Context: an optimization exercise on an open-source flow, tuned for small area, a short achievable clock period and few clock cycles per item. The choices shown serve that exercise and are no tape-out recipe. Where RTL was checked, it was by simulation tests only, not by an equivalence proof against the original. The series may have gaps, and a smaller design here may also do less where the tests do not look. The RTL of runs 2 to 5 was laid out without a check of its function.

==> design.v <==
module dct8x8_cal#(
    parameter DATA_WIDTH = 8
)(
    input  [8*DATA_WIDTH-1:0]    dct8x8_cal_data_in,
    output [8*(DATA_WIDTH+4)-1:0]dct8x8_cal_data_out
);
wire signed [DATA_WIDTH-1:0]    dct8x8_i0;
wire signed [DATA_WIDTH-1:0]    dct8x8_i1;
wire signed [DATA_WIDTH-1:0]    dct8x8_i2;
wire signed [DATA_WIDTH-1:0]    dct8x8_i3;
wire signed [DATA_WIDTH-1:0]    dct8x8_i4;
wire signed [DATA_WIDTH-1:0]    dct8x8_i5;
wire signed [DATA_WIDTH-1:0]    dct8x8_i6;
wire signed [DATA_WIDTH-1:0]    dct8x8_i7;
wire signed [DATA_WIDTH:0]      dct8x8_p0;
wire signed [DATA_WIDTH:0]      dct8x8_p1;
wire signed [DATA_WIDTH:0]      dct8x8_p2;
wire signed [DATA_WIDTH:0]      dct8x8_p3;
wire signed [DATA_WIDTH:0]      dct8x8_p4;
wire signed [DATA_WIDTH:0]      dct8x8_p5;
wire signed [DATA_WIDTH:0]      dct8x8_p6;
wire signed [DATA_WIDTH:0]      dct8x8_p7;
wire signed [DATA_WIDTH+1:0]    dct8x8_q0;
wire signed [DATA_WIDTH+1:0]    dct8x8_q1;
wire signed [DATA_WIDTH+1:0]    dct8x8_q2;
wire signed [DATA_WIDTH+1:0]    dct8x8_q3;
wire signed [DATA_WIDTH+1:0]    dct8x8_q4;
wire signed [DATA_WIDTH+1:0]    dct8x8_q5;
wire signed [DATA_WIDTH+1:0]    dct8x8_q6;
wire signed [DATA_WIDTH+1:0]    dct8x8_q7;
wire signed [DATA_WIDTH+3:0]    dct8x8_tmp0;
wire signed [DATA_WIDTH+3:0]    dct8x8_tmp1;
wire signed [DATA_WIDTH+3:0]    dct8x8_tmp2;
wire signed [DATA_WIDTH+3:0]    dct8x8_tmp3;
wire signed [DATA_WIDTH+3:0]    dct8x8_tmp4;
wire signed [DATA_WIDTH+3:0]    dct8x8_tmp5;
wire signed [DATA_WIDTH+3:0]    dct8x8_tmp6;
wire signed [DATA_WIDTH+3:0]    dct8x8_tmp7;
assign dct8x8_i0 = dct8x8_cal_data_in[1*DATA_WIDTH-1:0*DATA_WIDTH];
assign dct8x8_i1 = dct8x8_cal_data_in[2*DATA_WIDTH-1:1*DATA_WIDTH];
assign dct8x8_i2 = dct8x8_cal_data_in[3*DATA_WIDTH-1:2*DATA_WIDTH];
assign dct8x8_i3 = dct8x8_cal_data_in[4*DATA_WIDTH-1:3*DATA_WIDTH];
assign dct8x8_i4 = dct8x8_cal_data_in[5*DATA_WIDTH-1:4*DATA_WIDTH];
assign dct8x8_i5 = dct8x8_cal_data_in[6*DATA_WIDTH-1:5*DATA_WIDTH];
assign dct8x8_i6 = dct8x8_cal_data_in[7*DATA_WIDTH-1:6*DATA_WIDTH];
assign dct8x8_i7 = dct8x8_cal_data_in[8*DATA_WIDTH-1:7*DATA_WIDTH];
assign dct8x8_p0 = dct8x8_i0 + dct8x8_i7;
assign dct8x8_p1 = dct8x8_i3 - dct8x8_i4;
assign dct8x8_p2 = dct8x8_i1 + dct8x8_i6;
assign dct8x8_p3 = dct8x8_i2 - dct8x8_i5;
assign dct8x8_p4 = dct8x8_i2 + dct8x8_i5;
assign dct8x8_p5 = dct8x8_i1 - dct8x8_i6;
assign dct8x8_p6 = dct8x8_i3 + dct8x8_i4;
assign dct8x8_p7 = dct8x8_i0 - dct8x8_i7;
assign dct8x8_q0 =  dct8x8_p0       +  dct8x8_p6      ;
assign dct8x8_q1 =  dct8x8_p1       - (dct8x8_p7>>>2) ;
assign dct8x8_q2 =  dct8x8_p2       +  dct8x8_p4      ;
assign dct8x8_q3 =  dct8x8_p3       + (dct8x8_p5>>>2) ;
assign dct8x8_q4 =  dct8x8_p2       -  dct8x8_p4      ;
assign dct8x8_q5 = (dct8x8_p3>>>2)  -  dct8x8_p5      ;
assign dct8x8_q6 =  dct8x8_p0       -  dct8x8_p6      ;
assign dct8x8_q7 = (dct8x8_p1>>>2)  +  dct8x8_p7      ;
assign dct8x8_tmp0 =  dct8x8_q0      + dct8x8_q2                                        ;
assign dct8x8_tmp1 =  dct8x8_q3      - dct8x8_q5     + dct8x8_q7      +(dct8x8_q7>>>1)  ;
assign dct8x8_tmp2 = (dct8x8_q4>>>1) + dct8x8_q6                                        ;
assign dct8x8_tmp3 = -dct8x8_q1      - dct8x8_q3     -(dct8x8_q3>>>1) + dct8x8_q7       ;
assign dct8x8_tmp4 =  dct8x8_q0      - dct8x8_q2                                        ;
assign dct8x8_tmp5 =  dct8x8_q1      + dct8x8_q5     +(dct8x8_q5>>>1) + dct8x8_q7       ;
assign dct8x8_tmp6 = -dct8x8_q4      +(dct8x8_q6>>>1)                                   ;
assign dct8x8_tmp7 = -dct8x8_q1      -(dct8x8_q1>>>1)+ dct8x8_q3      + dct8x8_q5       ;
assign dct8x8_cal_data_out = {dct8x8_tmp7,
                              dct8x8_tmp6,
                              dct8x8_tmp5,
                              dct8x8_tmp4,
                              dct8x8_tmp3,
                              dct8x8_tmp2,
                              dct8x8_tmp1,
                              dct8x8_tmp0};
endmodule
module dct8x8_buf_ctrl(
input            clk,
input            rst_n,
input            dct8x8_buf_vld_i,
output wire      dct8x8_buf_rdy_i,
output wire      dct8x8_buf_vld_o,
input            dct8x8_buf_rdy_o,
output wire      dct8x8_buf_wen,
output reg [2:0] dct8x8_buf_wptr,
output wire      dct8x8_buf_ren,
output reg [2:0] dct8x8_buf_rptr
);
localparam      IDLE     = 3'd0;
localparam      SAVED_01 = 3'd1;
localparam      SAVED_03 = 3'd2;
localparam      SAVED_05 = 3'd3;
localparam      SAVED_07 = 3'd4;
localparam      SENT_01  = 3'd5;
localparam      SENT_03  = 3'd6;
localparam      SENT_05  = 3'd7;
wire data_i_en;
wire data_o_en;
assign data_i_en = dct8x8_buf_vld_i && dct8x8_buf_rdy_i;
assign data_o_en = dct8x8_buf_vld_o && dct8x8_buf_rdy_o;
assign dct8x8_buf_wen = data_i_en;
assign dct8x8_buf_ren = data_o_en;
reg     [2:0]   buf_cur_state;
reg     [2:0]   buf_nxt_state;
always @( posedge clk or negedge rst_n ) begin
    if( ~rst_n ) begin
        buf_cur_state <= IDLE;
    end
    else begin
        buf_cur_state <= buf_nxt_state;
    end
end      
always @(*) begin
    case(buf_cur_state)
        IDLE     :  buf_nxt_state = dct8x8_buf_wen ? SAVED_01 : buf_cur_state;
        SAVED_01 :  buf_nxt_state = dct8x8_buf_wen ? SAVED_03 : buf_cur_state;
        SAVED_03 :  buf_nxt_state = dct8x8_buf_wen ? SAVED_05 : buf_cur_state;
        SAVED_05 :  buf_nxt_state = dct8x8_buf_wen ? SAVED_07 : buf_cur_state;
        SAVED_07 :  buf_nxt_state = dct8x8_buf_ren ? SENT_01  : buf_cur_state;
        SENT_01  :  buf_nxt_state = dct8x8_buf_ren ? SENT_03  : buf_cur_state;
        SENT_03  :  buf_nxt_state = dct8x8_buf_ren ? SENT_05  : buf_cur_state;
        default  :  buf_nxt_state = dct8x8_buf_ren ? IDLE     : buf_cur_state;
    endcase
end
assign dct8x8_buf_rdy_i = ~buf_cur_state[2];
assign dct8x8_buf_vld_o = buf_cur_state[2];
always @(*) begin
    case(buf_cur_state[1:0])
        2'b00   : dct8x8_buf_wptr = 3'd0;
        2'b01   : dct8x8_buf_wptr = 3'd2;
        2'b10   : dct8x8_buf_wptr = 3'd4;
        default : dct8x8_buf_wptr = 3'd6;
    endcase
end
always @(*) begin
    case(buf_cur_state[1:0])
        2'b00   : dct8x8_buf_rptr = 3'd0;
        2'b01   : dct8x8_buf_rptr = 3'd2;
        2'b10   : dct8x8_buf_rptr = 3'd4;
        default : dct8x8_buf_rptr = 3'd6;
    endcase
end
endmodule
module dct8x8_buf_data
#(
parameter DATA_WIDTH    = 8
)(
  input                                                  clk                           ,
  input                                                  dct8x8_buf_wen                ,
  input                                                  dct8x8_buf_wr_row_flag        ,
  input          [               2:               0]     dct8x8_buf_wptr               ,
  input          [ DATA_WIDTH*16-1:               0]     dct8x8_buf_wdata              ,
  input                                                  dct8x8_buf_rd_row_flag        ,
  input          [               2:               0]     dct8x8_buf_rptr               ,
  output reg     [ DATA_WIDTH*16-1:               0]     dct8x8_buf_rdata               
);
  reg            [  DATA_WIDTH*8-1:               0]     dct8x8_buf          [0:7]  ;
  reg            [               6:               0]     bit_offset_w_0                ;
  reg            [               6:               0]     bit_offset_r_0                ;
  reg            [               6:               0]     bit_offset_w_1                ;
  reg            [               6:               0]     bit_offset_r_1                ;
always @(*) begin
    case(dct8x8_buf_wptr[2:1])
        3'd0:   bit_offset_w_0 = 0*DATA_WIDTH;
        3'd1:   bit_offset_w_0 = 2*DATA_WIDTH;
        3'd2:   bit_offset_w_0 = 4*DATA_WIDTH;
        default:bit_offset_w_0 = 6*DATA_WIDTH;
    endcase
end
always @(*) begin
    case(dct8x8_buf_wptr[2:1])
        3'd0:   bit_offset_w_1 = 1*DATA_WIDTH;
        3'd1:   bit_offset_w_1 = 3*DATA_WIDTH;
        3'd2:   bit_offset_w_1 = 5*DATA_WIDTH;
        default:bit_offset_w_1 = 7*DATA_WIDTH;
    endcase
end
always @( posedge clk ) begin
    if(dct8x8_buf_wen)begin
        if( dct8x8_buf_wr_row_flag == 1'b1 ) begin
            dct8x8_buf[{dct8x8_buf_wptr[2:1],1'b0}] <= dct8x8_buf_wdata[ DATA_WIDTH*8 -1:0 ];
            dct8x8_buf[{dct8x8_buf_wptr[2:1],1'b1}] <= dct8x8_buf_wdata[ DATA_WIDTH*16 -1:DATA_WIDTH*8 ];
        end
        else begin
            dct8x8_buf[0][bit_offset_w_0+:DATA_WIDTH] <= dct8x8_buf_wdata[1*DATA_WIDTH-1 : 0*DATA_WIDTH];
            dct8x8_buf[1][bit_offset_w_0+:DATA_WIDTH] <= dct8x8_buf_wdata[2*DATA_WIDTH-1 : 1*DATA_WIDTH];
            dct8x8_buf[2][bit_offset_w_0+:DATA_WIDTH] <= dct8x8_buf_wdata[3*DATA_WIDTH-1 : 2*DATA_WIDTH];
            dct8x8_buf[3][bit_offset_w_0+:DATA_WIDTH] <= dct8x8_buf_wdata[4*DATA_WIDTH-1 : 3*DATA_WIDTH];
            dct8x8_buf[4][bit_offset_w_0+:DATA_WIDTH] <= dct8x8_buf_wdata[5*DATA_WIDTH-1 : 4*DATA_WIDTH];
            dct8x8_buf[5][bit_offset_w_0+:DATA_WIDTH] <= dct8x8_buf_wdata[6*DATA_WIDTH-1 : 5*DATA_WIDTH];
            dct8x8_buf[6][bit_offset_w_0+:DATA_WIDTH] <= dct8x8_buf_wdata[7*DATA_WIDTH-1 : 6*DATA_WIDTH];
            dct8x8_buf[7][bit_offset_w_0+:DATA_WIDTH] <= dct8x8_buf_wdata[8*DATA_WIDTH-1 : 7*DATA_WIDTH];
            dct8x8_buf[0][bit_offset_w_1+:DATA_WIDTH] <= dct8x8_buf_wdata[9*DATA_WIDTH-1 : 8*DATA_WIDTH];
            dct8x8_buf[1][bit_offset_w_1+:DATA_WIDTH] <= dct8x8_buf_wdata[10*DATA_WIDTH-1: 9*DATA_WIDTH];
            dct8x8_buf[2][bit_offset_w_1+:DATA_WIDTH] <= dct8x8_buf_wdata[11*DATA_WIDTH-1:10*DATA_WIDTH];
            dct8x8_buf[3][bit_offset_w_1+:DATA_WIDTH] <= dct8x8_buf_wdata[12*DATA_WIDTH-1:11*DATA_WIDTH];
            dct8x8_buf[4][bit_offset_w_1+:DATA_WIDTH] <= dct8x8_buf_wdata[13*DATA_WIDTH-1:12*DATA_WIDTH];
            dct8x8_buf[5][bit_offset_w_1+:DATA_WIDTH] <= dct8x8_buf_wdata[14*DATA_WIDTH-1:13*DATA_WIDTH];
            dct8x8_buf[6][bit_offset_w_1+:DATA_WIDTH] <= dct8x8_buf_wdata[15*DATA_WIDTH-1:14*DATA_WIDTH];
            dct8x8_buf[7][bit_offset_w_1+:DATA_WIDTH] <= dct8x8_buf_wdata[16*DATA_WIDTH-1:15*DATA_WIDTH];
        end
    end
end
always @(*) begin
    case(dct8x8_buf_rptr[2:1])
        3'd0:   bit_offset_r_0 = 0*DATA_WIDTH;
        3'd1:   bit_offset_r_0 = 2*DATA_WIDTH;
        3'd2:   bit_offset_r_0 = 4*DATA_WIDTH;
        default:bit_offset_r_0 = 6*DATA_WIDTH;
    endcase
end
always @(*) begin
    case(dct8x8_buf_rptr[2:1])
        3'd0:   bit_offset_r_1 = 1*DATA_WIDTH;
        3'd1:   bit_offset_r_1 = 3*DATA_WIDTH;
        3'd2:   bit_offset_r_1 = 5*DATA_WIDTH;
        default:bit_offset_r_1 = 7*DATA_WIDTH;
    endcase
end
always @(*) begin
    if(dct8x8_buf_rd_row_flag == 1'b1)begin
        dct8x8_buf_rdata = {dct8x8_buf[{dct8x8_buf_rptr[2:1],1'b1}],
                            dct8x8_buf[{dct8x8_buf_rptr[2:1],1'b0}]};
        end
    else begin
        dct8x8_buf_rdata = {dct8x8_buf[7][bit_offset_r_1+:DATA_WIDTH],
                            dct8x8_buf[6][bit_offset_r_1+:DATA_WIDTH],
                            dct8x8_buf[5][bit_offset_r_1+:DATA_WIDTH],
                            dct8x8_buf[4][bit_offset_r_1+:DATA_WIDTH],
                            dct8x8_buf[3][bit_offset_r_1+:DATA_WIDTH],
                            dct8x8_buf[2][bit_offset_r_1+:DATA_WIDTH],
                            dct8x8_buf[1][bit_offset_r_1+:DATA_WIDTH],
                            dct8x8_buf[0][bit_offset_r_1+:DATA_WIDTH],
                            dct8x8_buf[7][bit_offset_r_0+:DATA_WIDTH],
                            dct8x8_buf[6][bit_offset_r_0+:DATA_WIDTH],
                            dct8x8_buf[5][bit_offset_r_0+:DATA_WIDTH], 
                            dct8x8_buf[4][bit_offset_r_0+:DATA_WIDTH],
                            dct8x8_buf[3][bit_offset_r_0+:DATA_WIDTH],
                            dct8x8_buf[2][bit_offset_r_0+:DATA_WIDTH],
                            dct8x8_buf[1][bit_offset_r_0+:DATA_WIDTH],
                            dct8x8_buf[0][bit_offset_r_0+:DATA_WIDTH]};
        end
end
endmodule
module dct8x8_buf_top#(
parameter DATA_WIDTH = 8
)(
input                           clk                    ,
input                           rst_n                  ,
input                           dct8x8_buf_wr_row_flag ,
input                           dct8x8_buf_rd_row_flag ,
input                           dct8x8_buf_vld_i       ,
input  wire [DATA_WIDTH*16-1:0] dct8x8_buf_data_i      ,
output wire                     dct8x8_buf_rdy_i       ,
output wire                     dct8x8_buf_vld_o       ,
output wire [DATA_WIDTH*16-1:0] dct8x8_buf_data_o      ,
input                           dct8x8_buf_rdy_o
);
wire            dct8x8_buf_wen  ;
wire [2:0]      dct8x8_buf_wptr ;
wire            dct8x8_buf_ren  ;
wire [2:0]      dct8x8_buf_rptr ;
dct8x8_buf_ctrl dct8x8_buf_ctrl_inst(.clk                   (clk             ),
                                     .rst_n                 (rst_n           ),
                                     .dct8x8_buf_vld_i      (dct8x8_buf_vld_i),
                                     .dct8x8_buf_rdy_i      (dct8x8_buf_rdy_i),
                                     .dct8x8_buf_vld_o      (dct8x8_buf_vld_o),
                                     .dct8x8_buf_rdy_o      (dct8x8_buf_rdy_o),
                                     .dct8x8_buf_wen        (dct8x8_buf_wen  ),
                                     .dct8x8_buf_wptr       (dct8x8_buf_wptr ),
                                     .dct8x8_buf_ren        (dct8x8_buf_ren  ),
                                     .dct8x8_buf_rptr       (dct8x8_buf_rptr )
);
dct8x8_buf_data#(
.DATA_WIDTH(DATA_WIDTH)
)
dct8x8_buf_data_inst(.clk                    (clk                   ),
                     .dct8x8_buf_wen         (dct8x8_buf_wen        ),
                     .dct8x8_buf_wr_row_flag (dct8x8_buf_wr_row_flag),
                     .dct8x8_buf_wptr        (dct8x8_buf_wptr       ),
                     .dct8x8_buf_wdata       (dct8x8_buf_data_i     ),
                     .dct8x8_buf_rd_row_flag (dct8x8_buf_rd_row_flag),
                     .dct8x8_buf_rptr        (dct8x8_buf_rptr       ),
                     .dct8x8_buf_rdata       (dct8x8_buf_data_o     )
);
endmodule
module dct8x8_top#(parameter DATA_WIDTH  =  8)
(
input								clk				  ,
input                               rst_n             ,
input                               dct8x8_top_vld_i  ,
input  wire [DATA_WIDTH*16-1:0]     dct8x8_top_data_i ,
output wire                         dct8x8_top_rdy_i  ,
output wire                         dct8x8_top_vld_o  ,
output wire [(DATA_WIDTH+8)*16-1:0] dct8x8_top_data_o ,
input                               dct8x8_top_rdy_o
);
wire    [(DATA_WIDTH+4)*8-1:0]      dct8x8_1d_row0;
wire    [(DATA_WIDTH+4)*8-1:0]      dct8x8_1d_row1;
dct8x8_cal#(
.DATA_WIDTH     (DATA_WIDTH)
)
dct8x8_cal_1d_0(.dct8x8_cal_data_in (dct8x8_top_data_i[DATA_WIDTH*8-1:0]),
                .dct8x8_cal_data_out(dct8x8_1d_row0)
);
dct8x8_cal#(
.DATA_WIDTH     (DATA_WIDTH)
)
dct8x8_cal_1d_1(.dct8x8_cal_data_in (dct8x8_top_data_i[DATA_WIDTH*16-1:DATA_WIDTH*8]),
                .dct8x8_cal_data_out(dct8x8_1d_row1)
);
wire    [(DATA_WIDTH+4)*8-1:0]      dct8x8_1d_col0;
wire    [(DATA_WIDTH+4)*8-1:0]      dct8x8_1d_col1;
wire    dct8x8_buf1_rdy_o;
wire    dct8x8_buf1_vld_o;
dct8x8_buf_top#(.DATA_WIDTH(DATA_WIDTH + 4))
dct8x8_buf_inst1(
.clk                    (  clk                              ),
.rst_n                  (  rst_n                            ),
.dct8x8_buf_wr_row_flag (  1'b1                             ), 
.dct8x8_buf_rd_row_flag (  1'b0                             ), 
.dct8x8_buf_vld_i       (  dct8x8_top_vld_i                 ),
.dct8x8_buf_data_i      ( {dct8x8_1d_row1,dct8x8_1d_row0}   ),
.dct8x8_buf_rdy_i       (  dct8x8_top_rdy_i                 ),
.dct8x8_buf_vld_o       (  dct8x8_buf1_vld_o                ),
.dct8x8_buf_data_o      ( {dct8x8_1d_col1,dct8x8_1d_col0}   ),
.dct8x8_buf_rdy_o       (  dct8x8_buf1_rdy_o                )
);
wire    [(DATA_WIDTH+8)*8-1:0]  dct8x8_2d_col0;
wire    [(DATA_WIDTH+8)*8-1:0]  dct8x8_2d_col1;
dct8x8_cal #( .DATA_WIDTH(DATA_WIDTH + 4) ) 
dct8x8_cal_2d_0(
.dct8x8_cal_data_in   ( dct8x8_1d_col0 ),
.dct8x8_cal_data_out  ( dct8x8_2d_col0 )
);
dct8x8_cal #( .DATA_WIDTH(DATA_WIDTH + 4) ) 
dct8x8_cal_2d_1(
.dct8x8_cal_data_in   ( dct8x8_1d_col1 ),
.dct8x8_cal_data_out  ( dct8x8_2d_col1 )
);
wire    [(DATA_WIDTH+8)*8-1:0]  dct8x8_2d_row0;
wire    [(DATA_WIDTH+8)*8-1:0]  dct8x8_2d_row1;
dct8x8_buf_top #( .DATA_WIDTH(DATA_WIDTH+8) ) 
dct8x8_buf_inst2(
.clk                    ( clk                            ) ,
.rst_n                  ( rst_n                          ) ,
.dct8x8_buf_wr_row_flag ( 1'b0                           ) , 
.dct8x8_buf_rd_row_flag ( 1'b1                           ) , 
.dct8x8_buf_vld_i       ( dct8x8_buf1_vld_o              ) ,
.dct8x8_buf_data_i      ({dct8x8_2d_col1,dct8x8_2d_col0} ) ,
.dct8x8_buf_rdy_i       ( dct8x8_buf1_rdy_o              ) ,
.dct8x8_buf_vld_o       ( dct8x8_top_vld_o               ) ,
.dct8x8_buf_data_o      ({dct8x8_2d_row1,dct8x8_2d_row0} ) ,
.dct8x8_buf_rdy_o       ( dct8x8_top_rdy_o               )
);
assign dct8x8_top_data_o = {dct8x8_2d_row1,dct8x8_2d_row0};
endmodule
==> run.sh <==
#!/bin/bash
# synth_recipe.tcl (not shown) runs the flow's synth.tcl, then flattens the netlist and writes it again
# the make line also repeats each setting of config.mk as NAME=value (left out here)
make -C /OpenROAD-flow-scripts/flow DESIGN_CONFIG=/design/flow/config.mk WORK_HOME=/design/flow/orfs CLKGATE_MAP_FILE= SYNTH_SCRIPT=/design/flow/synth_recipe.tcl finish
==> config.mk <==
export PLATFORM = sky130hd
export DESIGN_NAME = dct8x8_top
export DESIGN_NICKNAME = dct8x8_top
export VERILOG_FILES = /design/flow/design.v
export SDC_FILE = /design/flow/constraint.sdc
export NUM_CORES = 4
export LEC_CHECK = 0
export CAP_MARGIN = 20
export CORE_MARGIN = 2
export CORE_UTILIZATION = 40
export SLEW_MARGIN = 20
==> constraint.sdc <==
create_clock -name core_clock -period 10.0 [get_ports {clk}]
set_input_delay 2.0000 -clock core_clock [delete_from_list [all_inputs] [get_ports {clk}]]
set_output_delay 2.0000 -clock core_clock [all_outputs]
set_load 0.01 [all_outputs]
==> impl_metrics.py, run 1 <==
metrics = {
    "clock_network": {
        "cts_tree": "yes",
        "clk-insertion-delay-late_ns": 0.89,
        "clock_sinks": 1734,
    },
    "worst_setup_path": {
        "reg2reg_depth": 38,
        "critPathMostFrequentCell": "a21oi_1",
        "path_buf_inv": 7,
        "start_kind": "flop",
    },
    "drt": {
        "routed_via_density": 5.55,
    },
    "timing": {
        "skew_ns": 0.0978,
        "timing.slew.headroom": 0.157,
        "finalSetupTns_ns": 0,
        "fin_crit_sh": 0.954,
        "drv_slew": 0,
        "hold_violations": 0,
    },
    "run_status": {
        "status": "finished clean",
    },
    "placed_design": {
        "finalWeightedCongestion": 0.954,
    },
    "cells_and_area": {
        "multi_input_area_um2": 71200,
        "regArea_um2": 52100,
    },
    "grt": {
        "grt_max_degree": 143,
    },
    "synthesis": {
        "ys_ff_latch": 1734,
        "synth_compound_area_frac": 0.0927,
        "ys_seq_area_frac": 0.399,
        "synth_top_family_by_area": "adder cells",
    },
}
Testbench counts for the RTL of run 1, summed over its fixed seeds: cycles 4,128, items 512.
[run 1: area by class of cell]
| type | count | share of cell area |
|---|---|---|
| Multi-Input combinational cell | 7818 | 0.484 |
| Clock inverter | 101 | 0.00656 |
| Sequential cell | 1734 | 0.354 |
| Antenna cell | 5 | 0.0000851 |
| Timing Repair Buffer | 740 | 0.0477 |
| Inverter | 1510 | 0.0388 |
| Tap cell | 4325 | 0.0368 |
| Clock buffer | 211 | 0.0320 |
[run 1: registers in the layout, summed over array words and instances (netlist names)]
signal                                               flops
dct8x8_buf_inst2.dct8x8_buf_data_inst.dct8x8_buf       992
dct8x8_buf_inst1.dct8x8_buf_data_inst.dct8x8_buf       736
dct8x8_buf_inst1.dct8x8_buf_ctrl_inst.buf_cur_state      3
dct8x8_buf_inst2.dct8x8_buf_ctrl_inst.buf_cur_state      3
[run 1: layout by cell type (no fill, tap or decap), drive strengths merged, types with 18 or more instances in the layout]
cell	Yosys	routed
o21ai	393	393
nand2b	75	75
xor2	309	309
a21o	143	143
clkdlybuf4s50	0	389
buf	114	345
o21bai	302	302
ha	1137	1137
nand2	389	389
a22o	18	18
o21a	38	38
edfxtp	1728	1728
inv	1508	1522
a211oi	30	30
and2	107	107
or2	18	18
o211ai	38	38
mux4	622	622
a21oi	713	713
nand3b	24	24
clkbuf	339	217
mux2	34	34
nand3	51	51
xnor2	632	632
nor2b	106	106
and3	36	36
o31ai	22	22
clkinv	2	62
or3	24	24
nor3	126	126
mux2i	240	240
a21boi	36	36
a31oi	41	41
nor2	1433	1433
fa	440	440
o22ai	45	45
a31o	25	25
[run 1: metrics by stage]
stage	worst slack (ns)	instance area, um^2	cells	hold slack, ns
after floorplan	0.00249	130000	11500	0.569
after global placement	0.0268	141000	16100	0.677
after detailed placement	-0.103	141000	16100	0.701
after CTS	0.0157	147000	16400	0.720
after global routing	0.00277	147000	16400	0.698
final	0.456	147000	16400	0.693
[run 1: metal layers]
metal  global-route usage  part of all wire  up-vias
li1                     -                 -    41300
met2                0.387              0.46     3397
met4               0.0629             0.029        4
met1                0.343              0.44    46100
met3               0.0325             0.070      440
met5                    0          0.000054        -
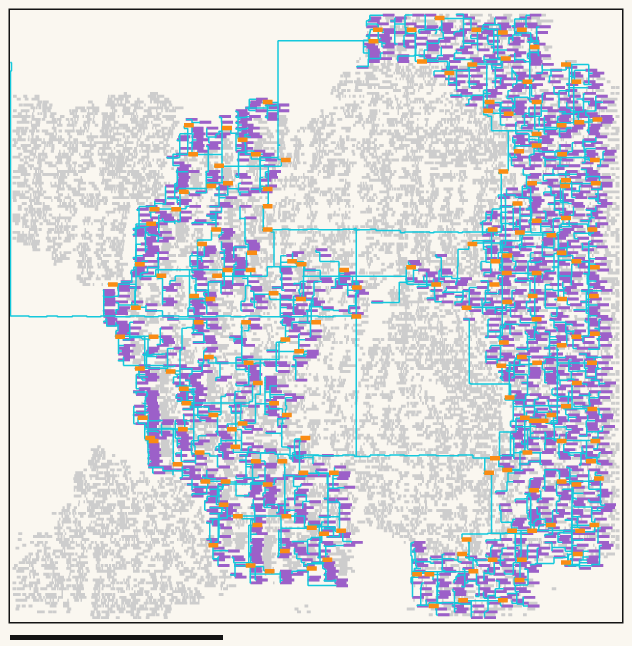
run_1/clk_routes.png
Scale bar: 200 um.
clock wires: marked cyan, length 21.5 mm. clock drivers: marked orange, count 184. flip-flops: marked purple, count 1,734.
There are 185 routed clock nets. Position of the flops: widely spread.

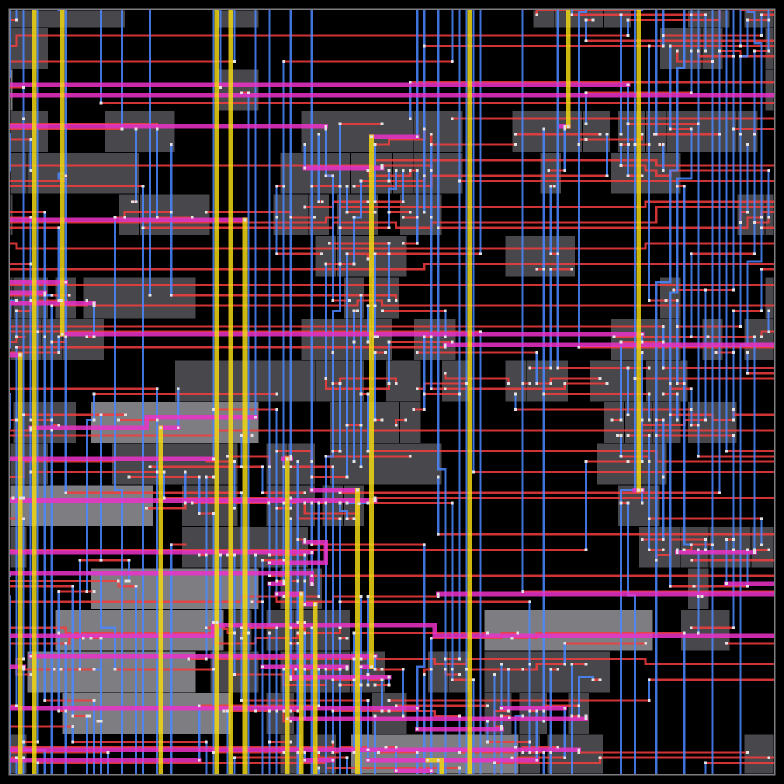
run_1/detail.png
Window x 262 to 312, y 147 to 197 um. Cells in gray, sequential cells in the stronger gray; small squares are vias.
metal 1: marked red. metal 3: marked magenta. metal 2: marked blue. metal 4: marked yellow.
Most frequent: inv_1 (13), ha_1 (12), nor2_1 (10). Netlist names of flops here include `dct8x8_buf_inst1.dct8x8_buf_data_inst.dct8x8_buf` (8). 107 logic cells have their middle in the window. Sequential cells in the window: 8.

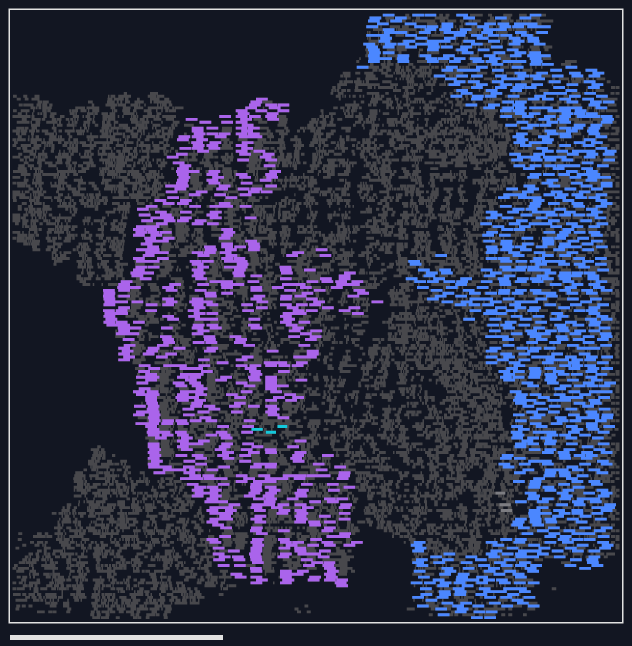
run_1/flops_by_reg.png
Scale bar: 200 um.
`dct8x8_buf_inst1.dct8x8_buf_ctrl_inst.buf_cur_state`: marked cyan, placed flops 3. `dct8x8_buf_inst2.dct8x8_buf_data_inst.dct8x8_buf`: marked blue, placed flops 992, where a column on the right. `dct8x8_buf_inst1.dct8x8_buf_data_inst.dct8x8_buf`: marked purple, placed flops 736.
Another 3 sequential cells are not colored.

run_1/layout.png
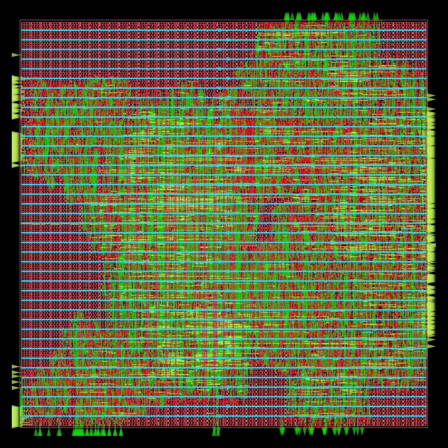

--- run 2 (changed files replaced; the others as in run 1) ---
==> design.v <==
module dct8x8_cal_p #(
    parameter IW = 8
)(
    input  [8*IW-1:0]     din,
    output [8*(IW+1)-1:0] pout
);
wire signed [IW-1:0] i0 = din[0*IW +: IW];
wire signed [IW-1:0] i1 = din[1*IW +: IW];
wire signed [IW-1:0] i2 = din[2*IW +: IW];
wire signed [IW-1:0] i3 = din[3*IW +: IW];
wire signed [IW-1:0] i4 = din[4*IW +: IW];
wire signed [IW-1:0] i5 = din[5*IW +: IW];
wire signed [IW-1:0] i6 = din[6*IW +: IW];
wire signed [IW-1:0] i7 = din[7*IW +: IW];
wire signed [IW:0] p0 = i0 + i7;
wire signed [IW:0] p1 = i3 - i4;
wire signed [IW:0] p2 = i1 + i6;
wire signed [IW:0] p3 = i2 - i5;
wire signed [IW:0] p4 = i2 + i5;
wire signed [IW:0] p5 = i1 - i6;
wire signed [IW:0] p6 = i3 + i4;
wire signed [IW:0] p7 = i0 - i7;
assign pout = {p7, p6, p5, p4, p3, p2, p1, p0};
endmodule
module dct8x8_cal_q #(
    parameter PW = 9
)(
    input  [8*PW-1:0]     pin,
    output [8*(PW+1)-1:0] qout
);
wire signed [PW-1:0] p0 = pin[0*PW +: PW];
wire signed [PW-1:0] p1 = pin[1*PW +: PW];
wire signed [PW-1:0] p2 = pin[2*PW +: PW];
wire signed [PW-1:0] p3 = pin[3*PW +: PW];
wire signed [PW-1:0] p4 = pin[4*PW +: PW];
wire signed [PW-1:0] p5 = pin[5*PW +: PW];
wire signed [PW-1:0] p6 = pin[6*PW +: PW];
wire signed [PW-1:0] p7 = pin[7*PW +: PW];
wire signed [PW:0] q0 =  p0        +  p6;
wire signed [PW:0] q1 =  p1        - (p7 >>> 2);
wire signed [PW:0] q2 =  p2        +  p4;
wire signed [PW:0] q3 =  p3        + (p5 >>> 2);
wire signed [PW:0] q4 =  p2        -  p4;
wire signed [PW:0] q5 = (p3 >>> 2) -  p5;
wire signed [PW:0] q6 =  p0        -  p6;
wire signed [PW:0] q7 = (p1 >>> 2) +  p7;
assign qout = {q7, q6, q5, q4, q3, q2, q1, q0};
endmodule
module dct8x8_cal_t #(
    parameter QW = 10,
    parameter OW = 11
)(
    input  [8*QW-1:0] qin,
    output [8*OW-1:0] tout
);
wire signed [QW-1:0] q0 = qin[0*QW +: QW];
wire signed [QW-1:0] q1 = qin[1*QW +: QW];
wire signed [QW-1:0] q2 = qin[2*QW +: QW];
wire signed [QW-1:0] q3 = qin[3*QW +: QW];
wire signed [QW-1:0] q4 = qin[4*QW +: QW];
wire signed [QW-1:0] q5 = qin[5*QW +: QW];
wire signed [QW-1:0] q6 = qin[6*QW +: QW];
wire signed [QW-1:0] q7 = qin[7*QW +: QW];
wire signed [OW-1:0] t0 =  q0 + q2;
wire signed [OW-1:0] t1 =  q3 - q5 + q7 + (q7 >>> 1);
wire signed [OW-1:0] t2 = (q4 >>> 1) + q6;
wire signed [OW-1:0] t3 = -q1 - q3 - (q3 >>> 1) + q7;
wire signed [OW-1:0] t4 =  q0 - q2;
wire signed [OW-1:0] t5 =  q1 + q5 + (q5 >>> 1) + q7;
wire signed [OW-1:0] t6 = -q4 + (q6 >>> 1);
wire signed [OW-1:0] t7 = -q1 - (q1 >>> 1) + q3 + q5;
assign tout = {t7, t6, t5, t4, t3, t2, t1, t0};
endmodule
module dct8x8_buf_ctrl(
    input            clk,
    input            rst_n,
    input            in_valid,
    output wire      in_ready,
    output wire      out_valid,
    input            out_ready,
    output reg       m,
    output wire [3:0] en
);
reg [1:0] n;
reg [3:0] v;
wire exit_ok = ~v[3] | out_ready;
wire step    = exit_ok & in_valid;
assign in_ready  = exit_ok;
assign out_valid = v[3];
assign en[0] = exit_ok & (in_valid | (n == 2'd0));
assign en[1] = exit_ok & (in_valid | (n <= 2'd1));
assign en[2] = exit_ok & (in_valid | (n <= 2'd2));
assign en[3] = exit_ok;
always @(posedge clk or negedge rst_n) begin
    if (~rst_n) begin
        m <= 1'b0;
        n <= 2'd0;
        v <= 4'd0;
    end else if (step) begin
        n <= n + 2'd1;
        if (n == 2'd3) begin
            m <= ~m;
            v <= 4'b1111;
        end else begin
            v <= {v[2:0], 1'b1};
        end
    end else if (exit_ok) begin
        case (n)
            2'd0: v <= {v[2:0], 1'b0};
            2'd1: v <= {v[2:1], 1'b0, v[0]};
            2'd2: v <= {v[2], 1'b0, v[1:0]};
            default: v <= {1'b0, v[2:0]};
        endcase
    end
end
endmodule
module dct8x8_buf_data #(
    parameter W = 11
)(
    input              clk,
    input              m,           
    input  [3:0]       en,          
    input  [8*W-1:0]   in_a,
    input  [8*W-1:0]   in_b,
    output [8*W-1:0]   out_a,
    output [8*W-1:0]   out_b
);
reg  [W-1:0] s [0:63];
genvar i, j;
generate
for (i = 0; i < 8; i = i + 1) begin : g_row
    for (j = 0; j < 8; j = j + 1) begin : g_col
        wire [W-1:0] src_h = (i >= 2) ? s[(i-2)*8+j] : ((i == 0) ? in_a[j*W +: W] : in_b[j*W +: W]);
        wire [W-1:0] src_v = (j >= 2) ? s[i*8+j-2]   : ((j == 0) ? in_a[i*W +: W] : in_b[i*W +: W]);
        wire         ce    = m ? en[j/2] : en[i/2];
        always @(posedge clk)
            if (ce) s[i*8+j] <= m ? src_v : src_h;
    end
end
for (i = 0; i < 8; i = i + 1) begin : g_out
    localparam integer SR = 6 - (i & 6) + (i & 1);
    assign out_a[i*W +: W] = m ? s[SR*8+6] : s[6*8+SR];
    assign out_b[i*W +: W] = m ? s[SR*8+7] : s[7*8+SR];
end
endgenerate
endmodule
module dct8x8_buf_top #(
    parameter W = 11
)(
    input            clk,
    input            rst_n,
    input            in_valid,
    output wire      in_ready,
    input  [8*W-1:0] in_a,
    input  [8*W-1:0] in_b,
    output wire      out_valid,
    input            out_ready,
    output [8*W-1:0] out_a,
    output [8*W-1:0] out_b
);
wire       m;
wire [3:0] en;
dct8x8_buf_ctrl u_ctrl (
    .clk(clk), .rst_n(rst_n),
    .in_valid(in_valid), .in_ready(in_ready),
    .out_valid(out_valid), .out_ready(out_ready),
    .m(m), .en(en)
);
dct8x8_buf_data #(.W(W)) u_data (
    .clk(clk), .m(m), .en(en),
    .in_a(in_a), .in_b(in_b),
    .out_a(out_a), .out_b(out_b)
);
endmodule
module dct8x8_top#(parameter DATA_WIDTH  =  8)
(
input                               clk               ,
input                               rst_n             ,
input                               dct8x8_top_vld_i  ,
input  wire [DATA_WIDTH*16-1:0]     dct8x8_top_data_i ,
output wire                         dct8x8_top_rdy_i  ,
output wire                         dct8x8_top_vld_o  ,
output wire [(DATA_WIDTH+8)*16-1:0] dct8x8_top_data_o ,
input                               dct8x8_top_rdy_o
);
localparam ZW = 11;    
localparam QW = 13;    
localparam YW = 14;    
localparam PW = 9;     
reg  [16*PW-1:0] r0_p;
reg              r0_vld;
reg  [127:0]     sk_data;
reg              sk_vld;
wire             tp1_in_ready;
wire r0_free = ~r0_vld | tp1_in_ready;
wire accept  = dct8x8_top_vld_i & ~sk_vld;
assign dct8x8_top_rdy_i = ~sk_vld;
always @(posedge clk or negedge rst_n) begin
    if (~rst_n) begin
        r0_vld <= 1'b0;
        sk_vld <= 1'b0;
    end else begin
        if (r0_free)
            r0_vld <= sk_vld | accept;
        sk_vld <= ~r0_free & (sk_vld | accept);
    end
end
wire [127:0]     x_in = sk_vld ? sk_data : dct8x8_top_data_i;
wire [16*PW-1:0] p_in;
dct8x8_cal_p #(.IW(8)) u_row0_p (.din(x_in[63:0]),   .pout(p_in[8*PW-1:0]));
dct8x8_cal_p #(.IW(8)) u_row1_p (.din(x_in[127:64]), .pout(p_in[16*PW-1:8*PW]));
always @(posedge clk) begin
    if (r0_free)
        r0_p <= p_in;
    if (~sk_vld)
        sk_data <= dct8x8_top_data_i;
end
wire [8*ZW-1:0] za, zb;
wire [8*(PW+1)-1:0] rqa, rqb;
dct8x8_cal_q #(.PW(PW))               u_row0_q (.pin(r0_p[8*PW-1:0]),      .qout(rqa));
dct8x8_cal_q #(.PW(PW))               u_row1_q (.pin(r0_p[16*PW-1:8*PW]),  .qout(rqb));
dct8x8_cal_t #(.QW(PW+1), .OW(ZW))    u_row0_t (.qin(rqa), .tout(za));
dct8x8_cal_t #(.QW(PW+1), .OW(ZW))    u_row1_t (.qin(rqb), .tout(zb));
wire            tp1_out_valid;
wire            p1_ready;
wire [8*ZW-1:0] ca, cb;      
dct8x8_buf_top #(.W(ZW)) u_tp1 (
    .clk(clk), .rst_n(rst_n),
    .in_valid(r0_vld), .in_ready(tp1_in_ready),
    .in_a(za), .in_b(zb),
    .out_valid(tp1_out_valid), .out_ready(p1_ready),
    .out_a(ca), .out_b(cb)
);
wire [8*QW-1:0] qa_w, qb_w;
wire [8*(ZW+1)-1:0] cpa, cpb;
dct8x8_cal_p #(.IW(ZW))   u_col0_p (.din(ca),  .pout(cpa));
dct8x8_cal_p #(.IW(ZW))   u_col1_p (.din(cb),  .pout(cpb));
dct8x8_cal_q #(.PW(ZW+1)) u_col0_q (.pin(cpa), .qout(qa_w));
dct8x8_cal_q #(.PW(ZW+1)) u_col1_q (.pin(cpb), .qout(qb_w));
reg  [8*QW-1:0] qa, qb;
reg             p1_vld;
wire            tp2_in_ready;
assign p1_ready = ~p1_vld | tp2_in_ready;
always @(posedge clk or negedge rst_n) begin
    if (~rst_n)
        p1_vld <= 1'b0;
    else if (p1_ready)
        p1_vld <= tp1_out_valid;
end
always @(posedge clk) begin
    if (p1_ready) begin
        qa <= qa_w;
        qb <= qb_w;
    end
end
wire [8*YW-1:0] ya, yb;      
dct8x8_cal_t #(.QW(QW), .OW(YW)) u_col0_t (.qin(qa), .tout(ya));
dct8x8_cal_t #(.QW(QW), .OW(YW)) u_col1_t (.qin(qb), .tout(yb));
wire [8*YW-1:0] ya_p, yb_p;
genvar e;
generate
for (e = 0; e < 8; e = e + 1) begin : g_perm_in
    localparam integer SE = 6 - (e & 6) + (e & 1);
    assign ya_p[e*YW +: YW] = ya[SE*YW +: YW];
    assign yb_p[e*YW +: YW] = yb[SE*YW +: YW];
end
endgenerate
wire [8*YW-1:0] oa, ob;
dct8x8_buf_top #(.W(YW)) u_tp2 (
    .clk(clk), .rst_n(rst_n),
    .in_valid(p1_vld), .in_ready(tp2_in_ready),
    .in_a(ya_p), .in_b(yb_p),
    .out_valid(dct8x8_top_vld_o), .out_ready(dct8x8_top_rdy_o),
    .out_a(oa), .out_b(ob)
);
generate
for (e = 0; e < 8; e = e + 1) begin : g_out
    localparam integer SE = 6 - (e & 6) + (e & 1);
    assign dct8x8_top_data_o[16*e +: 16]       = {{2{oa[SE*YW+YW-1]}}, oa[SE*YW +: YW]};
    assign dct8x8_top_data_o[128 + 16*e +: 16] = {{2{ob[SE*YW+YW-1]}}, ob[SE*YW +: YW]};
end
endgenerate
endmodule
==> config.mk <==
export PLATFORM = sky130hd
export DESIGN_NAME = dct8x8_top
export DESIGN_NICKNAME = dct8x8_top
export VERILOG_FILES = /design/flow/design.v
export SDC_FILE = /design/flow/constraint.sdc
export NUM_CORES = 4
export LEC_CHECK = 0
export ABC_CLOCK_PERIOD_IN_PS = 4000
export CAP_MARGIN = 20
export CORE_MARGIN = 2
export CORE_UTILIZATION = 50
export SETUP_SLACK_MARGIN = 5
export SLEW_MARGIN = 20
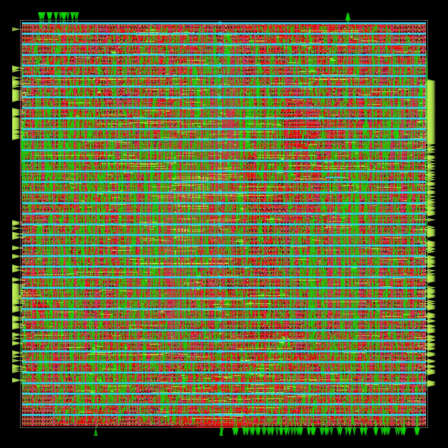
run_2/layout.png
Die H: 523 um
routed wire length: 367 mm
fin util: 0.575
die width: 523 um

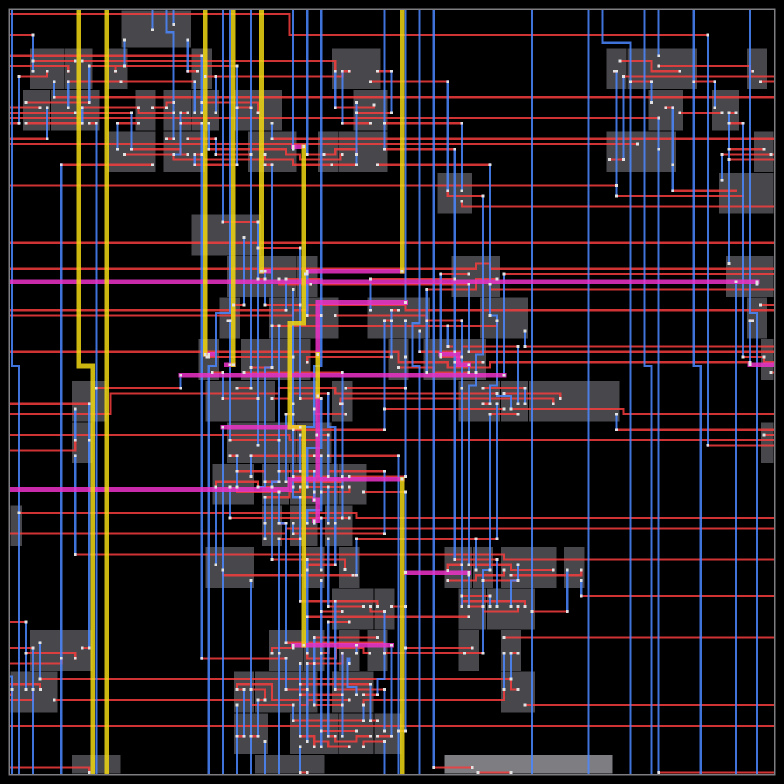
run_2/detail.png
Window x 237 to 287, y 132 to 182 um. Cells in gray, sequential cells in the stronger gray; small squares are vias.
metal 2: marked blue. metal 1: marked red. metal 3: marked magenta. metal 4: marked yellow.
Sequential cells in the window: 0. 84 logic cells have their middle in the window. Most frequent: inv_1 (12), ha_1 (10).

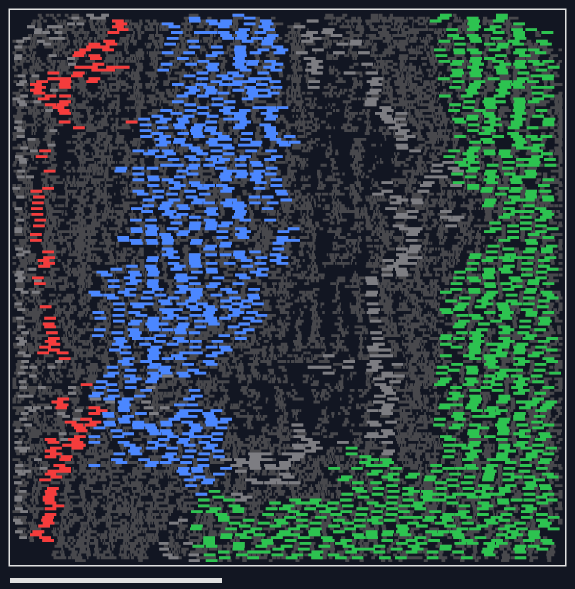
run_2/flops_by_reg.png
Scale bar: 200 um.
`u_tp1.u_data.s`: marked blue, placed flops 704. `r0_p`: marked red, placed flops 136, where a column on the left. `u_tp2.u_data.s`: marked green, placed flops 896.
Another 349 sequential cells are not colored.

==> impl_metrics.py, run 2 <==
metrics = {
    "timing": {
        "final.setup.worst_slack_ns": 4.94,
        "fin_crit_sh": 0.506,
        "timing.slew.headroom": 0.279,
        "hold_violations": 0,
        "fin_hold_ws_ns": 0.456,
        "skew_ns": 0.0660,
        "finalSetupTns_ns": 0,
    },
    "synthesis": {
        "synth_fp_nets": 13100,
        "ys_ff_latch": 2085,
        "ys_seq_area_frac": 0.455,
        "synthCells": 11500,
    },
    "cells_and_area": {
        "final_cell_mix": "edfxtp_1, mux2_2, inv_1",
        "final_common_cell": "edfxtp_1",
        "final_cells": 15700,
        "top_register": "u_tp2.u_data.s",
        "reg_top3": "u_tp2.u_data.s: 896 flops, u_tp1.u_data.s: 704 flops, r0_p: 136 flops",
        "post-route-cell-area_um2": 154000,
        "largest_reg_flops": 896,
    },
    "grt": {
        "grt_max_degree": 198,
        "busiest_layer": "met2",
        "grt_use_met2": 0.471,
        "use_met1": 0.326,
        "grt_util_met3": 0.0256,
    },
    "placed_design": {
        "post-place-ws_ns": 3.84,
        "finalWeightedCongestion": 0.940,
        "place_inst": 15200,
    },
    "clock_network": {
        "clock_sinks": 2085,
        "clk-insertion-delay-late_ns": 0.92,
        "cts_tree": "yes",
    },
    "worst_setup_path": {
        "start_kind": "flop",
        "critPathCaptureType": "flop",
    },
    "run_status": {
        "status": "finished clean",
    },
    "drt": {
        "routed_via_density": 5.45,
    },
}
-- run 2: area by class of cell --
type	instances	area (um^2)
fill	22000	114000
multi-input combinational	7622	69100
sequential	2085	61300
timing repair buffer	623	6630
clock buffer	282	6040
inverter	1420	5360
tap	3552	4440
clock inverter	127	1220
antenna	6	15.0
-- run 2: cells by family (layout without fill, tap and decap cells) --
group,Yosys count,after routing,synth area share
flip-flops,2085,2085,0.455
AND/OR/NAND/NOR,1882,1882,0.0618
buffers and inverters,1777,2452,0.0506
AO/OA/AOI/OAI,1734,1734,0.0800
multiplexers,1724,1724,0.142
adder cells (fa/ha/maj),1461,1461,0.157
XOR/XNOR,821,821,0.0535
other,0,6,0
-- run 2: repair_timing --
| action | 4_1_cts | 5_1_grt |
|---|---|---|
| gates cloned | 17 | 8 |
| buffers inserted | 31 | 96 |
| hold buffers | 0 | 0 |
| pin swaps | 29 | 86 |
| resized for setup | 204 | 310 |
| setup endpoints to repair | 382 | 166 |
-- run 2: metal layers --
layer | share of wire | vias to the layer above
li1 | - | 41200
met1 | 0.42 | 42300
met2 | 0.51 | 1729
met3 | 0.034 | 500
met4 | 0.045 | 2
met5 | 0.000049 | -
-- run 2: path summary, 6_finish.rpt --
path	endpoint	depth (start not counted)	from
min in group asynchronous	u_tp2.u_ctrl.n[0]	1	rst_n
setup / recovery	u_tp1.u_data.s[25][10]	24	r0_p[119]
setup reg to reg	u_tp1.u_data.s[25][10]	24	r0_p[119]
hold reg to reg	p1_vld	1	u_tp1.u_ctrl.v[3]
max in group asynchronous	sk_vld	1	rst_n
hold / removal	p1_vld	1	u_tp1.u_ctrl.v[3]
-- run 2: worst max-delay path, cell delays in order, from the launching register on --
cell,delay (ns)
edfxtp_1,0.44
ha_4,0.20
inv_2,0.06
fa_2,0.20
nor2b_1,0.04
o21ai_1,0.15
nand2b_1,0.11
a21o_1,0.18
a21o_1,0.17
a21o_1,0.17
a21o_4,0.23
xor2_4,0.16
xnor2_1,0.15
ha_1,0.29
inv_2,0.04
fa_1,0.51
inv_2,0.05
ha_4,0.17
or3_1,0.33
a311o_1,0.37
o311ai_4,0.09
o21ai_1,0.13
xnor2_1,0.23
xnor2_2,0.19
o21ai_1,0.12
run_2/clk_routes.png
Scale bar: 200 um.
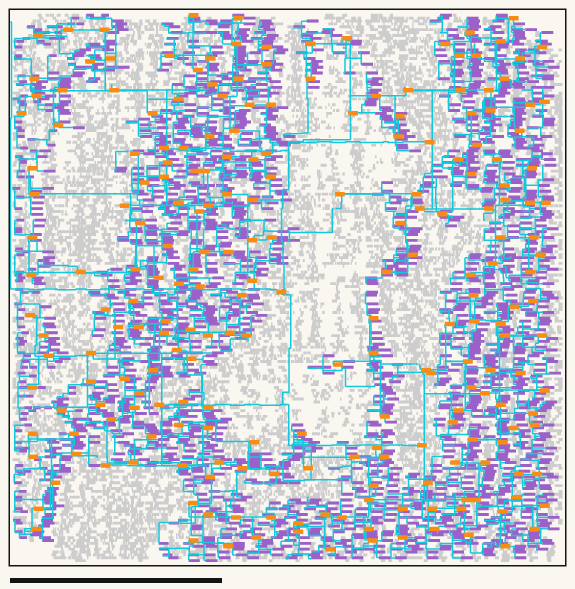

==> inputs of run 3 (changes only) <==
--- a/design.v
+++ b/design.v
@@ -80,4 +80,5 @@
     input            out_ready,
     output reg       m,
+    output reg [7:0] mx,        
     output wire [3:0] en
 );
@@ -95,4 +96,5 @@
     if (~rst_n) begin
         m <= 1'b0;
+        mx <= 8'd0;
         n <= 2'd0;
         v <= 4'd0;
@@ -101,4 +103,5 @@
         if (n == 2'd3) begin
             m <= ~m;
+            mx <= ~mx;
             v <= 4'b1111;
         end else begin
@@ -120,4 +123,5 @@
     input              clk,
     input              m,           
+    input  [7:0]       mx,          
     input  [3:0]       en,          
     input  [8*W-1:0]   in_a,
@@ -140,6 +144,6 @@
 for (i = 0; i < 8; i = i + 1) begin : g_out
     localparam integer SR = 6 - (i & 6) + (i & 1);
-    assign out_a[i*W +: W] = m ? s[SR*8+6] : s[6*8+SR];
-    assign out_b[i*W +: W] = m ? s[SR*8+7] : s[7*8+SR];
+    assign out_a[i*W +: W] = mx[i] ? s[SR*8+6] : s[6*8+SR];
+    assign out_b[i*W +: W] = mx[i] ? s[SR*8+7] : s[7*8+SR];
 end
 endgenerate
@@ -160,4 +164,5 @@
 );
 wire       m;
+wire [7:0] mx;
 wire [3:0] en;
 dct8x8_buf_ctrl u_ctrl (
@@ -165,8 +170,8 @@
     .in_valid(in_valid), .in_ready(in_ready),
     .out_valid(out_valid), .out_ready(out_ready),
-    .m(m), .en(en)
+    .m(m), .mx(mx), .en(en)
 );
 dct8x8_buf_data #(.W(W)) u_data (
-    .clk(clk), .m(m), .en(en),
+    .clk(clk), .m(m), .mx(mx), .en(en),
     .in_a(in_a), .in_b(in_b),
     .out_a(out_a), .out_b(out_b)
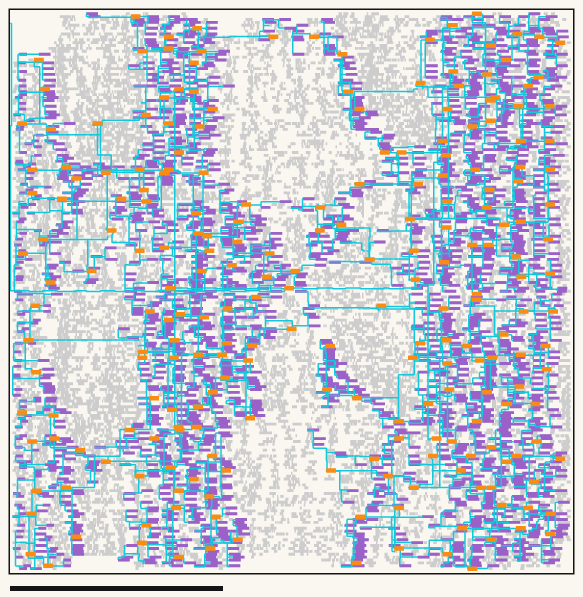
run_3/clk_routes.png
Scale bar: 200 um.
clock drivers: marked orange, count 229. flip-flops: marked purple, count 2,101. clock wires: marked cyan, length 27.0 mm.
There are 230 routed clock nets. Position of the flops: widely spread.

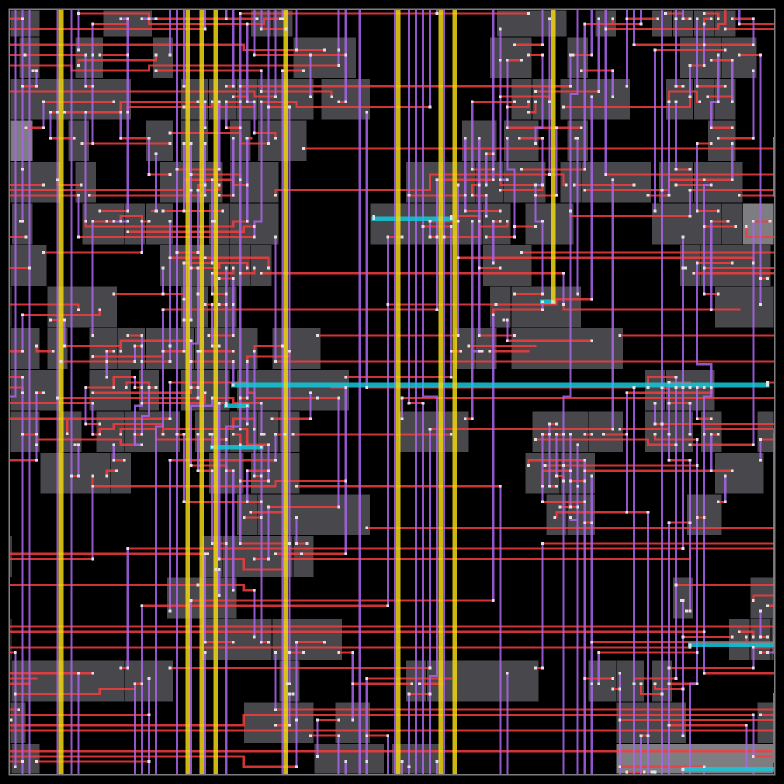
run_3/detail.png
Window x 240 to 290, y 134 to 184 um. Cells in gray, sequential cells in the stronger gray; small squares are vias.
metal 4: marked yellow. metal 2: marked purple. metal 1: marked red. metal 3: marked cyan.
Most frequent: inv_1 (31), ha_1 (23), nor2_1 (12). Sequential cells in the window: 1. 144 logic cells have their middle in the window. Netlist names of flops here include `qa` (1).

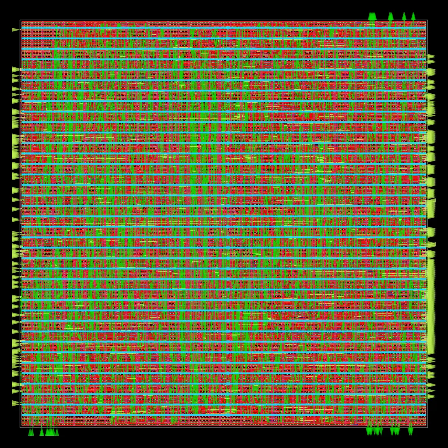
run_3/layout.png
non-filler cells, final: 16,300
fin util: 0.564
die area: 281,000 um^2

==> impl_metrics.py, run 3 <==
metrics = {
    "clock_network": {
        "cts_resized": 91,
        "clk-insertion-delay-late_ns": 0.90,
        "post_cts_buffers": 9,
        "cts_tree": "yes",
        "clock_sinks": 2101,
    },
    "timing": {
        "hold_violations": 0,
        "fin_crit_ns": 4.89,
        "finalSetupTns_ns": 0,
        "timing.slew.headroom": 0.281,
        "fin_crit_sh": 0.489,
        "skew_ns": 0.0414,
        "drv_slew": 0,
    },
    "synthesis": {
        "ys_ff_latch": 2101,
        "ys_seq_area_frac": 0.446,
        "synth_fp_nets": 13600,
        "synthCells": 12000,
    },
    "cells_and_area": {
        "multi_input_area_um2": 71500,
        "final_cell_mix": "edfxtp_1, mux2_2, inv_1",
        "nFillCells": 23200,
        "regArea_um2": 61700,
        "top_register": "u_tp2.u_data.s",
        "reg_top3": "u_tp2.u_data.s: 896 flops, u_tp1.u_data.s: 704 flops, r0_p: 136 flops",
        "largest_reg_flops": 896,
        "final_common_cell": "edfxtp_1",
    },
    "drt": {
        "route.met2.wl_mm": 166,
        "totalWireLength_mm": 341,
        "routed_via_density": 5.38,
        "top_layer": "met4",
        "met1Wirelength_mm": 153,
        "wl_met3_mm": 10.9,
    },
    "worst_setup_path": {
        "path_delay_family": "adder cells",
        "cp.required_ns": 10.63,
        "cp_cell_sequence": "ha_1 -> inv_1 -> fa_2 -> nor2b_1 -> o21ai_0 -> nand2b_1 -> a21o_1 -> a21o_4 -> a31oi_4 -> xnor2_2 -> buf_4 -> xnor2_1 -> ha_1 -> inv_1 -> fa_1 -> inv_2 -> ha_4 -> a31o_1 -> a21oi_2 -> xnor2_1 -> xnor3_2 -> mux2_2",
        "slowest_stage": "fa_1",
        "critPathCaptureType": "flop",
        "path_buf_inv": 4,
    },
    "grt": {
        "busiest_layer": "met2",
        "grt_util_met3": 0.0212,
        "grt_max_degree": 218,
        "grt_usage": 0.240,
    },
    "floorplan": {
        "die_w_um": 530,
        "die_h_um": 530,
    },
    "run_status": {
        "status": "finished clean",
    },
}
[run 3: kinds of logic after synthesis]
logic type | count (synthesis) | synth area share
simple gates | 2191 | 0.0745
flops | 2101 | 0.446
buf+inv | 1811 | 0.0501
compound gates | 1917 | 0.0860
xor+xnor | 811 | 0.0521
fa+ha+maj | 1463 | 0.153
mux | 1717 | 0.138
[run 3: final timing paths]
path	start	end	cells after the start
setup / recovery	r0_p[108]	u_tp1.u_data.s[15][10]	22
hold / removal	sk_data[122]	sk_data[122]	2
setup reg to reg	r0_p[108]	u_tp1.u_data.s[15][10]	22
hold reg to reg	sk_data[122]	sk_data[122]	2
max in group asynchronous	rst_n	u_tp1.u_ctrl.m	2
min in group asynchronous	rst_n	u_tp2.u_ctrl.mx[1]	2
[run 3: final cells by class]
| cell class | count | share of cell area |
|---|---|---|
| Antenna cell | 3 | 0.0000483 |
| Clock inverter | 154 | 0.00943 |
| Inverter | 1399 | 0.0339 |
| Multi-Input combinational cell | 8099 | 0.459 |
| Sequential cell | 2101 | 0.396 |
| Tap cell | 3705 | 0.0298 |
| Clock buffer | 273 | 0.0383 |
| Timing Repair Buffer | 527 | 0.0326 |
[run 3: metrics by stage]
| stage | util | setup WS, ns | cells | cell area [um^2] |
|---|---|---|---|---|
| 6_report | 0.564 | 5.11 | 16300 | 156000 |
| 5_1_grt | 0.564 | 4.91 | 16300 | 156000 |
| 4_1_cts | 0.559 | 4.93 | 16200 | 154000 |
| 3_5_place_dp | 0.529 | 3.55 | 15800 | 146000 |
| 3_3_place_gp | 0.529 | 3.64 | 15800 | 146000 |
| 2_1_floorplan | - | 4.41 | 12000 | 138000 |
[run 3: worst reg2reg max path, stage by stage (launching register included)]
cell	delay, ns
edfxtp_1	0.40
ha_1	0.25
inv_1	0.10
fa_2	0.24
nor2b_1	0.05
o21ai_0	0.14
nand2b_1	0.09
a21o_1	0.19
a21o_4	0.24
a31oi_4	0.22
xnor2_2	0.11
buf_4	0.16
xnor2_1	0.12
ha_1	0.30
inv_1	0.05
fa_1	0.58
inv_2	0.06
ha_4	0.22
a31o_1	0.23
a21oi_2	0.15
xnor2_1	0.13
xnor3_2	0.32
mux2_2	0.29
run_3/flops_by_reg.png
Scale bar: 200 um.
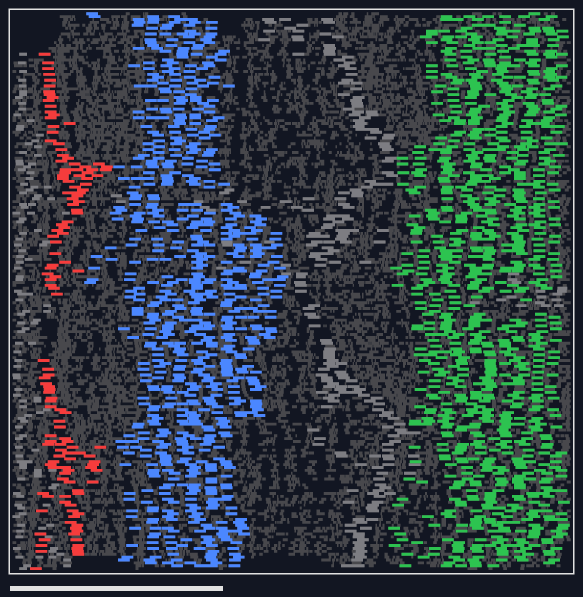

==> inputs of run 4 (changes only) <==
--- a/design.v
+++ b/design.v
@@ -75,8 +75,7 @@
     input            clk,
     input            rst_n,
+    input            adv,
     input            in_valid,
-    output wire      in_ready,
     output wire      out_valid,
-    input            out_ready,
     output reg       m,
     output reg [7:0] mx,        
@@ -85,12 +84,10 @@
 reg [1:0] n;
 reg [3:0] v;
-wire exit_ok = ~v[3] | out_ready;
-wire step    = exit_ok & in_valid;
-assign in_ready  = exit_ok;
+wire step = adv & in_valid;
 assign out_valid = v[3];
-assign en[0] = exit_ok & (in_valid | (n == 2'd0));
-assign en[1] = exit_ok & (in_valid | (n <= 2'd1));
-assign en[2] = exit_ok & (in_valid | (n <= 2'd2));
-assign en[3] = exit_ok;
+assign en[0] = adv & (in_valid | (n == 2'd0));
+assign en[1] = adv & (in_valid | (n <= 2'd1));
+assign en[2] = adv & (in_valid | (n <= 2'd2));
+assign en[3] = adv;
 always @(posedge clk or negedge rst_n) begin
     if (~rst_n) begin
@@ -108,5 +105,5 @@
             v <= {v[2:0], 1'b1};
         end
-    end else if (exit_ok) begin
+    end else if (adv) begin
         case (n)
             2'd0: v <= {v[2:0], 1'b0};
@@ -154,10 +151,9 @@
     input            clk,
     input            rst_n,
+    input            adv,
     input            in_valid,
-    output wire      in_ready,
     input  [8*W-1:0] in_a,
     input  [8*W-1:0] in_b,
     output wire      out_valid,
-    input            out_ready,
     output [8*W-1:0] out_a,
     output [8*W-1:0] out_b
@@ -167,7 +163,6 @@
 wire [3:0] en;
 dct8x8_buf_ctrl u_ctrl (
-    .clk(clk), .rst_n(rst_n),
-    .in_valid(in_valid), .in_ready(in_ready),
-    .out_valid(out_valid), .out_ready(out_ready),
+    .clk(clk), .rst_n(rst_n), .adv(adv),
+    .in_valid(in_valid), .out_valid(out_valid),
     .m(m), .mx(mx), .en(en)
 );
@@ -189,14 +184,15 @@
 input                               dct8x8_top_rdy_o
 );
-localparam ZW = 11;    
-localparam QW = 13;    
-localparam YW = 14;    
-localparam PW = 9;     
+localparam PW  = 9;     
+localparam RQW = 10;    
+localparam ZW  = 11;    
+localparam QW  = 13;    
+localparam YW  = 14;    
+wire adv = ~dct8x8_top_vld_o | dct8x8_top_rdy_o;
 reg  [16*PW-1:0] r0_p;
 reg              r0_vld;
 reg  [127:0]     sk_data;
 reg              sk_vld;
-wire             tp1_in_ready;
-wire r0_free = ~r0_vld | tp1_in_ready;
+wire r0_free = ~r0_vld | adv;
 wire accept  = dct8x8_top_vld_i & ~sk_vld;
 assign dct8x8_top_rdy_i = ~sk_vld;
@@ -221,42 +217,62 @@
         sk_data <= dct8x8_top_data_i;
 end
+wire [16*RQW-1:0] rq_w;
+dct8x8_cal_q #(.PW(PW)) u_row0_q (.pin(r0_p[8*PW-1:0]),     .qout(rq_w[8*RQW-1:0]));
+dct8x8_cal_q #(.PW(PW)) u_row1_q (.pin(r0_p[16*PW-1:8*PW]), .qout(rq_w[16*RQW-1:8*RQW]));
+reg [16*RQW-1:0] r1_q;
+reg              r1_vld;
+always @(posedge clk or negedge rst_n) begin
+    if (~rst_n)
+        r1_vld <= 1'b0;
+    else if (adv)
+        r1_vld <= r0_vld;
+end
+always @(posedge clk)
+    if (adv)
+        r1_q <= rq_w;
 wire [8*ZW-1:0] za, zb;
-wire [8*(PW+1)-1:0] rqa, rqb;
-dct8x8_cal_q #(.PW(PW))               u_row0_q (.pin(r0_p[8*PW-1:0]),      .qout(rqa));
-dct8x8_cal_q #(.PW(PW))               u_row1_q (.pin(r0_p[16*PW-1:8*PW]),  .qout(rqb));
-dct8x8_cal_t #(.QW(PW+1), .OW(ZW))    u_row0_t (.qin(rqa), .tout(za));
-dct8x8_cal_t #(.QW(PW+1), .OW(ZW))    u_row1_t (.qin(rqb), .tout(zb));
+dct8x8_cal_t #(.QW(RQW), .OW(ZW)) u_row0_t (.qin(r1_q[8*RQW-1:0]),      .tout(za));
+dct8x8_cal_t #(.QW(RQW), .OW(ZW)) u_row1_t (.qin(r1_q[16*RQW-1:8*RQW]), .tout(zb));
 wire            tp1_out_valid;
-wire            p1_ready;
 wire [8*ZW-1:0] ca, cb;      
 dct8x8_buf_top #(.W(ZW)) u_tp1 (
-    .clk(clk), .rst_n(rst_n),
-    .in_valid(r0_vld), .in_ready(tp1_in_ready),
+    .clk(clk), .rst_n(rst_n), .adv(adv),
+    .in_valid(r1_vld),
     .in_a(za), .in_b(zb),
-    .out_valid(tp1_out_valid), .out_ready(p1_ready),
+    .out_valid(tp1_out_valid),
     .out_a(ca), .out_b(cb)
 );
-wire [8*QW-1:0] qa_w, qb_w;
+reg [8*ZW-1:0] c0a, c0b;
+reg            p0_vld;
+always @(posedge clk or negedge rst_n) begin
+    if (~rst_n)
+        p0_vld <= 1'b0;
+    else if (adv)
+        p0_vld <= tp1_out_valid;
+end
+always @(posedge clk)
+    if (adv) begin
+        c0a <= ca;
+        c0b <= cb;
+    end
 wire [8*(ZW+1)-1:0] cpa, cpb;
-dct8x8_cal_p #(.IW(ZW))   u_col0_p (.din(ca),  .pout(cpa));
-dct8x8_cal_p #(.IW(ZW))   u_col1_p (.din(cb),  .pout(cpb));
+wire [8*QW-1:0]     qa_w, qb_w;
+dct8x8_cal_p #(.IW(ZW))   u_col0_p (.din(c0a), .pout(cpa));
+dct8x8_cal_p #(.IW(ZW))   u_col1_p (.din(c0b), .pout(cpb));
 dct8x8_cal_q #(.PW(ZW+1)) u_col0_q (.pin(cpa), .qout(qa_w));
 dct8x8_cal_q #(.PW(ZW+1)) u_col1_q (.pin(cpb), .qout(qb_w));
 reg  [8*QW-1:0] qa, qb;
 reg             p1_vld;
-wire            tp2_in_ready;
-assign p1_ready = ~p1_vld | tp2_in_ready;
 always @(posedge clk or negedge rst_n) begin
     if (~rst_n)
         p1_vld <= 1'b0;
-    else if (p1_ready)
-        p1_vld <= tp1_out_valid;
-end
-always @(posedge clk) begin
-    if (p1_ready) begin
+    else if (adv)
+        p1_vld <= p0_vld;
+end
+always @(posedge clk)
+    if (adv) begin
         qa <= qa_w;
         qb <= qb_w;
     end
-end
 wire [8*YW-1:0] ya, yb;      
 dct8x8_cal_t #(.QW(QW), .OW(YW)) u_col0_t (.qin(qa), .tout(ya));
@@ -273,8 +289,8 @@
 wire [8*YW-1:0] oa, ob;
 dct8x8_buf_top #(.W(YW)) u_tp2 (
-    .clk(clk), .rst_n(rst_n),
-    .in_valid(p1_vld), .in_ready(tp2_in_ready),
+    .clk(clk), .rst_n(rst_n), .adv(adv),
+    .in_valid(p1_vld),
     .in_a(ya_p), .in_b(yb_p),
-    .out_valid(dct8x8_top_vld_o), .out_ready(dct8x8_top_rdy_o),
+    .out_valid(dct8x8_top_vld_o),
     .out_a(oa), .out_b(ob)
 );
--- a/config.mk
+++ b/config.mk
@@ -6,5 +6,4 @@
 export NUM_CORES = 4
 export LEC_CHECK = 0
-export ABC_CLOCK_PERIOD_IN_PS = 4000
 export CAP_MARGIN = 20
 export CORE_MARGIN = 2
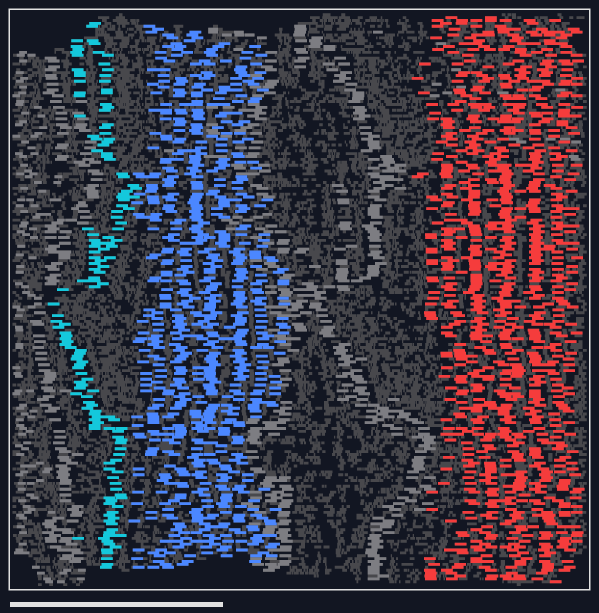
run_4/flops_by_reg.png
Scale bar: 200 um.
`r1_q`: marked cyan, placed flops 156, where a column on the left. `u_tp1.u_data.s`: marked blue, placed flops 704. `u_tp2.u_data.s`: marked red, placed flops 896, where a column on the right.

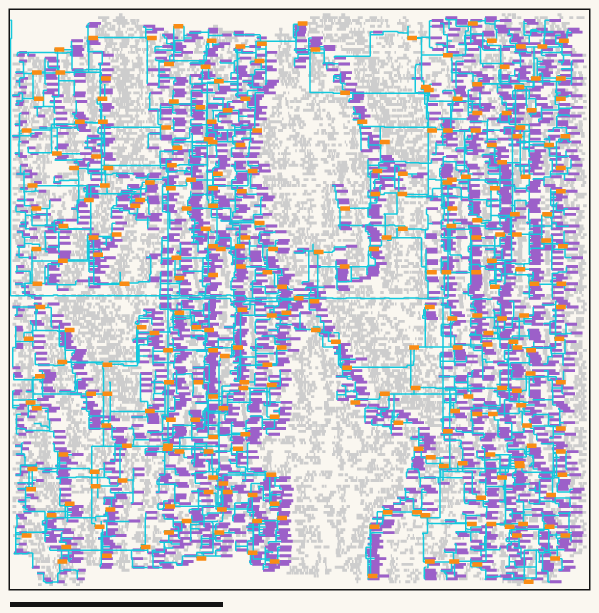
run_4/clk_routes.png
Scale bar: 200 um.
flip-flops: marked purple, count 2,435. clock wires: marked cyan, length 31.0 mm. clock drivers: marked orange, count 280.
Position of the flops: widely spread. There are 281 routed clock nets.

==> impl_metrics.py, run 4 <==
metrics = {
    "floorplan": {
        "die_w_um": 544,
        "die-area_um2": 296000,
    },
    "timing": {
        "timing.slew.headroom": 0.257,
        "final.setup.worst_slack_ns": 5.16,
        "fin_crit_sh": 0.484,
        "fin_crit_ns": 4.84,
    },
    "hold_path": {
        "whs_endpoint": "c0b[16]",
        "hp-start": "u_tp1.u_data.s[63][5]",
    },
    "placed_design": {
        "place_inst": 15700,
        "finalWeightedCongestion": 0.899,
        "placed_cell_area_um2": 154000,
        "post-place-ws_ns": 3.76,
    },
    "drt": {
        "totalWireLength_mm": 330,
        "routed_via_density": 5.19,
    },
    "run_status": {
        "status": "finished clean",
    },
    "clock_network": {
        "clk-insertion-delay-late_ns": 0.89,
        "clock_sinks": 2435,
        "post_cts_buffers": 0,
    },
    "worst_setup_path": {
        "critPathCaptureType": "output pin",
        "reg2reg_to": "u_tp2.u_data.s[15][13]",
        "start_kind": "flop",
        "cp.required_ns": 8.00,
        "path_delay_family": "buffers and inverters",
        "slowest_stage": "dfrtp_2",
        "reg2reg_depth": 15,
    },
    "synthesis": {
        "ys_seq_area_frac": 0.491,
        "synthCells": 11700,
    },
    "cells_and_area": {
        "post-route-cell-area_um2": 163000,
        "largest_reg_flops": 896,
        "final_cells": 16200,
        "final_common_cell": "edfxtp_1",
    },
    "grt": {
        "grt_max_degree": 208,
    },
}
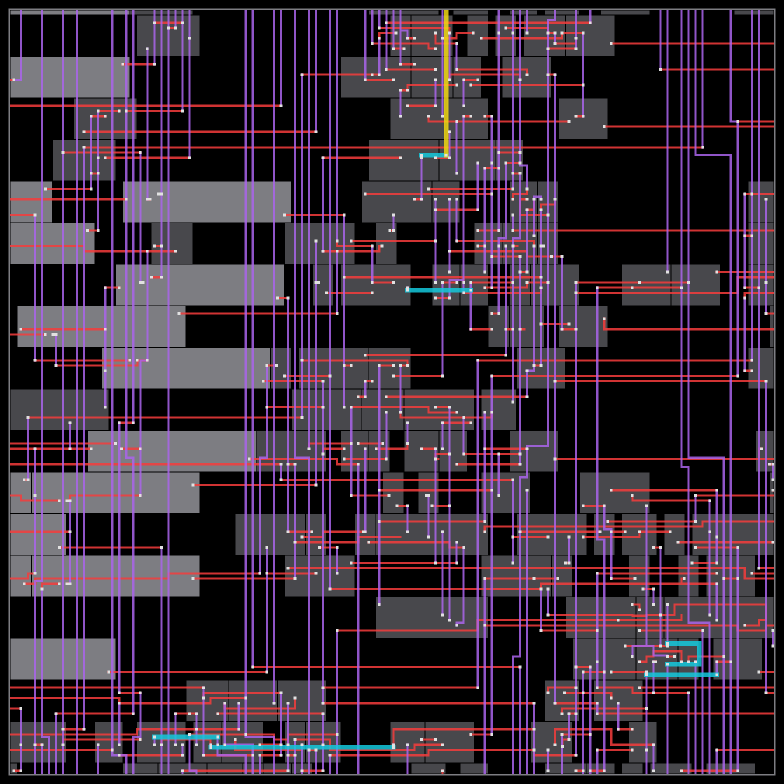
run_4/detail.png
Window x 247 to 297, y 138 to 188 um. Cells in gray, sequential cells in the stronger gray; small squares are vias.
metal 3: marked cyan. metal 2: marked purple. metal 1: marked red. metal 4: marked yellow.
Sequential cells in the window: 10. Netlist names of flops here include `c0a` (8), `u_tp1.u_data.s` (2). Most frequent: inv_1 (17), ha_1 (15), xnor2_1 (11). 111 logic cells have their middle in the window.

## run 4: cell count changes in the layout (fill, tap and decap cells not counted), moves of 103 or more
| cell | delta |
|---|---|
| edfxtp_1 | +332 |
| inv_1 | +183 |
| mux2_2 | +175 |
| nand2_1 | -203 |
| nor2_1 | -130 |
| o21ai_1 | -103 |
## run 4: worst max path at each step
stage / to / slack (ns)
2_1_floorplan: u_tp1.u_data.s[50][0] / 3.94
3_3_place_gp: u_tp2.u_data.s[34][9] / 3.78
3_5_place_dp: u_tp2.u_data.s[34][11] / 3.76
4_1_cts: dct8x8_top_data_o[159] / 5.02
5_1_grt: u_tp1.u_data.s[34][9] / 5.02
6_report: dct8x8_top_data_o[158] / 5.16
## run 4: layout make-up
cell class | count | area, um^2
fill | 24000 | 128000
timing repair buffer | 467 | 4580
clock buffer | 342 | 7400
antenna | 2 | 5.00
tap | 3900 | 4880
sequential | 2435 | 71700
inverter | 1580 | 5950
clock inverter | 164 | 1640
multi-input combinational | 7338 | 67200
## run 4: logic make-up after synthesis
logic type,count (synthesis),share of synthesized area
muxes,1797,0.138
and+or+nand+nor,1532,0.0479
AOI/OAI and AO/OA,1688,0.0736
DFF,2435,0.491
xor gates and xnor gates,853,0.0513
adders and majority gates,1468,0.148
buffers and inverters,1939,0.0509
## run 4: metrics by stage
step	util
after floorplan	-
final	0.561
after global routing	0.561
after CTS	0.561
after global placement	0.530
after detailed placement	0.530
## run 4: routing by layer
| metal | routed length (um) | global-route usage | up-vias |
|---|---|---|---|
| met5 | 0 | 0 | - |
| met4 | 7110 | 0.0519 | 0 |
| met3 | 9700 | 0.0229 | 387 |
| met2 | 166000 | 0.399 | 1278 |
| met1 | 147000 | 0.287 | 40700 |
| li1 | - | - | 41900 |
## run 4: what timing repair did
item	in CTS	in global routing
hold endpoints to repair	0	0
endpoints found under the setup margin	309	202
resized for setup	7	4
cloned	0	0
run_4/layout.png
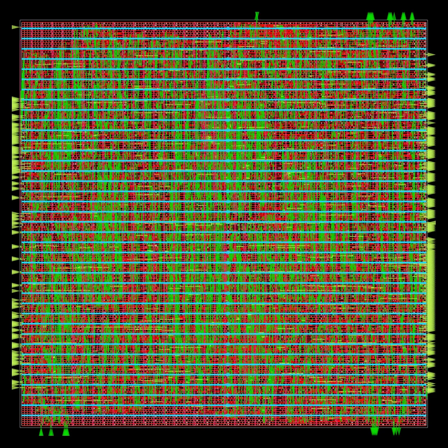

==> inputs of run 5 (changes only) <==
==> flow/run.sh (new file) <==
#!/bin/bash
set -euo pipefail
echo "export SETUP_SLACK_MARGIN = 5.8" >> config.mk
bash standard.sh > standard.log 2>&1
==> standard.sh (new file) <==
#!/bin/bash
# synth_recipe.tcl (not shown) runs the flow's synth.tcl, then flattens the netlist and writes it again
# the make line also repeats each setting of config.mk as NAME=value (left out here)
make -C /OpenROAD-flow-scripts/flow DESIGN_CONFIG=/design/flow/config.mk WORK_HOME=/design/flow/orfs CLKGATE_MAP_FILE= SYNTH_SCRIPT=/design/flow/synth_recipe.tcl "${@:-finish}"
--- a/config.mk
+++ b/config.mk
@@ -9,4 +9,4 @@
 export CORE_MARGIN = 2
 export CORE_UTILIZATION = 50
-export SETUP_SLACK_MARGIN = 5
 export SLEW_MARGIN = 20
+export SETUP_SLACK_MARGIN = 5.8
removed: run.sh
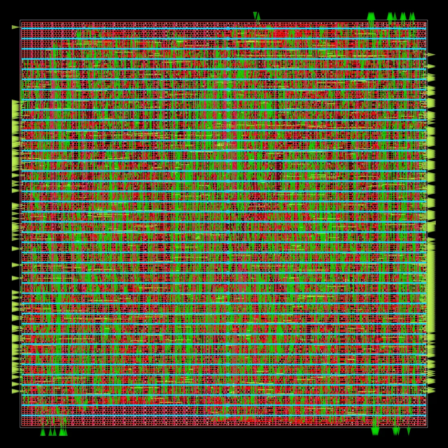
run_5/layout.png
row cnt: 198
Die H: 544 um
non-filler cells, final: 16,400
die width: 544 um

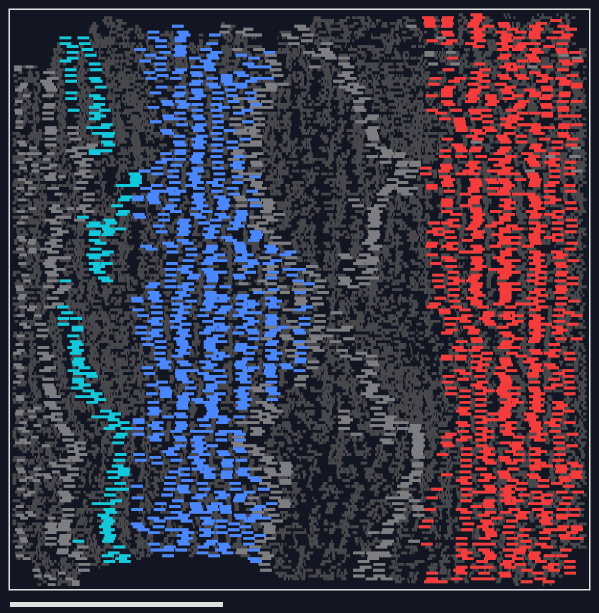
run_5/flops_by_reg.png
Scale bar: 200 um.
`u_tp1.u_data.s`: marked blue, placed flops 704. `r1_q`: marked cyan, placed flops 156, where a column on the left. `u_tp2.u_data.s`: marked red, placed flops 896, where a column on the right.

==> impl_metrics.py, run 5 <==
metrics = {
    "run_status": {
        "status": "finished clean",
    },
    "grt": {
        "grt_util_met3": 0.0246,
        "busiest_layer": "met2",
        "grt_max_degree": 213,
        "grt_usage": 0.227,
    },
    "cells_and_area": {
        "post-route-cell-area_um2": 167000,
        "final_cell_mix": "edfxtp_1, mux2_2, inv_1",
        "largest_reg_flops": 896,
        "final_common_cell": "edfxtp_1",
        "reg_top3": "u_tp2.u_data.s: 896 flops, u_tp1.u_data.s: 704 flops, r1_q: 156 flops",
        "top_register": "u_tp2.u_data.s",
        "multi_input_area_um2": 69000,
        "nFillCells": 23700,
    },
    "drt": {
        "routed_via_density": 5.23,
    },
    "timing": {
        "timing.slew.headroom": 0.256,
        "fin_crit_ns": 4.27,
        "hold_violations": 0,
        "finalSetupTns_ns": 0,
        "fin_crit_sh": 0.427,
        "skew_ns": 0.0667,
    },
    "synthesis": {
        "ys_ff_latch": 2435,
        "synthCells": 11700,
        "synth_fp_nets": 13300,
    },
    "hold_path": {
        "whs_path_depth": 0,
    },
    "worst_setup_path": {
        "reg2reg_to": "u_tp2.u_data.s[7][13]",
        "rr_startpoint": "qa[40]",
        "cp.required_ns": 8.00,
        "endpoint": "dct8x8_top_data_o[61]",
        "crit_start": "u_tp2.u_ctrl.mx[5]",
    },
    "floorplan": {
        "die-area_um2": 296000,
    },
    "placed_design": {
        "finalWeightedCongestion": 0.909,
        "post-place-ws_ns": 3.54,
        "place_inst": 15700,
    },
    "clock_network": {
        "clk-insertion-delay-late_ns": 0.92,
    },
}
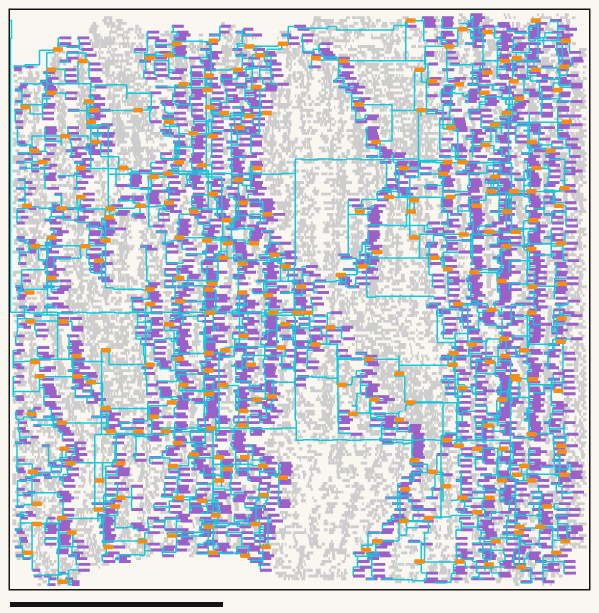
run_5/clk_routes.png
Scale bar: 200 um.
flip-flops: marked purple, count 2,435. clock wires: marked cyan, length 30.7 mm. clock drivers: marked orange, count 277.
There are 278 routed clock nets. Position of the flops: widely spread.

==> run 5: final cells by class <==
class / instances / share of cell area
Sequential cell: 2435 / 0.430
Tap cell: 3900 / 0.0293
Antenna cell: 3 / 0.0000451
Inverter: 1580 / 0.0358
Clock buffer: 355 / 0.0444
Clock inverter: 133 / 0.00842
Multi-Input combinational cell: 7338 / 0.414
Timing Repair Buffer: 621 / 0.0377
==> run 5: what timing repair did <==
item                        CTS  global route
cloned                       14             1
resized for setup           870           370
setup endpoints to repair  1441           633
buffers inserted             96            54
pin swaps                    42            67
==> run 5: logic make-up (layout without fill, tap and decap cells) <==
kind of cell,count (synthesis),in the layout,share of synthesized area
other,0,3,0
multiplexers,1797,1797,0.138
XOR/XNOR,853,853,0.0513
AO/OA/AOI/OAI,1688,1688,0.0736
adder cells (fa/ha/maj),1468,1468,0.148
AND/OR/NAND/NOR,1532,1532,0.0479
buffers and inverters,1939,2689,0.0509
flip-flops,2435,2435,0.491
==> run 5: worst min-delay path by stage <==
| stage | slack [ns] | start | to |
|---|---|---|---|
| after floorplan | 0.40 | u_tp1.u_data.s[54][0] | c0a[0] |
| after global placement | 0.40 | u_tp1.u_data.s[54][3] | c0a[3] |
| after detailed placement | 0.41 | u_tp1.u_data.s[54][3] | c0a[3] |
| after CTS | 0.42 | u_tp1.u_data.s[63][8] | c0b[19] |
| after global routing | 0.42 | u_tp1.u_data.s[63][8] | c0b[19] |
| final | 0.42 | u_tp1.u_data.s[63][8] | c0b[19] |
==> run 5: worst max-delay path: stages (launching register included) <==
cell and delay (ns):
dfrtp_2 0.42, buf_6 0.14, buf_12 0.14, buf_8 0.12
buf_6 0.11, mux2_4 0.32, buf_6 0.13
==> run 5: routing by layer <==
layer  vias up  share of wire
met2      1367           0.50
met3       462          0.030
li1      42200              -
met5         -              0
met4         0          0.031
met1     41500           0.44
run_5/detail.png
Window x 247 to 297, y 138 to 188 um. Cells in gray, sequential cells in the stronger gray; small squares are vias.
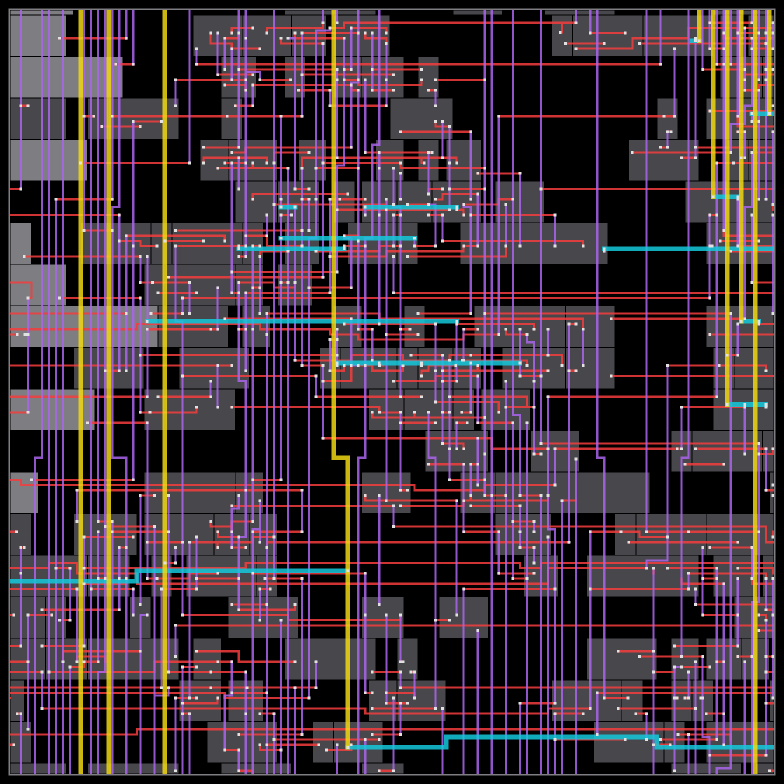

==> inputs of run 6 (changes only) <==
--- a/design.v
+++ b/design.v
@@ -79,5 +79,5 @@
     output wire      out_valid,
     output reg       m,
-    output reg [7:0] mx,        
+    output reg [15:0] mx,        
     output wire [3:0] en
 );
@@ -93,5 +93,5 @@
     if (~rst_n) begin
         m <= 1'b0;
-        mx <= 8'd0;
+        mx <= 16'd0;
         n <= 2'd0;
         v <= 4'd0;
@@ -120,5 +120,5 @@
     input              clk,
     input              m,           
-    input  [7:0]       mx,          
+    input  [15:0]      mx,          
     input  [3:0]       en,          
     input  [8*W-1:0]   in_a,
@@ -142,5 +142,5 @@
     localparam integer SR = 6 - (i & 6) + (i & 1);
     assign out_a[i*W +: W] = mx[i] ? s[SR*8+6] : s[6*8+SR];
-    assign out_b[i*W +: W] = mx[i] ? s[SR*8+7] : s[7*8+SR];
+    assign out_b[i*W +: W] = mx[8+i] ? s[SR*8+7] : s[7*8+SR];
 end
 endgenerate
@@ -160,5 +160,5 @@
 );
 wire       m;
-wire [7:0] mx;
+wire [15:0] mx;
 wire [3:0] en;
 dct8x8_buf_ctrl u_ctrl (
@@ -196,13 +196,16 @@
 wire r0_free = ~r0_vld | adv;
 wire accept  = dct8x8_top_vld_i & ~sk_vld;
-assign dct8x8_top_rdy_i = ~sk_vld;
+reg rdy_q;
+assign dct8x8_top_rdy_i = rdy_q;
 always @(posedge clk or negedge rst_n) begin
     if (~rst_n) begin
         r0_vld <= 1'b0;
         sk_vld <= 1'b0;
+        rdy_q  <= 1'b1;
     end else begin
         if (r0_free)
             r0_vld <= sk_vld | accept;
         sk_vld <= ~r0_free & (sk_vld | accept);
+        rdy_q  <= r0_free | ~(sk_vld | accept);
     end
 end
==> flow/run.sh (replaced) <==
#!/bin/bash
set -euo pipefail
echo "export SETUP_SLACK_MARGIN = 6.0" >> config.mk
bash standard.sh > standard.log 2>&1
--- a/config.mk
+++ b/config.mk
@@ -10,3 +10,3 @@
 export CORE_UTILIZATION = 50
 export SLEW_MARGIN = 20
-export SETUP_SLACK_MARGIN = 5.8
+export SETUP_SLACK_MARGIN = 6.0
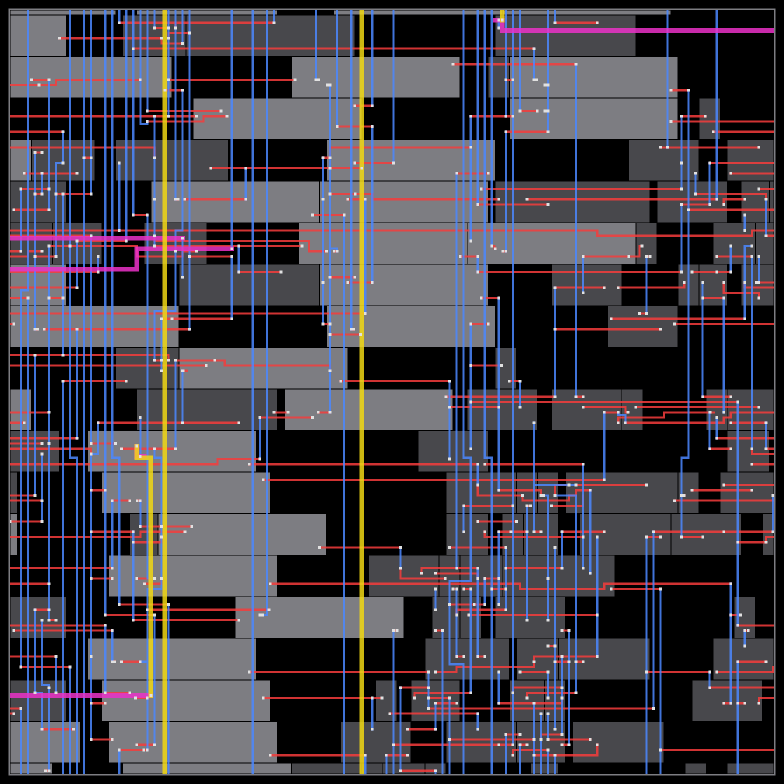
run_6/detail.png
Window x 247 to 297, y 138 to 188 um. Cells in gray, sequential cells in the stronger gray; small squares are vias.
metal 4: marked yellow. metal 3: marked magenta. metal 1: marked red. metal 2: marked blue.
Most frequent: edfxtp_1 (23), ha_1 (18), inv_1 (13). Netlist names of flops here include `c0a` (20), `u_tp1.u_data.s` (3). 93 logic cells have their middle in the window. Sequential cells in the window: 23.

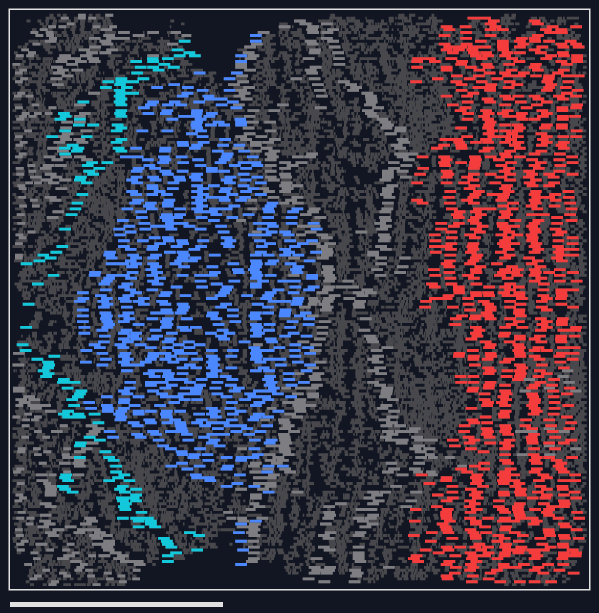
run_6/flops_by_reg.png
Scale bar: 200 um.
`u_tp1.u_data.s`: marked blue, placed flops 704. `r1_q`: marked cyan, placed flops 156, where a column on the left. `u_tp2.u_data.s`: marked red, placed flops 896, where a column on the right.
Another 692 sequential cells are not colored.

==> impl_metrics.py, run 6 <==
metrics = {
    "run_status": {
        "status": "finished clean",
    },
    "hold_path": {
        "hp-start": "u_tp1.u_data.s[63][4]",
        "whs_endpoint": "c0b[15]",
        "whs_path_depth": 0,
    },
    "cells_and_area": {
        "post-route-cell-area_um2": 170000,
        "final_common_cell": "edfxtp_1",
        "drive_gt1_frac": 0.255,
        "largest_reg_flops": 896,
        "nFillCells": 23300,
        "top_register": "u_tp2.u_data.s",
        "final_cell_mix": "edfxtp_1, mux2_2, inv_1",
        "reg_top3": "u_tp2.u_data.s: 896 flops, u_tp1.u_data.s: 704 flops, r1_q: 156 flops",
    },
    "synthesis": {
        "yosysTopAreaCell": "edfxtp_1",
        "synth_area_leaders": "edfxtp_1, mux2_2, ha_1, fa_1, inv_1",
        "ys_seq_area_frac": 0.492,
        "synth_fp_nets": 13300,
        "ys_types": 97,
        "ys_ff_latch": 2448,
        "async_flop_share": 0.0196,
        "synthCells": 11700,
    },
    "worst_setup_path": {
        "reg2reg_to": "u_tp2.u_data.s[5][12]",
        "crit_start": "u_tp2.u_ctrl.mx[6]",
        "start_kind": "flop",
        "reg2reg_depth": 17,
        "critPathCaptureType": "output pin",
        "cp.required_ns": 8.00,
        "rr_startpoint": "qa[40]",
    },
    "grt": {
        "use_met1": 0.308,
        "grt_max_degree": 200,
        "grt_util_met3": 0.0218,
        "busiest_layer": "met2",
        "grt_use_met2": 0.441,
    },
    "drt": {
        "route.met2.wl_mm": 189,
        "vias": 87300,
        "met1Wirelength_mm": 156,
        "wl_met3_mm": 11.5,
    },
    "clock_network": {
        "hold_buffers": 0,
        "path_clk_slew_ns": 0.07,
        "clk-insertion-delay-late_ns": 0.92,
        "cts_tree": "yes",
        "clock_sinks": 2448,
    },
    "timing": {
        "hold_violations": 0,
        "fin_crit_sh": 0.412,
        "fin_crit_ns": 4.12,
        "timing.slew.headroom": 0.205,
        "drv_slew": 0,
        "finalSetupTns_ns": 0,
        "skew_ns": 0.0568,
    },
    "floorplan": {
        "die_h_um": 545,
        "die_w_um": 545,
        "rows": 198,
        "core_area_um2": 291000,
    },
    "placed_design": {
        "placed_cell_area_um2": 154000,
    },
}
Testbench counts for the RTL of run 6, summed over its fixed seeds: cycles 2,144, items 512.
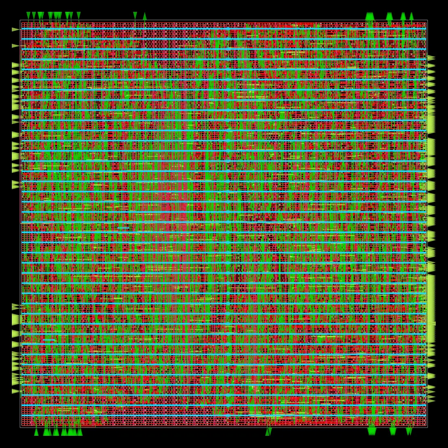
run_6/layout.png
die area: 297,000 um^2
I/O pins: 390
routed wire length: 373 mm

-- run 6: cell types whose count changed after synthesis, moves of 8 or more --
cell,before,now
clkbuf_1,266,285
o21ai_0,370,360
dfrtp_1,35,47
a21o_1,128,136
nand2_1,473,461
nor2_1,502,488
xnor2_1,639,658
buf_1,51,35
-- run 6: area by class of cell --
cell class,count,area (um^2),area share
clock inverter,163,1880,0.0111
clock buffer,344,7350,0.0433
inverter,1577,5970,0.0352
timing repair buffer,722,7610,0.0449
antenna,6,15.0,0.0000885
sequential,2448,72100,0.425
multi-input combinational,7298,70000,0.412
timing repair inverter,1,16.3,0.0000958
tap,3900,4880,0.0288
-- run 6: cell families after synthesis --
group | Yosys count | synth area share
buffers and inverters | 1935 | 0.0506
DFF | 2448 | 0.492
and+or+nand+nor | 1476 | 0.0458
muxes | 1804 | 0.138
AOI/OAI and AO/OA | 1677 | 0.0733
adders and majority gates | 1468 | 0.148
xor gates and xnor gates | 873 | 0.0525
-- run 6: timing repair --
item | in CTS | in global routing
gates resized for setup | 1414 | 503
setup endpoints to repair | 1821 | 1406
gates cloned | 3 | 3
pin swaps | 76 | 191
setup buffers | 161 | 107
-- run 6: critical path, cell delays in order, from the launching register on --
cell and delay [ns]:
dfrtp_4 0.53, buf_8 0.16, buf_4 0.14, mux2_2 0.28
buf_6 0.13
-- run 6: worst max-delay path by stage --
stage	endpoint	slack, ns	depth (start not counted)
after global routing	u_tp2.u_data.s[57][13]	5.76	16
final	dct8x8_top_data_o[11]	5.88	4
after floorplan	u_tp1.u_data.s[10][0]	4.06	7
after CTS	dct8x8_top_data_o[174]	5.77	3
after detailed placement	u_tp2.u_data.s[41][11]	3.61	10
after global placement	u_tp2.u_data.s[41][11]	3.65	10
-- run 6: stage by stage --
step / hold WS (ns) / utilization / setup slack [ns] / instances
finish: 0.410 / 0.583 / 5.88 / 16500
CTS: 0.414 / 0.573 / 5.77 / 16300
detailed placement: 0.405 / 0.530 / 3.61 / 15700
floorplan: 0.400 / - / 4.06 / 11700
global placement: 0.402 / 0.530 / 3.65 / 15700
global route: 0.423 / 0.583 / 5.76 / 16500
run_6/clk_routes.png
Scale bar: 200 um.
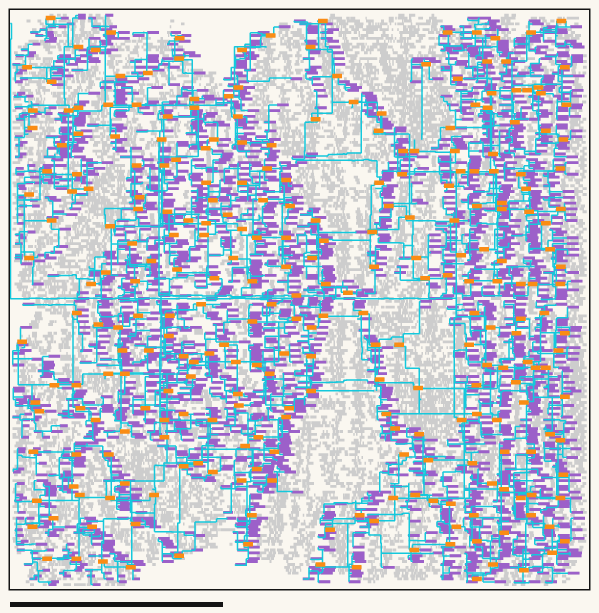

==> inputs of run 7 (changes only) <==
==> flow/run.sh (replaced) <==
#!/bin/bash
set -euo pipefail
echo "export SETUP_SLACK_MARGIN = 5.8" >> config.mk
bash standard.sh > standard.log 2>&1
--- a/config.mk
+++ b/config.mk
@@ -8,5 +8,7 @@
 export CAP_MARGIN = 20
 export CORE_MARGIN = 2
-export CORE_UTILIZATION = 50
+export CORE_UTILIZATION = 60
+export CTS_CLUSTER_DIAMETER = 100
+export CTS_CLUSTER_SIZE = 22
 export SLEW_MARGIN = 20
-export SETUP_SLACK_MARGIN = 6.0
+export SETUP_SLACK_MARGIN = 5.8
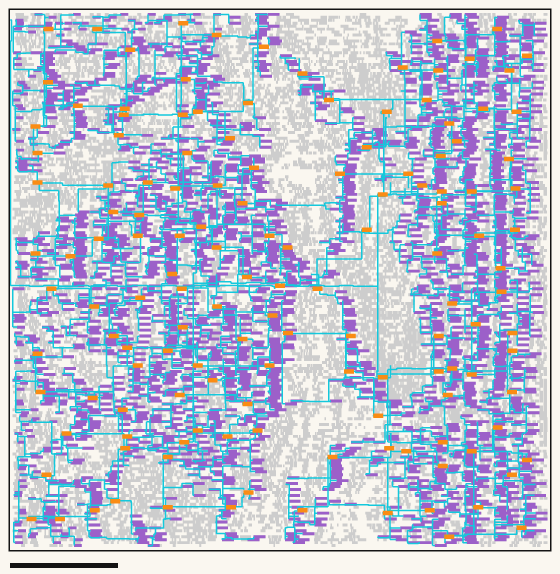
run_7/clk_routes.png
Scale bar: 100 um.
clock wires: marked cyan, length 26.8 mm. clock drivers: marked orange, count 140. flip-flops: marked purple, count 2,448.
There are 141 routed clock nets.

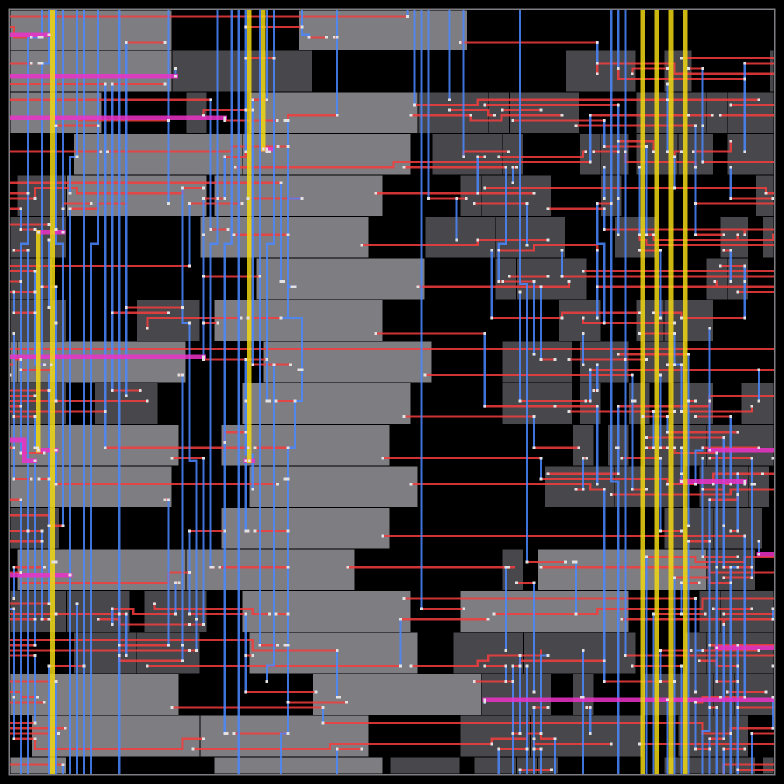
run_7/detail.png
Window x 224 to 274, y 124 to 174 um. Cells in gray, sequential cells in the stronger gray; small squares are vias.
metal 2: marked blue. metal 1: marked red. metal 3: marked magenta. metal 4: marked yellow.
Sequential cells in the window: 30. Netlist names of flops here include `c0a` (22), `u_tp1.u_data.s` (6), `u_tp1.u_ctrl.mx` (2). Most frequent: edfxtp_1 (28), ha_1 (23), inv_1 (17). 108 logic cells have their middle in the window.

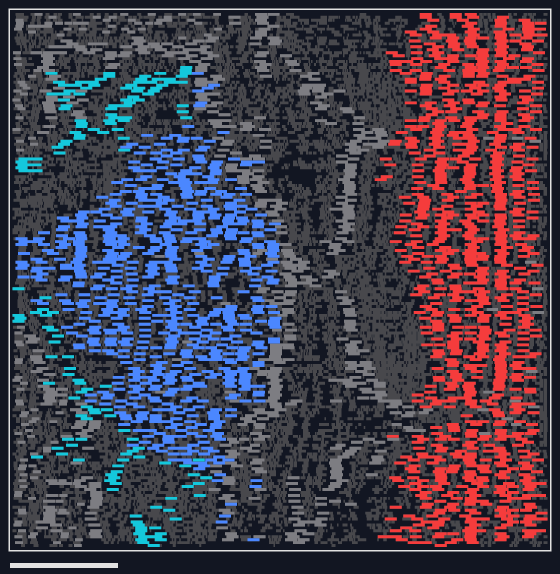
run_7/flops_by_reg.png
Scale bar: 100 um.
`u_tp2.u_data.s`: marked red, placed flops 896, where a column on the right. `u_tp1.u_data.s`: marked blue, placed flops 704. `r1_q`: marked cyan, placed flops 156, where a column on the left.
Another 692 sequential cells are not colored.

==> impl_metrics.py, run 7 <==
metrics = {
    "run_status": {
        "status": "finished clean",
    },
    "timing": {
        "fin_crit_ns": 4.24,
        "tightest_slew_ns": 1.12,
        "fin_crit_sh": 0.424,
        "final.setup.worst_slack_ns": 5.76,
        "drv_slew": 0,
        "hold_violations": 0,
        "skew_ns": 0.0507,
        "timing.slew.headroom": 0.251,
        "finalSetupTns_ns": 0,
    },
    "synthesis": {
        "synth_top_area_share": 0.467,
        "synthCells": 11700,
        "ys_ff_latch": 2448,
        "yosysTopAreaCell": "edfxtp_1",
        "synth_fp_nets": 13300,
        "ys_types": 97,
        "synth_area_um2": 146000,
        "ys_seq_area_frac": 0.492,
        "async_flop_share": 0.0196,
        "synth_area_leaders": "edfxtp_1, mux2_2, ha_1, fa_1, inv_1",
    },
    "drt": {
        "vias": 86500,
        "routed_via_density": 5.63,
        "totalWireLength_mm": 348,
    },
    "clock_network": {
        "clk-insertion-delay-late_ns": 0.88,
        "cts_tree": "yes",
        "path_clk_slew_ns": 0.09,
        "clock_sinks": 2448,
    },
    "floorplan": {
        "die-area_um2": 248000,
        "die_h_um": 498,
        "io_pins": 390,
        "initial_core_util": 0.602,
        "core_area_um2": 243000,
        "rows": 181,
        "die_w_um": 498,
    },
    "grt": {
        "grt_max_degree": 211,
        "grt_usage": 0.277,
    },
    "placed_design": {
        "finalWeightedCongestion": 0.971,
        "post-place-ws_ns": 3.67,
        "place_inst": 15000,
    },
    "worst_setup_path": {
        "cp_cell_sequence": "buf_6 -> buf_6 -> inv_4 -> fa_1 -> inv_2 -> fa_1 -> inv_2 -> ha_4 -> fa_2 -> a21o_1 -> a21oi_2 -> nor2b_1 -> o21ai_2 -> a21oi_2 -> a31o_2 -> o41ai_4 -> xnor2_2 -> mux2_4",
        "path_buf_inv": 5,
        "critPathCaptureType": "flop",
        "cpPeakStageDelay_ns": 0.53,
        "start_kind": "flop",
        "cp.required_ns": 10.61,
        "path_delay_family": "adder cells",
        "slowest_stage": "fa_1",
    },
    "cells_and_area": {
        "largest_reg_flops": 896,
        "final_cells": 15400,
        "final_cell_mix": "edfxtp_1, mux2_2, inv_1",
        "final_common_cell": "edfxtp_1",
        "reg_top3": "u_tp2.u_data.s: 896 flops, u_tp1.u_data.s: 704 flops, r1_q: 156 flops",
        "nNetsFinal": 13600,
        "drive_gt1_frac": 0.198,
        "top_register": "u_tp2.u_data.s",
        "post-route-cell-area_um2": 160000,
    },
}
run 7: final cells by class:
cell class / instances / area [um^2]
Fill cell: 18000 / 82400
Sequential cell: 2448 / 72100
Multi-Input combinational cell: 7298 / 68400
Inverter: 1577 / 5960
Timing Repair Buffer: 574 / 5430
Tap cell: 3202 / 4010
Clock buffer: 208 / 3790
Clock inverter: 44 / 661
Timing Repair inverter: 2 / 27.5
Antenna cell: 6 / 15.0
run 7: stage by stage:
step                 util  hold slack [ns]
floorplan               -            0.400
global route        0.660            0.441
CTS                 0.655            0.426
detailed placement  0.632            0.405
finish              0.661            0.424
global placement    0.632            0.405
run 7: final timing paths:
path / cells past startpoint / slack, ns / to / from
max reg2reg: 18 / 5.76 / u_tp2.u_data.s[40][12] / qa[40]
min reg2reg: 0 / 0.42 / c0a[4] / u_tp1.u_data.s[54][4]
min in group asynchronous: 1 / 1.04 / u_tp2.u_ctrl.mx[2] / rst_n
max: 18 / 5.76 / u_tp2.u_data.s[40][12] / qa[40]
min: 0 / 0.42 / c0a[4] / u_tp1.u_data.s[54][4]
max in group asynchronous: 2 / 7.73 / sk_vld / rst_n
run 7: timing repair:
| item | 4_1_cts | 5_1_grt |
|---|---|---|
| gates cloned | 1 | 1 |
| endpoints found under the setup margin | 1558 | 681 |
| setup buffers | 73 | 51 |
| hold buffers | 0 | 0 |
| pin swaps | 23 | 65 |
| resized for setup | 392 | 204 |
run 7: cell families after synthesis:
logic type | after synthesis | share of synthesized area
xor+xnor | 873 | 0.0525
compound gates | 1677 | 0.0733
buf+inv | 1935 | 0.0506
simple gates | 1476 | 0.0458
fa+ha+maj | 1468 | 0.148
flops | 2448 | 0.492
mux | 1804 | 0.138
run 7: layer usage:
layer,GRT usage,wire [um],up-vias,part of all wire
li1,-,-,41600,-
met1,0.349,144000,42500,0.42
met2,0.490,174000,1900,0.50
met3,0.0278,12700,528,0.037
met4,0.113,15900,12,0.046
met5,0,80,-,0.00023
run_7/layout.png
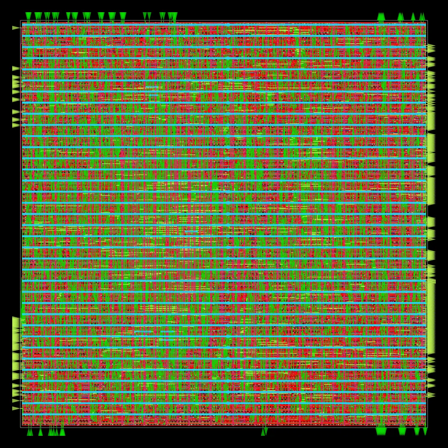

==> inputs of run 8 (changes only) <==
--- a/design.v
+++ b/design.v
@@ -72,4 +72,60 @@
 assign tout = {t7, t6, t5, t4, t3, t2, t1, t0};
 endmodule
+module dct8x8_rc_add #(
+    parameter W = 8
+)(
+    input  [W-1:0] a,
+    input  [W-1:0] b,
+    input          cin,
+    output [W-1:0] s
+);
+wire [W:0] c;
+assign c[0] = cin;
+genvar k;
+generate
+for (k = 0; k < W; k = k + 1) begin : g_bit
+    assign s[k]   = a[k] ^ b[k] ^ c[k];
+    assign c[k+1] = (a[k] & b[k]) | (c[k] & (a[k] ^ b[k]));
+end
+endgenerate
+endmodule
+module dct8x8_cal_q_rc #(
+    parameter PW = 9
+)(
+    input  [8*PW-1:0]     pin,
+    output [8*(PW+1)-1:0] qout
+);
+localparam QW = PW + 1;
+wire [PW-1:0] p0 = pin[0*PW +: PW];
+wire [PW-1:0] p1 = pin[1*PW +: PW];
+wire [PW-1:0] p2 = pin[2*PW +: PW];
+wire [PW-1:0] p3 = pin[3*PW +: PW];
+wire [PW-1:0] p4 = pin[4*PW +: PW];
+wire [PW-1:0] p5 = pin[5*PW +: PW];
+wire [PW-1:0] p6 = pin[6*PW +: PW];
+wire [PW-1:0] p7 = pin[7*PW +: PW];
+wire [QW-1:0] e0 = {p0[PW-1], p0};
+wire [QW-1:0] e1 = {p1[PW-1], p1};
+wire [QW-1:0] e2 = {p2[PW-1], p2};
+wire [QW-1:0] e3 = {p3[PW-1], p3};
+wire [QW-1:0] e4 = {p4[PW-1], p4};
+wire [QW-1:0] e5 = {p5[PW-1], p5};
+wire [QW-1:0] e6 = {p6[PW-1], p6};
+wire [QW-1:0] e7 = {p7[PW-1], p7};
+wire [QW-1:0] f1 = {{3{p1[PW-1]}}, p1[PW-1:2]};
+wire [QW-1:0] f3 = {{3{p3[PW-1]}}, p3[PW-1:2]};
+wire [QW-1:0] f5 = {{3{p5[PW-1]}}, p5[PW-1:2]};
+wire [QW-1:0] f7 = {{3{p7[PW-1]}}, p7[PW-1:2]};
+wire [QW-1:0] q0, q1, q2, q3, q4, q5, q6, q7;
+dct8x8_rc_add #(QW) u_q0 (.a(e0), .b( e6), .cin(1'b0), .s(q0));    
+dct8x8_rc_add #(QW) u_q1 (.a(e1), .b(~f7), .cin(1'b1), .s(q1));    
+dct8x8_rc_add #(QW) u_q2 (.a(e2), .b( e4), .cin(1'b0), .s(q2));    
+dct8x8_rc_add #(QW) u_q3 (.a(e3), .b( f5), .cin(1'b0), .s(q3));    
+dct8x8_rc_add #(QW) u_q4 (.a(e2), .b(~e4), .cin(1'b1), .s(q4));    
+dct8x8_rc_add #(QW) u_q5 (.a(f3), .b(~e5), .cin(1'b1), .s(q5));    
+dct8x8_rc_add #(QW) u_q6 (.a(e0), .b(~e6), .cin(1'b1), .s(q6));    
+dct8x8_rc_add #(QW) u_q7 (.a(f1), .b( e7), .cin(1'b0), .s(q7));    
+assign qout = {q7, q6, q5, q4, q3, q2, q1, q0};
+endmodule
 module dct8x8_buf_ctrl(
     input            clk,
@@ -221,6 +277,6 @@
 end
 wire [16*RQW-1:0] rq_w;
-dct8x8_cal_q #(.PW(PW)) u_row0_q (.pin(r0_p[8*PW-1:0]),     .qout(rq_w[8*RQW-1:0]));
-dct8x8_cal_q #(.PW(PW)) u_row1_q (.pin(r0_p[16*PW-1:8*PW]), .qout(rq_w[16*RQW-1:8*RQW]));
+dct8x8_cal_q_rc #(.PW(PW)) u_row0_q (.pin(r0_p[8*PW-1:0]),     .qout(rq_w[8*RQW-1:0]));
+dct8x8_cal_q_rc #(.PW(PW)) u_row1_q (.pin(r0_p[16*PW-1:8*PW]), .qout(rq_w[16*RQW-1:8*RQW]));
 reg [16*RQW-1:0] r1_q;
 reg              r1_vld;
==> flow/run.sh (replaced) <==
#!/bin/bash
set -euo pipefail
echo "export SETUP_SLACK_MARGIN = 5.9" >> config.mk
bash standard.sh > standard.log 2>&1
--- a/config.mk
+++ b/config.mk
@@ -8,7 +8,7 @@
 export CAP_MARGIN = 20
 export CORE_MARGIN = 2
-export CORE_UTILIZATION = 60
+export CORE_UTILIZATION = 65
 export CTS_CLUSTER_DIAMETER = 100
 export CTS_CLUSTER_SIZE = 22
 export SLEW_MARGIN = 20
-export SETUP_SLACK_MARGIN = 5.8
+export SETUP_SLACK_MARGIN = 5.9
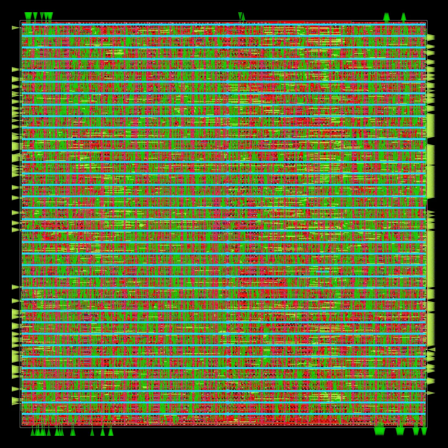
run_8/layout.png
fin util: 0.709
Die H: 484 um
die width: 484 um
non-filler cells, final: 15,600

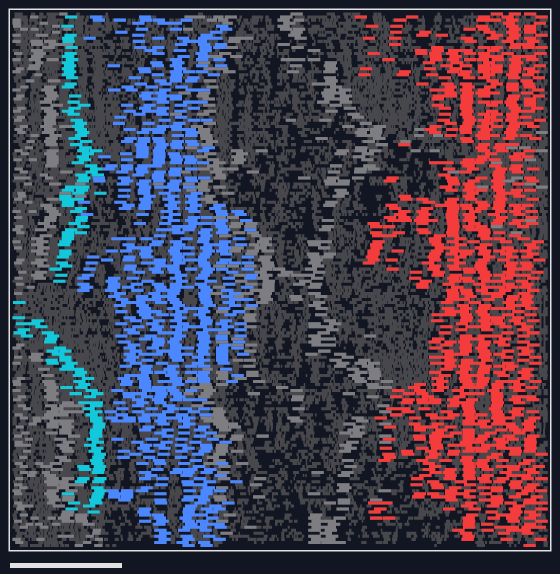
run_8/flops_by_reg.png
Scale bar: 100 um.
`r1_q`: marked cyan, placed flops 156, where a column on the left. `u_tp2.u_data.s`: marked red, placed flops 896, where a column on the right. `u_tp1.u_data.s`: marked blue, placed flops 704.
Another 692 sequential cells are not colored.

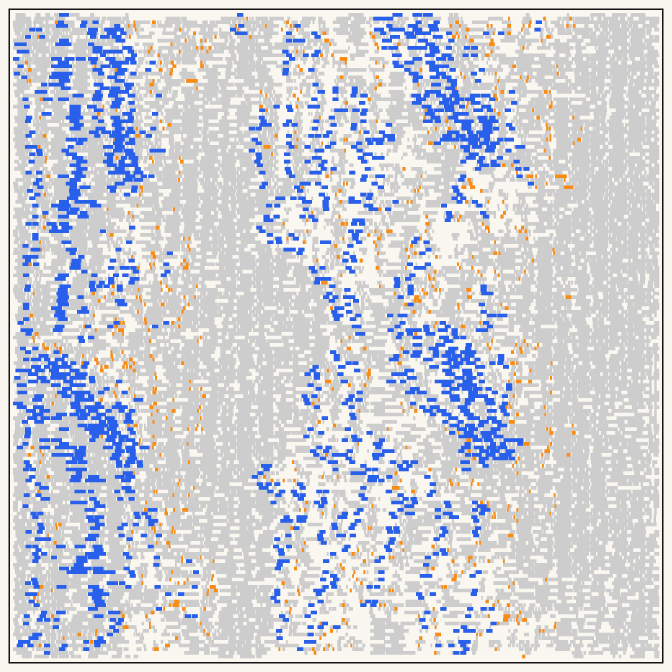
run_8/logic_types.png
adder and majority cells: marked blue, cells 1,470, most used ha_1, where widely spread. NAND gates: marked orange, cells 880, most used nand2_1, where widely spread.

==> impl_metrics.py, run 8 <==
metrics = {
    "run_status": {
        "status": "finished clean",
    },
    "cells_and_area": {
        "nNetsFinal": 14100,
        "final_common_cell": "edfxtp_1",
        "multi_input_area_um2": 71900,
        "regArea_um2": 72100,
        "reg_top3": "u_tp2.u_data.s: 896 flops, u_tp1.u_data.s: 704 flops, r1_q: 156 flops",
        "top_register": "u_tp2.u_data.s",
        "nFillCells": 15500,
        "largest_reg_flops": 896,
        "drive_gt1_frac": 0.189,
    },
    "synthesis": {
        "synth_fp_nets": 13900,
        "ys_types": 83,
        "ys_ff_latch": 2448,
        "ys_seq_area_frac": 0.481,
        "async_flop_share": 0.0196,
    },
    "timing": {
        "final.setup.worst_slack_ns": 5.82,
        "fin_crit_sh": 0.418,
        "fin_hold_ws_ns": 0.420,
        "finalSetupTns_ns": 0,
        "skew_ns": 0.0469,
        "fin_crit_ns": 4.18,
        "timing.slew.headroom": 0.222,
        "tightest_slew_ns": 1.17,
    },
    "worst_setup_path": {
        "critPathMostFrequentCell": "buf_6",
        "slowest_stage": "dfrtp_4",
        "cp.required_ns": 8.00,
        "critPathCaptureType": "output pin",
    },
    "drt": {
        "totalWireLength_mm": 359,
        "route.met2.wl_mm": 183,
        "top_layer": "met5",
        "wl_met3_mm": 15.7,
        "vias": 93900,
    },
    "floorplan": {
        "core_area_um2": 229000,
        "io_pins": 390,
        "initial_core_util": 0.652,
        "die-area_um2": 234000,
    },
    "placed_design": {
        "post-place-ws_ns": 4.40,
    },
    "clock_network": {
        "clk-insertion-delay-late_ns": 0.86,
        "clock_sinks": 2448,
    },
    "grt": {
        "use_met1": 0.388,
    },
}
Testbench counts for the RTL of run 8, summed over its fixed seeds: cycles 2,144, items 512.
==> run 8: logic make-up (layout without fill, tap and decap cells) <==
kind of cell | count (synthesis) | count (layout) | synth area share
adders and majority gates | 1470 | 1470 | 0.151
other | 0 | 3 | 0
xor gates and xnor gates | 642 | 642 | 0.0376
muxes | 1672 | 1672 | 0.125
DFF | 2448 | 2448 | 0.481
AOI/OAI and AO/OA | 1999 | 1999 | 0.0878
buffers and inverters | 1919 | 2271 | 0.0490
and+or+nand+nor | 2116 | 2116 | 0.0686
==> run 8: path summary, 6_finish.rpt <==
| path | cells past startpoint | endpoint | from | slack [ns] |
|---|---|---|---|---|
| worst min-delay path | 0 | c0b[12] | u_tp1.u_data.s[63][1] | 0.42 |
| worst max-delay path | 5 | dct8x8_top_data_o[77] | u_tp2.u_ctrl.mx[2] | 5.82 |
| max in group asynchronous | 2 | sk_vld | rst_n | 7.78 |
| worst max register to register | 13 | qb[50] | c0b[12] | 5.88 |
| min in group asynchronous | 1 | u_tp2.u_ctrl.mx[2] | rst_n | 0.99 |
| worst min register to register | 0 | c0b[12] | u_tp1.u_data.s[63][1] | 0.42 |
==> run 8: stage by stage <==
step / instances / area, um^2
CTS: 15600 / 162000
global placement: 15300 / 156000
global route: 15600 / 163000
detailed placement: 15300 / 156000
floorplan: 12300 / 150000
finish: 15600 / 163000
==> run 8: final cells by class <==
| type | instances | area share |
|---|---|---|
| diodes | 3 | 0.0000462 |
| clock buffers | 204 | 0.0227 |
| clock inverters | 24 | 0.00178 |
| inverters | 1470 | 0.0342 |
| multi-input cells | 7899 | 0.442 |
| flip-flops and latches | 2448 | 0.443 |
| well taps | 3026 | 0.0233 |
| repair buffers | 573 | 0.0332 |
==> run 8: critical path, delay by kind of cell (launching register included) <==
| kind | cells | cell delay [ns] |
|---|---|---|
| buffers and inverters | 4 | 0.51 |
| DFF | 1 | 0.51 |
| muxes | 1 | 0.33 |
==> run 8: repair_timing <==
item | CTS | global route
hold buffers | 0 | 0
pin swaps | 30 | 69
resized for setup | 653 | 379
setup endpoints to repair | 468 | 643
buffers inserted | 66 | 51
run_8/clk_routes.png
Scale bar: 100 um.
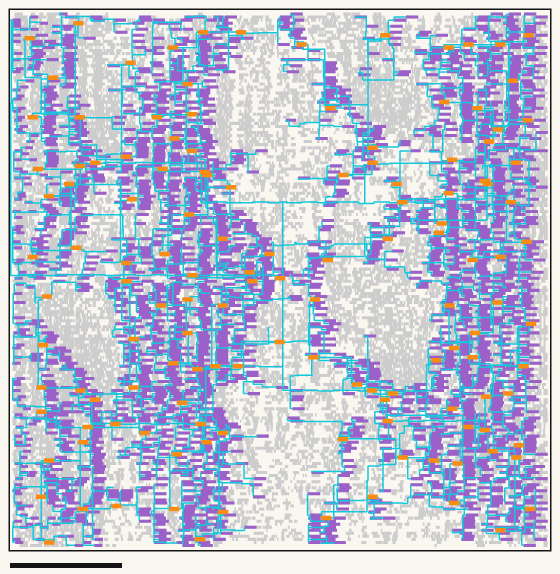

==> inputs of run 9 (changes only) <==
--- a/config.mk
+++ b/config.mk
@@ -8,5 +8,5 @@
 export CAP_MARGIN = 20
 export CORE_MARGIN = 2
-export CORE_UTILIZATION = 65
+export CORE_UTILIZATION = 70
 export CTS_CLUSTER_DIAMETER = 100
 export CTS_CLUSTER_SIZE = 22
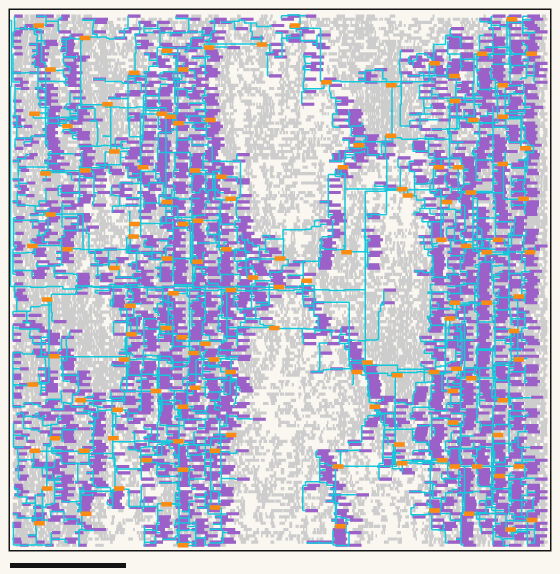
run_9/clk_routes.png
Scale bar: 100 um.
flip-flops: marked purple, count 2,448. clock wires: marked cyan, length 25.9 mm. clock drivers: marked orange, count 134.
There are 135 routed clock nets.

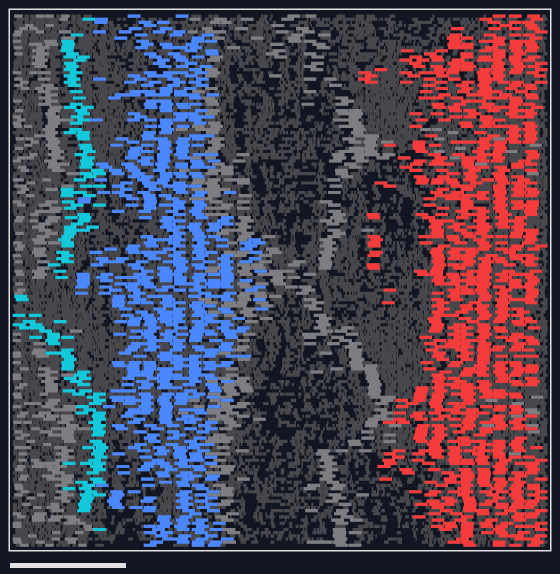
run_9/flops_by_reg.png
Scale bar: 100 um.
`u_tp1.u_data.s`: marked blue, placed flops 704. `u_tp2.u_data.s`: marked red, placed flops 896, where a column on the right. `r1_q`: marked cyan, placed flops 156, where a column on the left.
Another 692 sequential cells are not colored.

==> impl_metrics.py, run 9 <==
metrics = {
    "timing": {
        "fin_crit_sh": 0.422,
        "finalSetupTns_ns": 0,
        "timing.slew.headroom": 0.191,
        "skew_ns": 0.0311,
        "fin_crit_ns": 4.22,
    },
    "synthesis": {
        "async_flop_share": 0.0196,
        "ys_ff_latch": 2448,
        "synth_top_area_share": 0.456,
        "synth_area_um2": 150000,
        "ys_seq_area_frac": 0.481,
        "synthCells": 12300,
        "synth_area_leaders": "edfxtp_1, mux2_2, ha_1, fa_1, inv_1",
    },
    "clock_network": {
        "cts_resized": 683,
        "clk-insertion-delay-late_ns": 0.85,
        "hold_buffers": 0,
        "post_cts_buffers": 81,
    },
    "grt": {
        "grt_max_degree": 202,
        "grt_usage": 0.336,
    },
    "floorplan": {
        "rows": 169,
        "io_pins": 390,
        "die_h_um": 466,
        "die-area_um2": 217000,
        "initial_core_util": 0.705,
        "core_area_um2": 212000,
    },
    "drt": {
        "vias": 97000,
        "routed_via_density": 6.26,
    },
    "worst_setup_path": {
        "critPathCaptureType": "flop",
        "start_kind": "flop",
    },
    "cells_and_area": {
        "top_register": "u_tp2.u_data.s",
        "reg_top3": "u_tp2.u_data.s: 896 flops, u_tp1.u_data.s: 704 flops, r1_q: 156 flops",
        "final_common_cell": "edfxtp_1",
        "drive_gt1_frac": 0.197,
    },
    "hold_path": {
        "whs_path_depth": 0,
        "whs_endpoint": "c0a[9]",
        "hp-start": "u_tp1.u_data.s[54][9]",
    },
    "run_status": {
        "status": "finished clean",
    },
    "placed_design": {
        "finalWeightedCongestion": 0.983,
    },
}
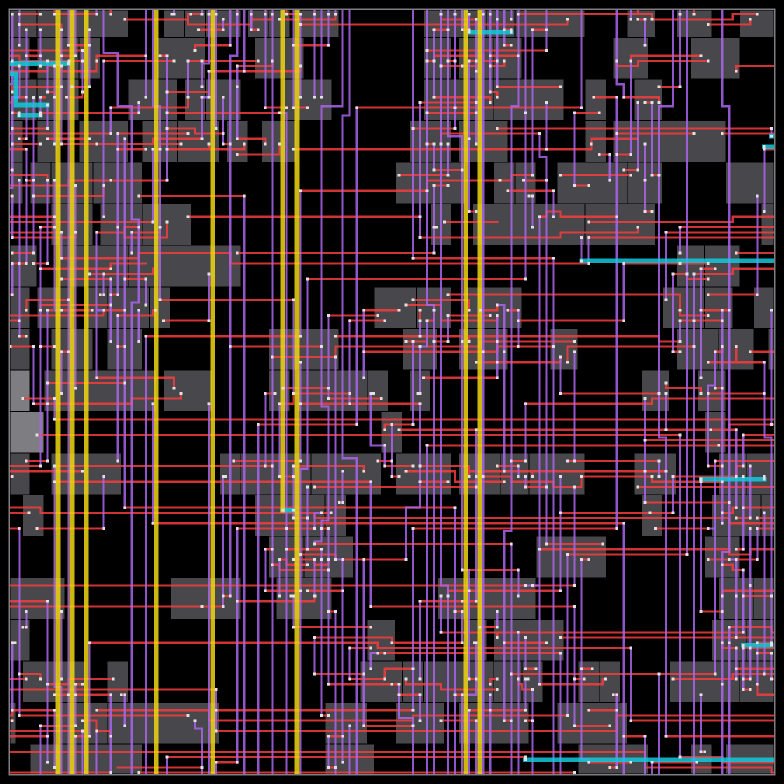
run_9/detail.png
Window x 208 to 258, y 115 to 165 um. Cells in gray, sequential cells in the stronger gray; small squares are vias.
metal 2: marked purple. metal 1: marked red. metal 3: marked cyan. metal 4: marked yellow.
Sequential cells in the window: 0. Most frequent: ha_1 (26), inv_1 (25), nor2_1 (9). 150 logic cells have their middle in the window.

run 9: cell counts after synthesis:
No cell type changed its count.
run 9: worst max-delay path: stages (launching register included):
cell	delay, ns
edfxtp_1	0.41
buf_4	0.13
buf_4	0.09
inv_1	0.04
ha_2	0.18
fa_2	0.37
fa_2	0.37
fa_2	0.38
fa_2	0.37
fa_2	0.37
fa_2	0.37
fa_2	0.38
fa_1	0.50
inv_1	0.04
run 9: layout make-up:
cell class / count / area [um^2]
Tap cell: 2821 / 3530
Sequential cell: 2448 / 72100
Fill cell: 12500 / 49400
Inverter: 1470 / 5550
Antenna cell: 2 / 5.00
Timing Repair inverter: 1 / 8.76
Clock buffer: 213 / 3730
Clock inverter: 29 / 372
Multi-Input combinational cell: 7901 / 72000
Timing Repair Buffer: 597 / 5650
run 9: kinds of logic after synthesis:
kind of cell	share of synthesized area
multiplexers	0.125
AO/OA/AOI/OAI	0.0878
flip-flops	0.481
buffers and inverters	0.0490
adder cells (fa/ha/maj)	0.151
XOR/XNOR	0.0376
AND/OR/NAND/NOR	0.0686
run 9: per-stage QoR:
stage	cells	instance area, um^2	hold WS, ns
3_5_place_dp	15100	156000	0.405
4_1_cts	15400	162000	0.416
3_3_place_gp	15100	156000	0.401
6_report	15500	163000	0.415
5_1_grt	15500	163000	0.427
2_1_floorplan	12300	150000	0.400
run 9: how the worst max path moves through the flow:
stage / endpoint / cells after the start / startpoint / slack [ns]
after floorplan: u_tp1.u_data.s[12][0] / 5 / dct8x8_top_rdy_o / 4.82
after global placement: u_tp2.u_data.s[32][10] / 10 / dct8x8_top_rdy_o / 3.96
after detailed placement: u_tp2.u_data.s[32][9] / 10 / dct8x8_top_rdy_o / 3.91
after CTS: dct8x8_top_data_o[142] / 4 / u_tp2.u_ctrl.mx[14] / 5.72
after global routing: r1_q[68] / 12 / r0_p[63] / 5.72
final: r1_q[18] / 13 / r0_p[54] / 5.78
run 9: metal layers:
metal / vias up / track usage / routed length (um)
li1: 44300 / - / -
met1: 48000 / 0.422 / 146000
met2: 3808 / 0.594 / 190000
met3: 878 / 0.0351 / 19400
met4: 0 / 0.146 / 20000
met5: - / 0 / 0

## what the ideal ports hide
The flow's constraints put no driver on any port. The routed layouts listed below were extracted and timed again, unchanged, in two steps. Step 1, drivers: a clkbuf_16 drives clk and a buf_2 each remaining input, both assumed. Step 2 times the ports against the registers' clock, not the clock port: input delays grow and output delays shrink by t, the midpoint of the rising clock arrivals with the driver on. Three values: ideal ports, drivers, drivers and shift; two values: the first two.
run | shift t [ns] | slack for setup (ns) | worst setup path after step 2 | latest minus earliest clock arrival (ns) | slew at the worst register clock pin (ns)
run 1 | 0.946 | 0.456 / 0.456 / 0.456 | register to register | 0.102 / 0.102 | 0.07 / 0.07
run 2 | 0.992 | 4.945 / 4.874 / 4.417 | input to register | 0.067 / 0.067 | 0.07 / 0.07
run 3 | 0.980 | 5.112 / 5.112 / 4.440 | input to register | 0.049 / 0.049 | 0.07 / 0.07
run 4 | 0.962 | 5.161 / 5.061 / 4.325 | input to register | 0.065 / 0.065 | 0.07 / 0.07
run 5 | 0.987 | 5.732 / 5.629 / 5.003 | input to register | 0.072 / 0.072 | 0.07 / 0.07
run 6 | 0.996 | 5.880 / 5.779 / 5.177 | input to register | 0.061 / 0.062 | 0.07 / 0.07
run 7 | 0.954 | 5.758 / 5.758 / 4.997 | input to register | 0.053 / 0.053 | 0.10 / 0.10
run 8 | 0.917 | 5.822 / 5.741 / 5.183 | input to register | 0.049 / 0.049 | 0.10 / 0.10
run 9 | 0.931 | 5.780 / 5.697 / 5.098 | input to register | 0.038 / 0.038 | 0.10 / 0.10
After both steps setup and hold are still met in every run listed. The setup slack of run 4, which loses most, moves by -0.100 ns with the drivers and by -0.836 ns with both steps.
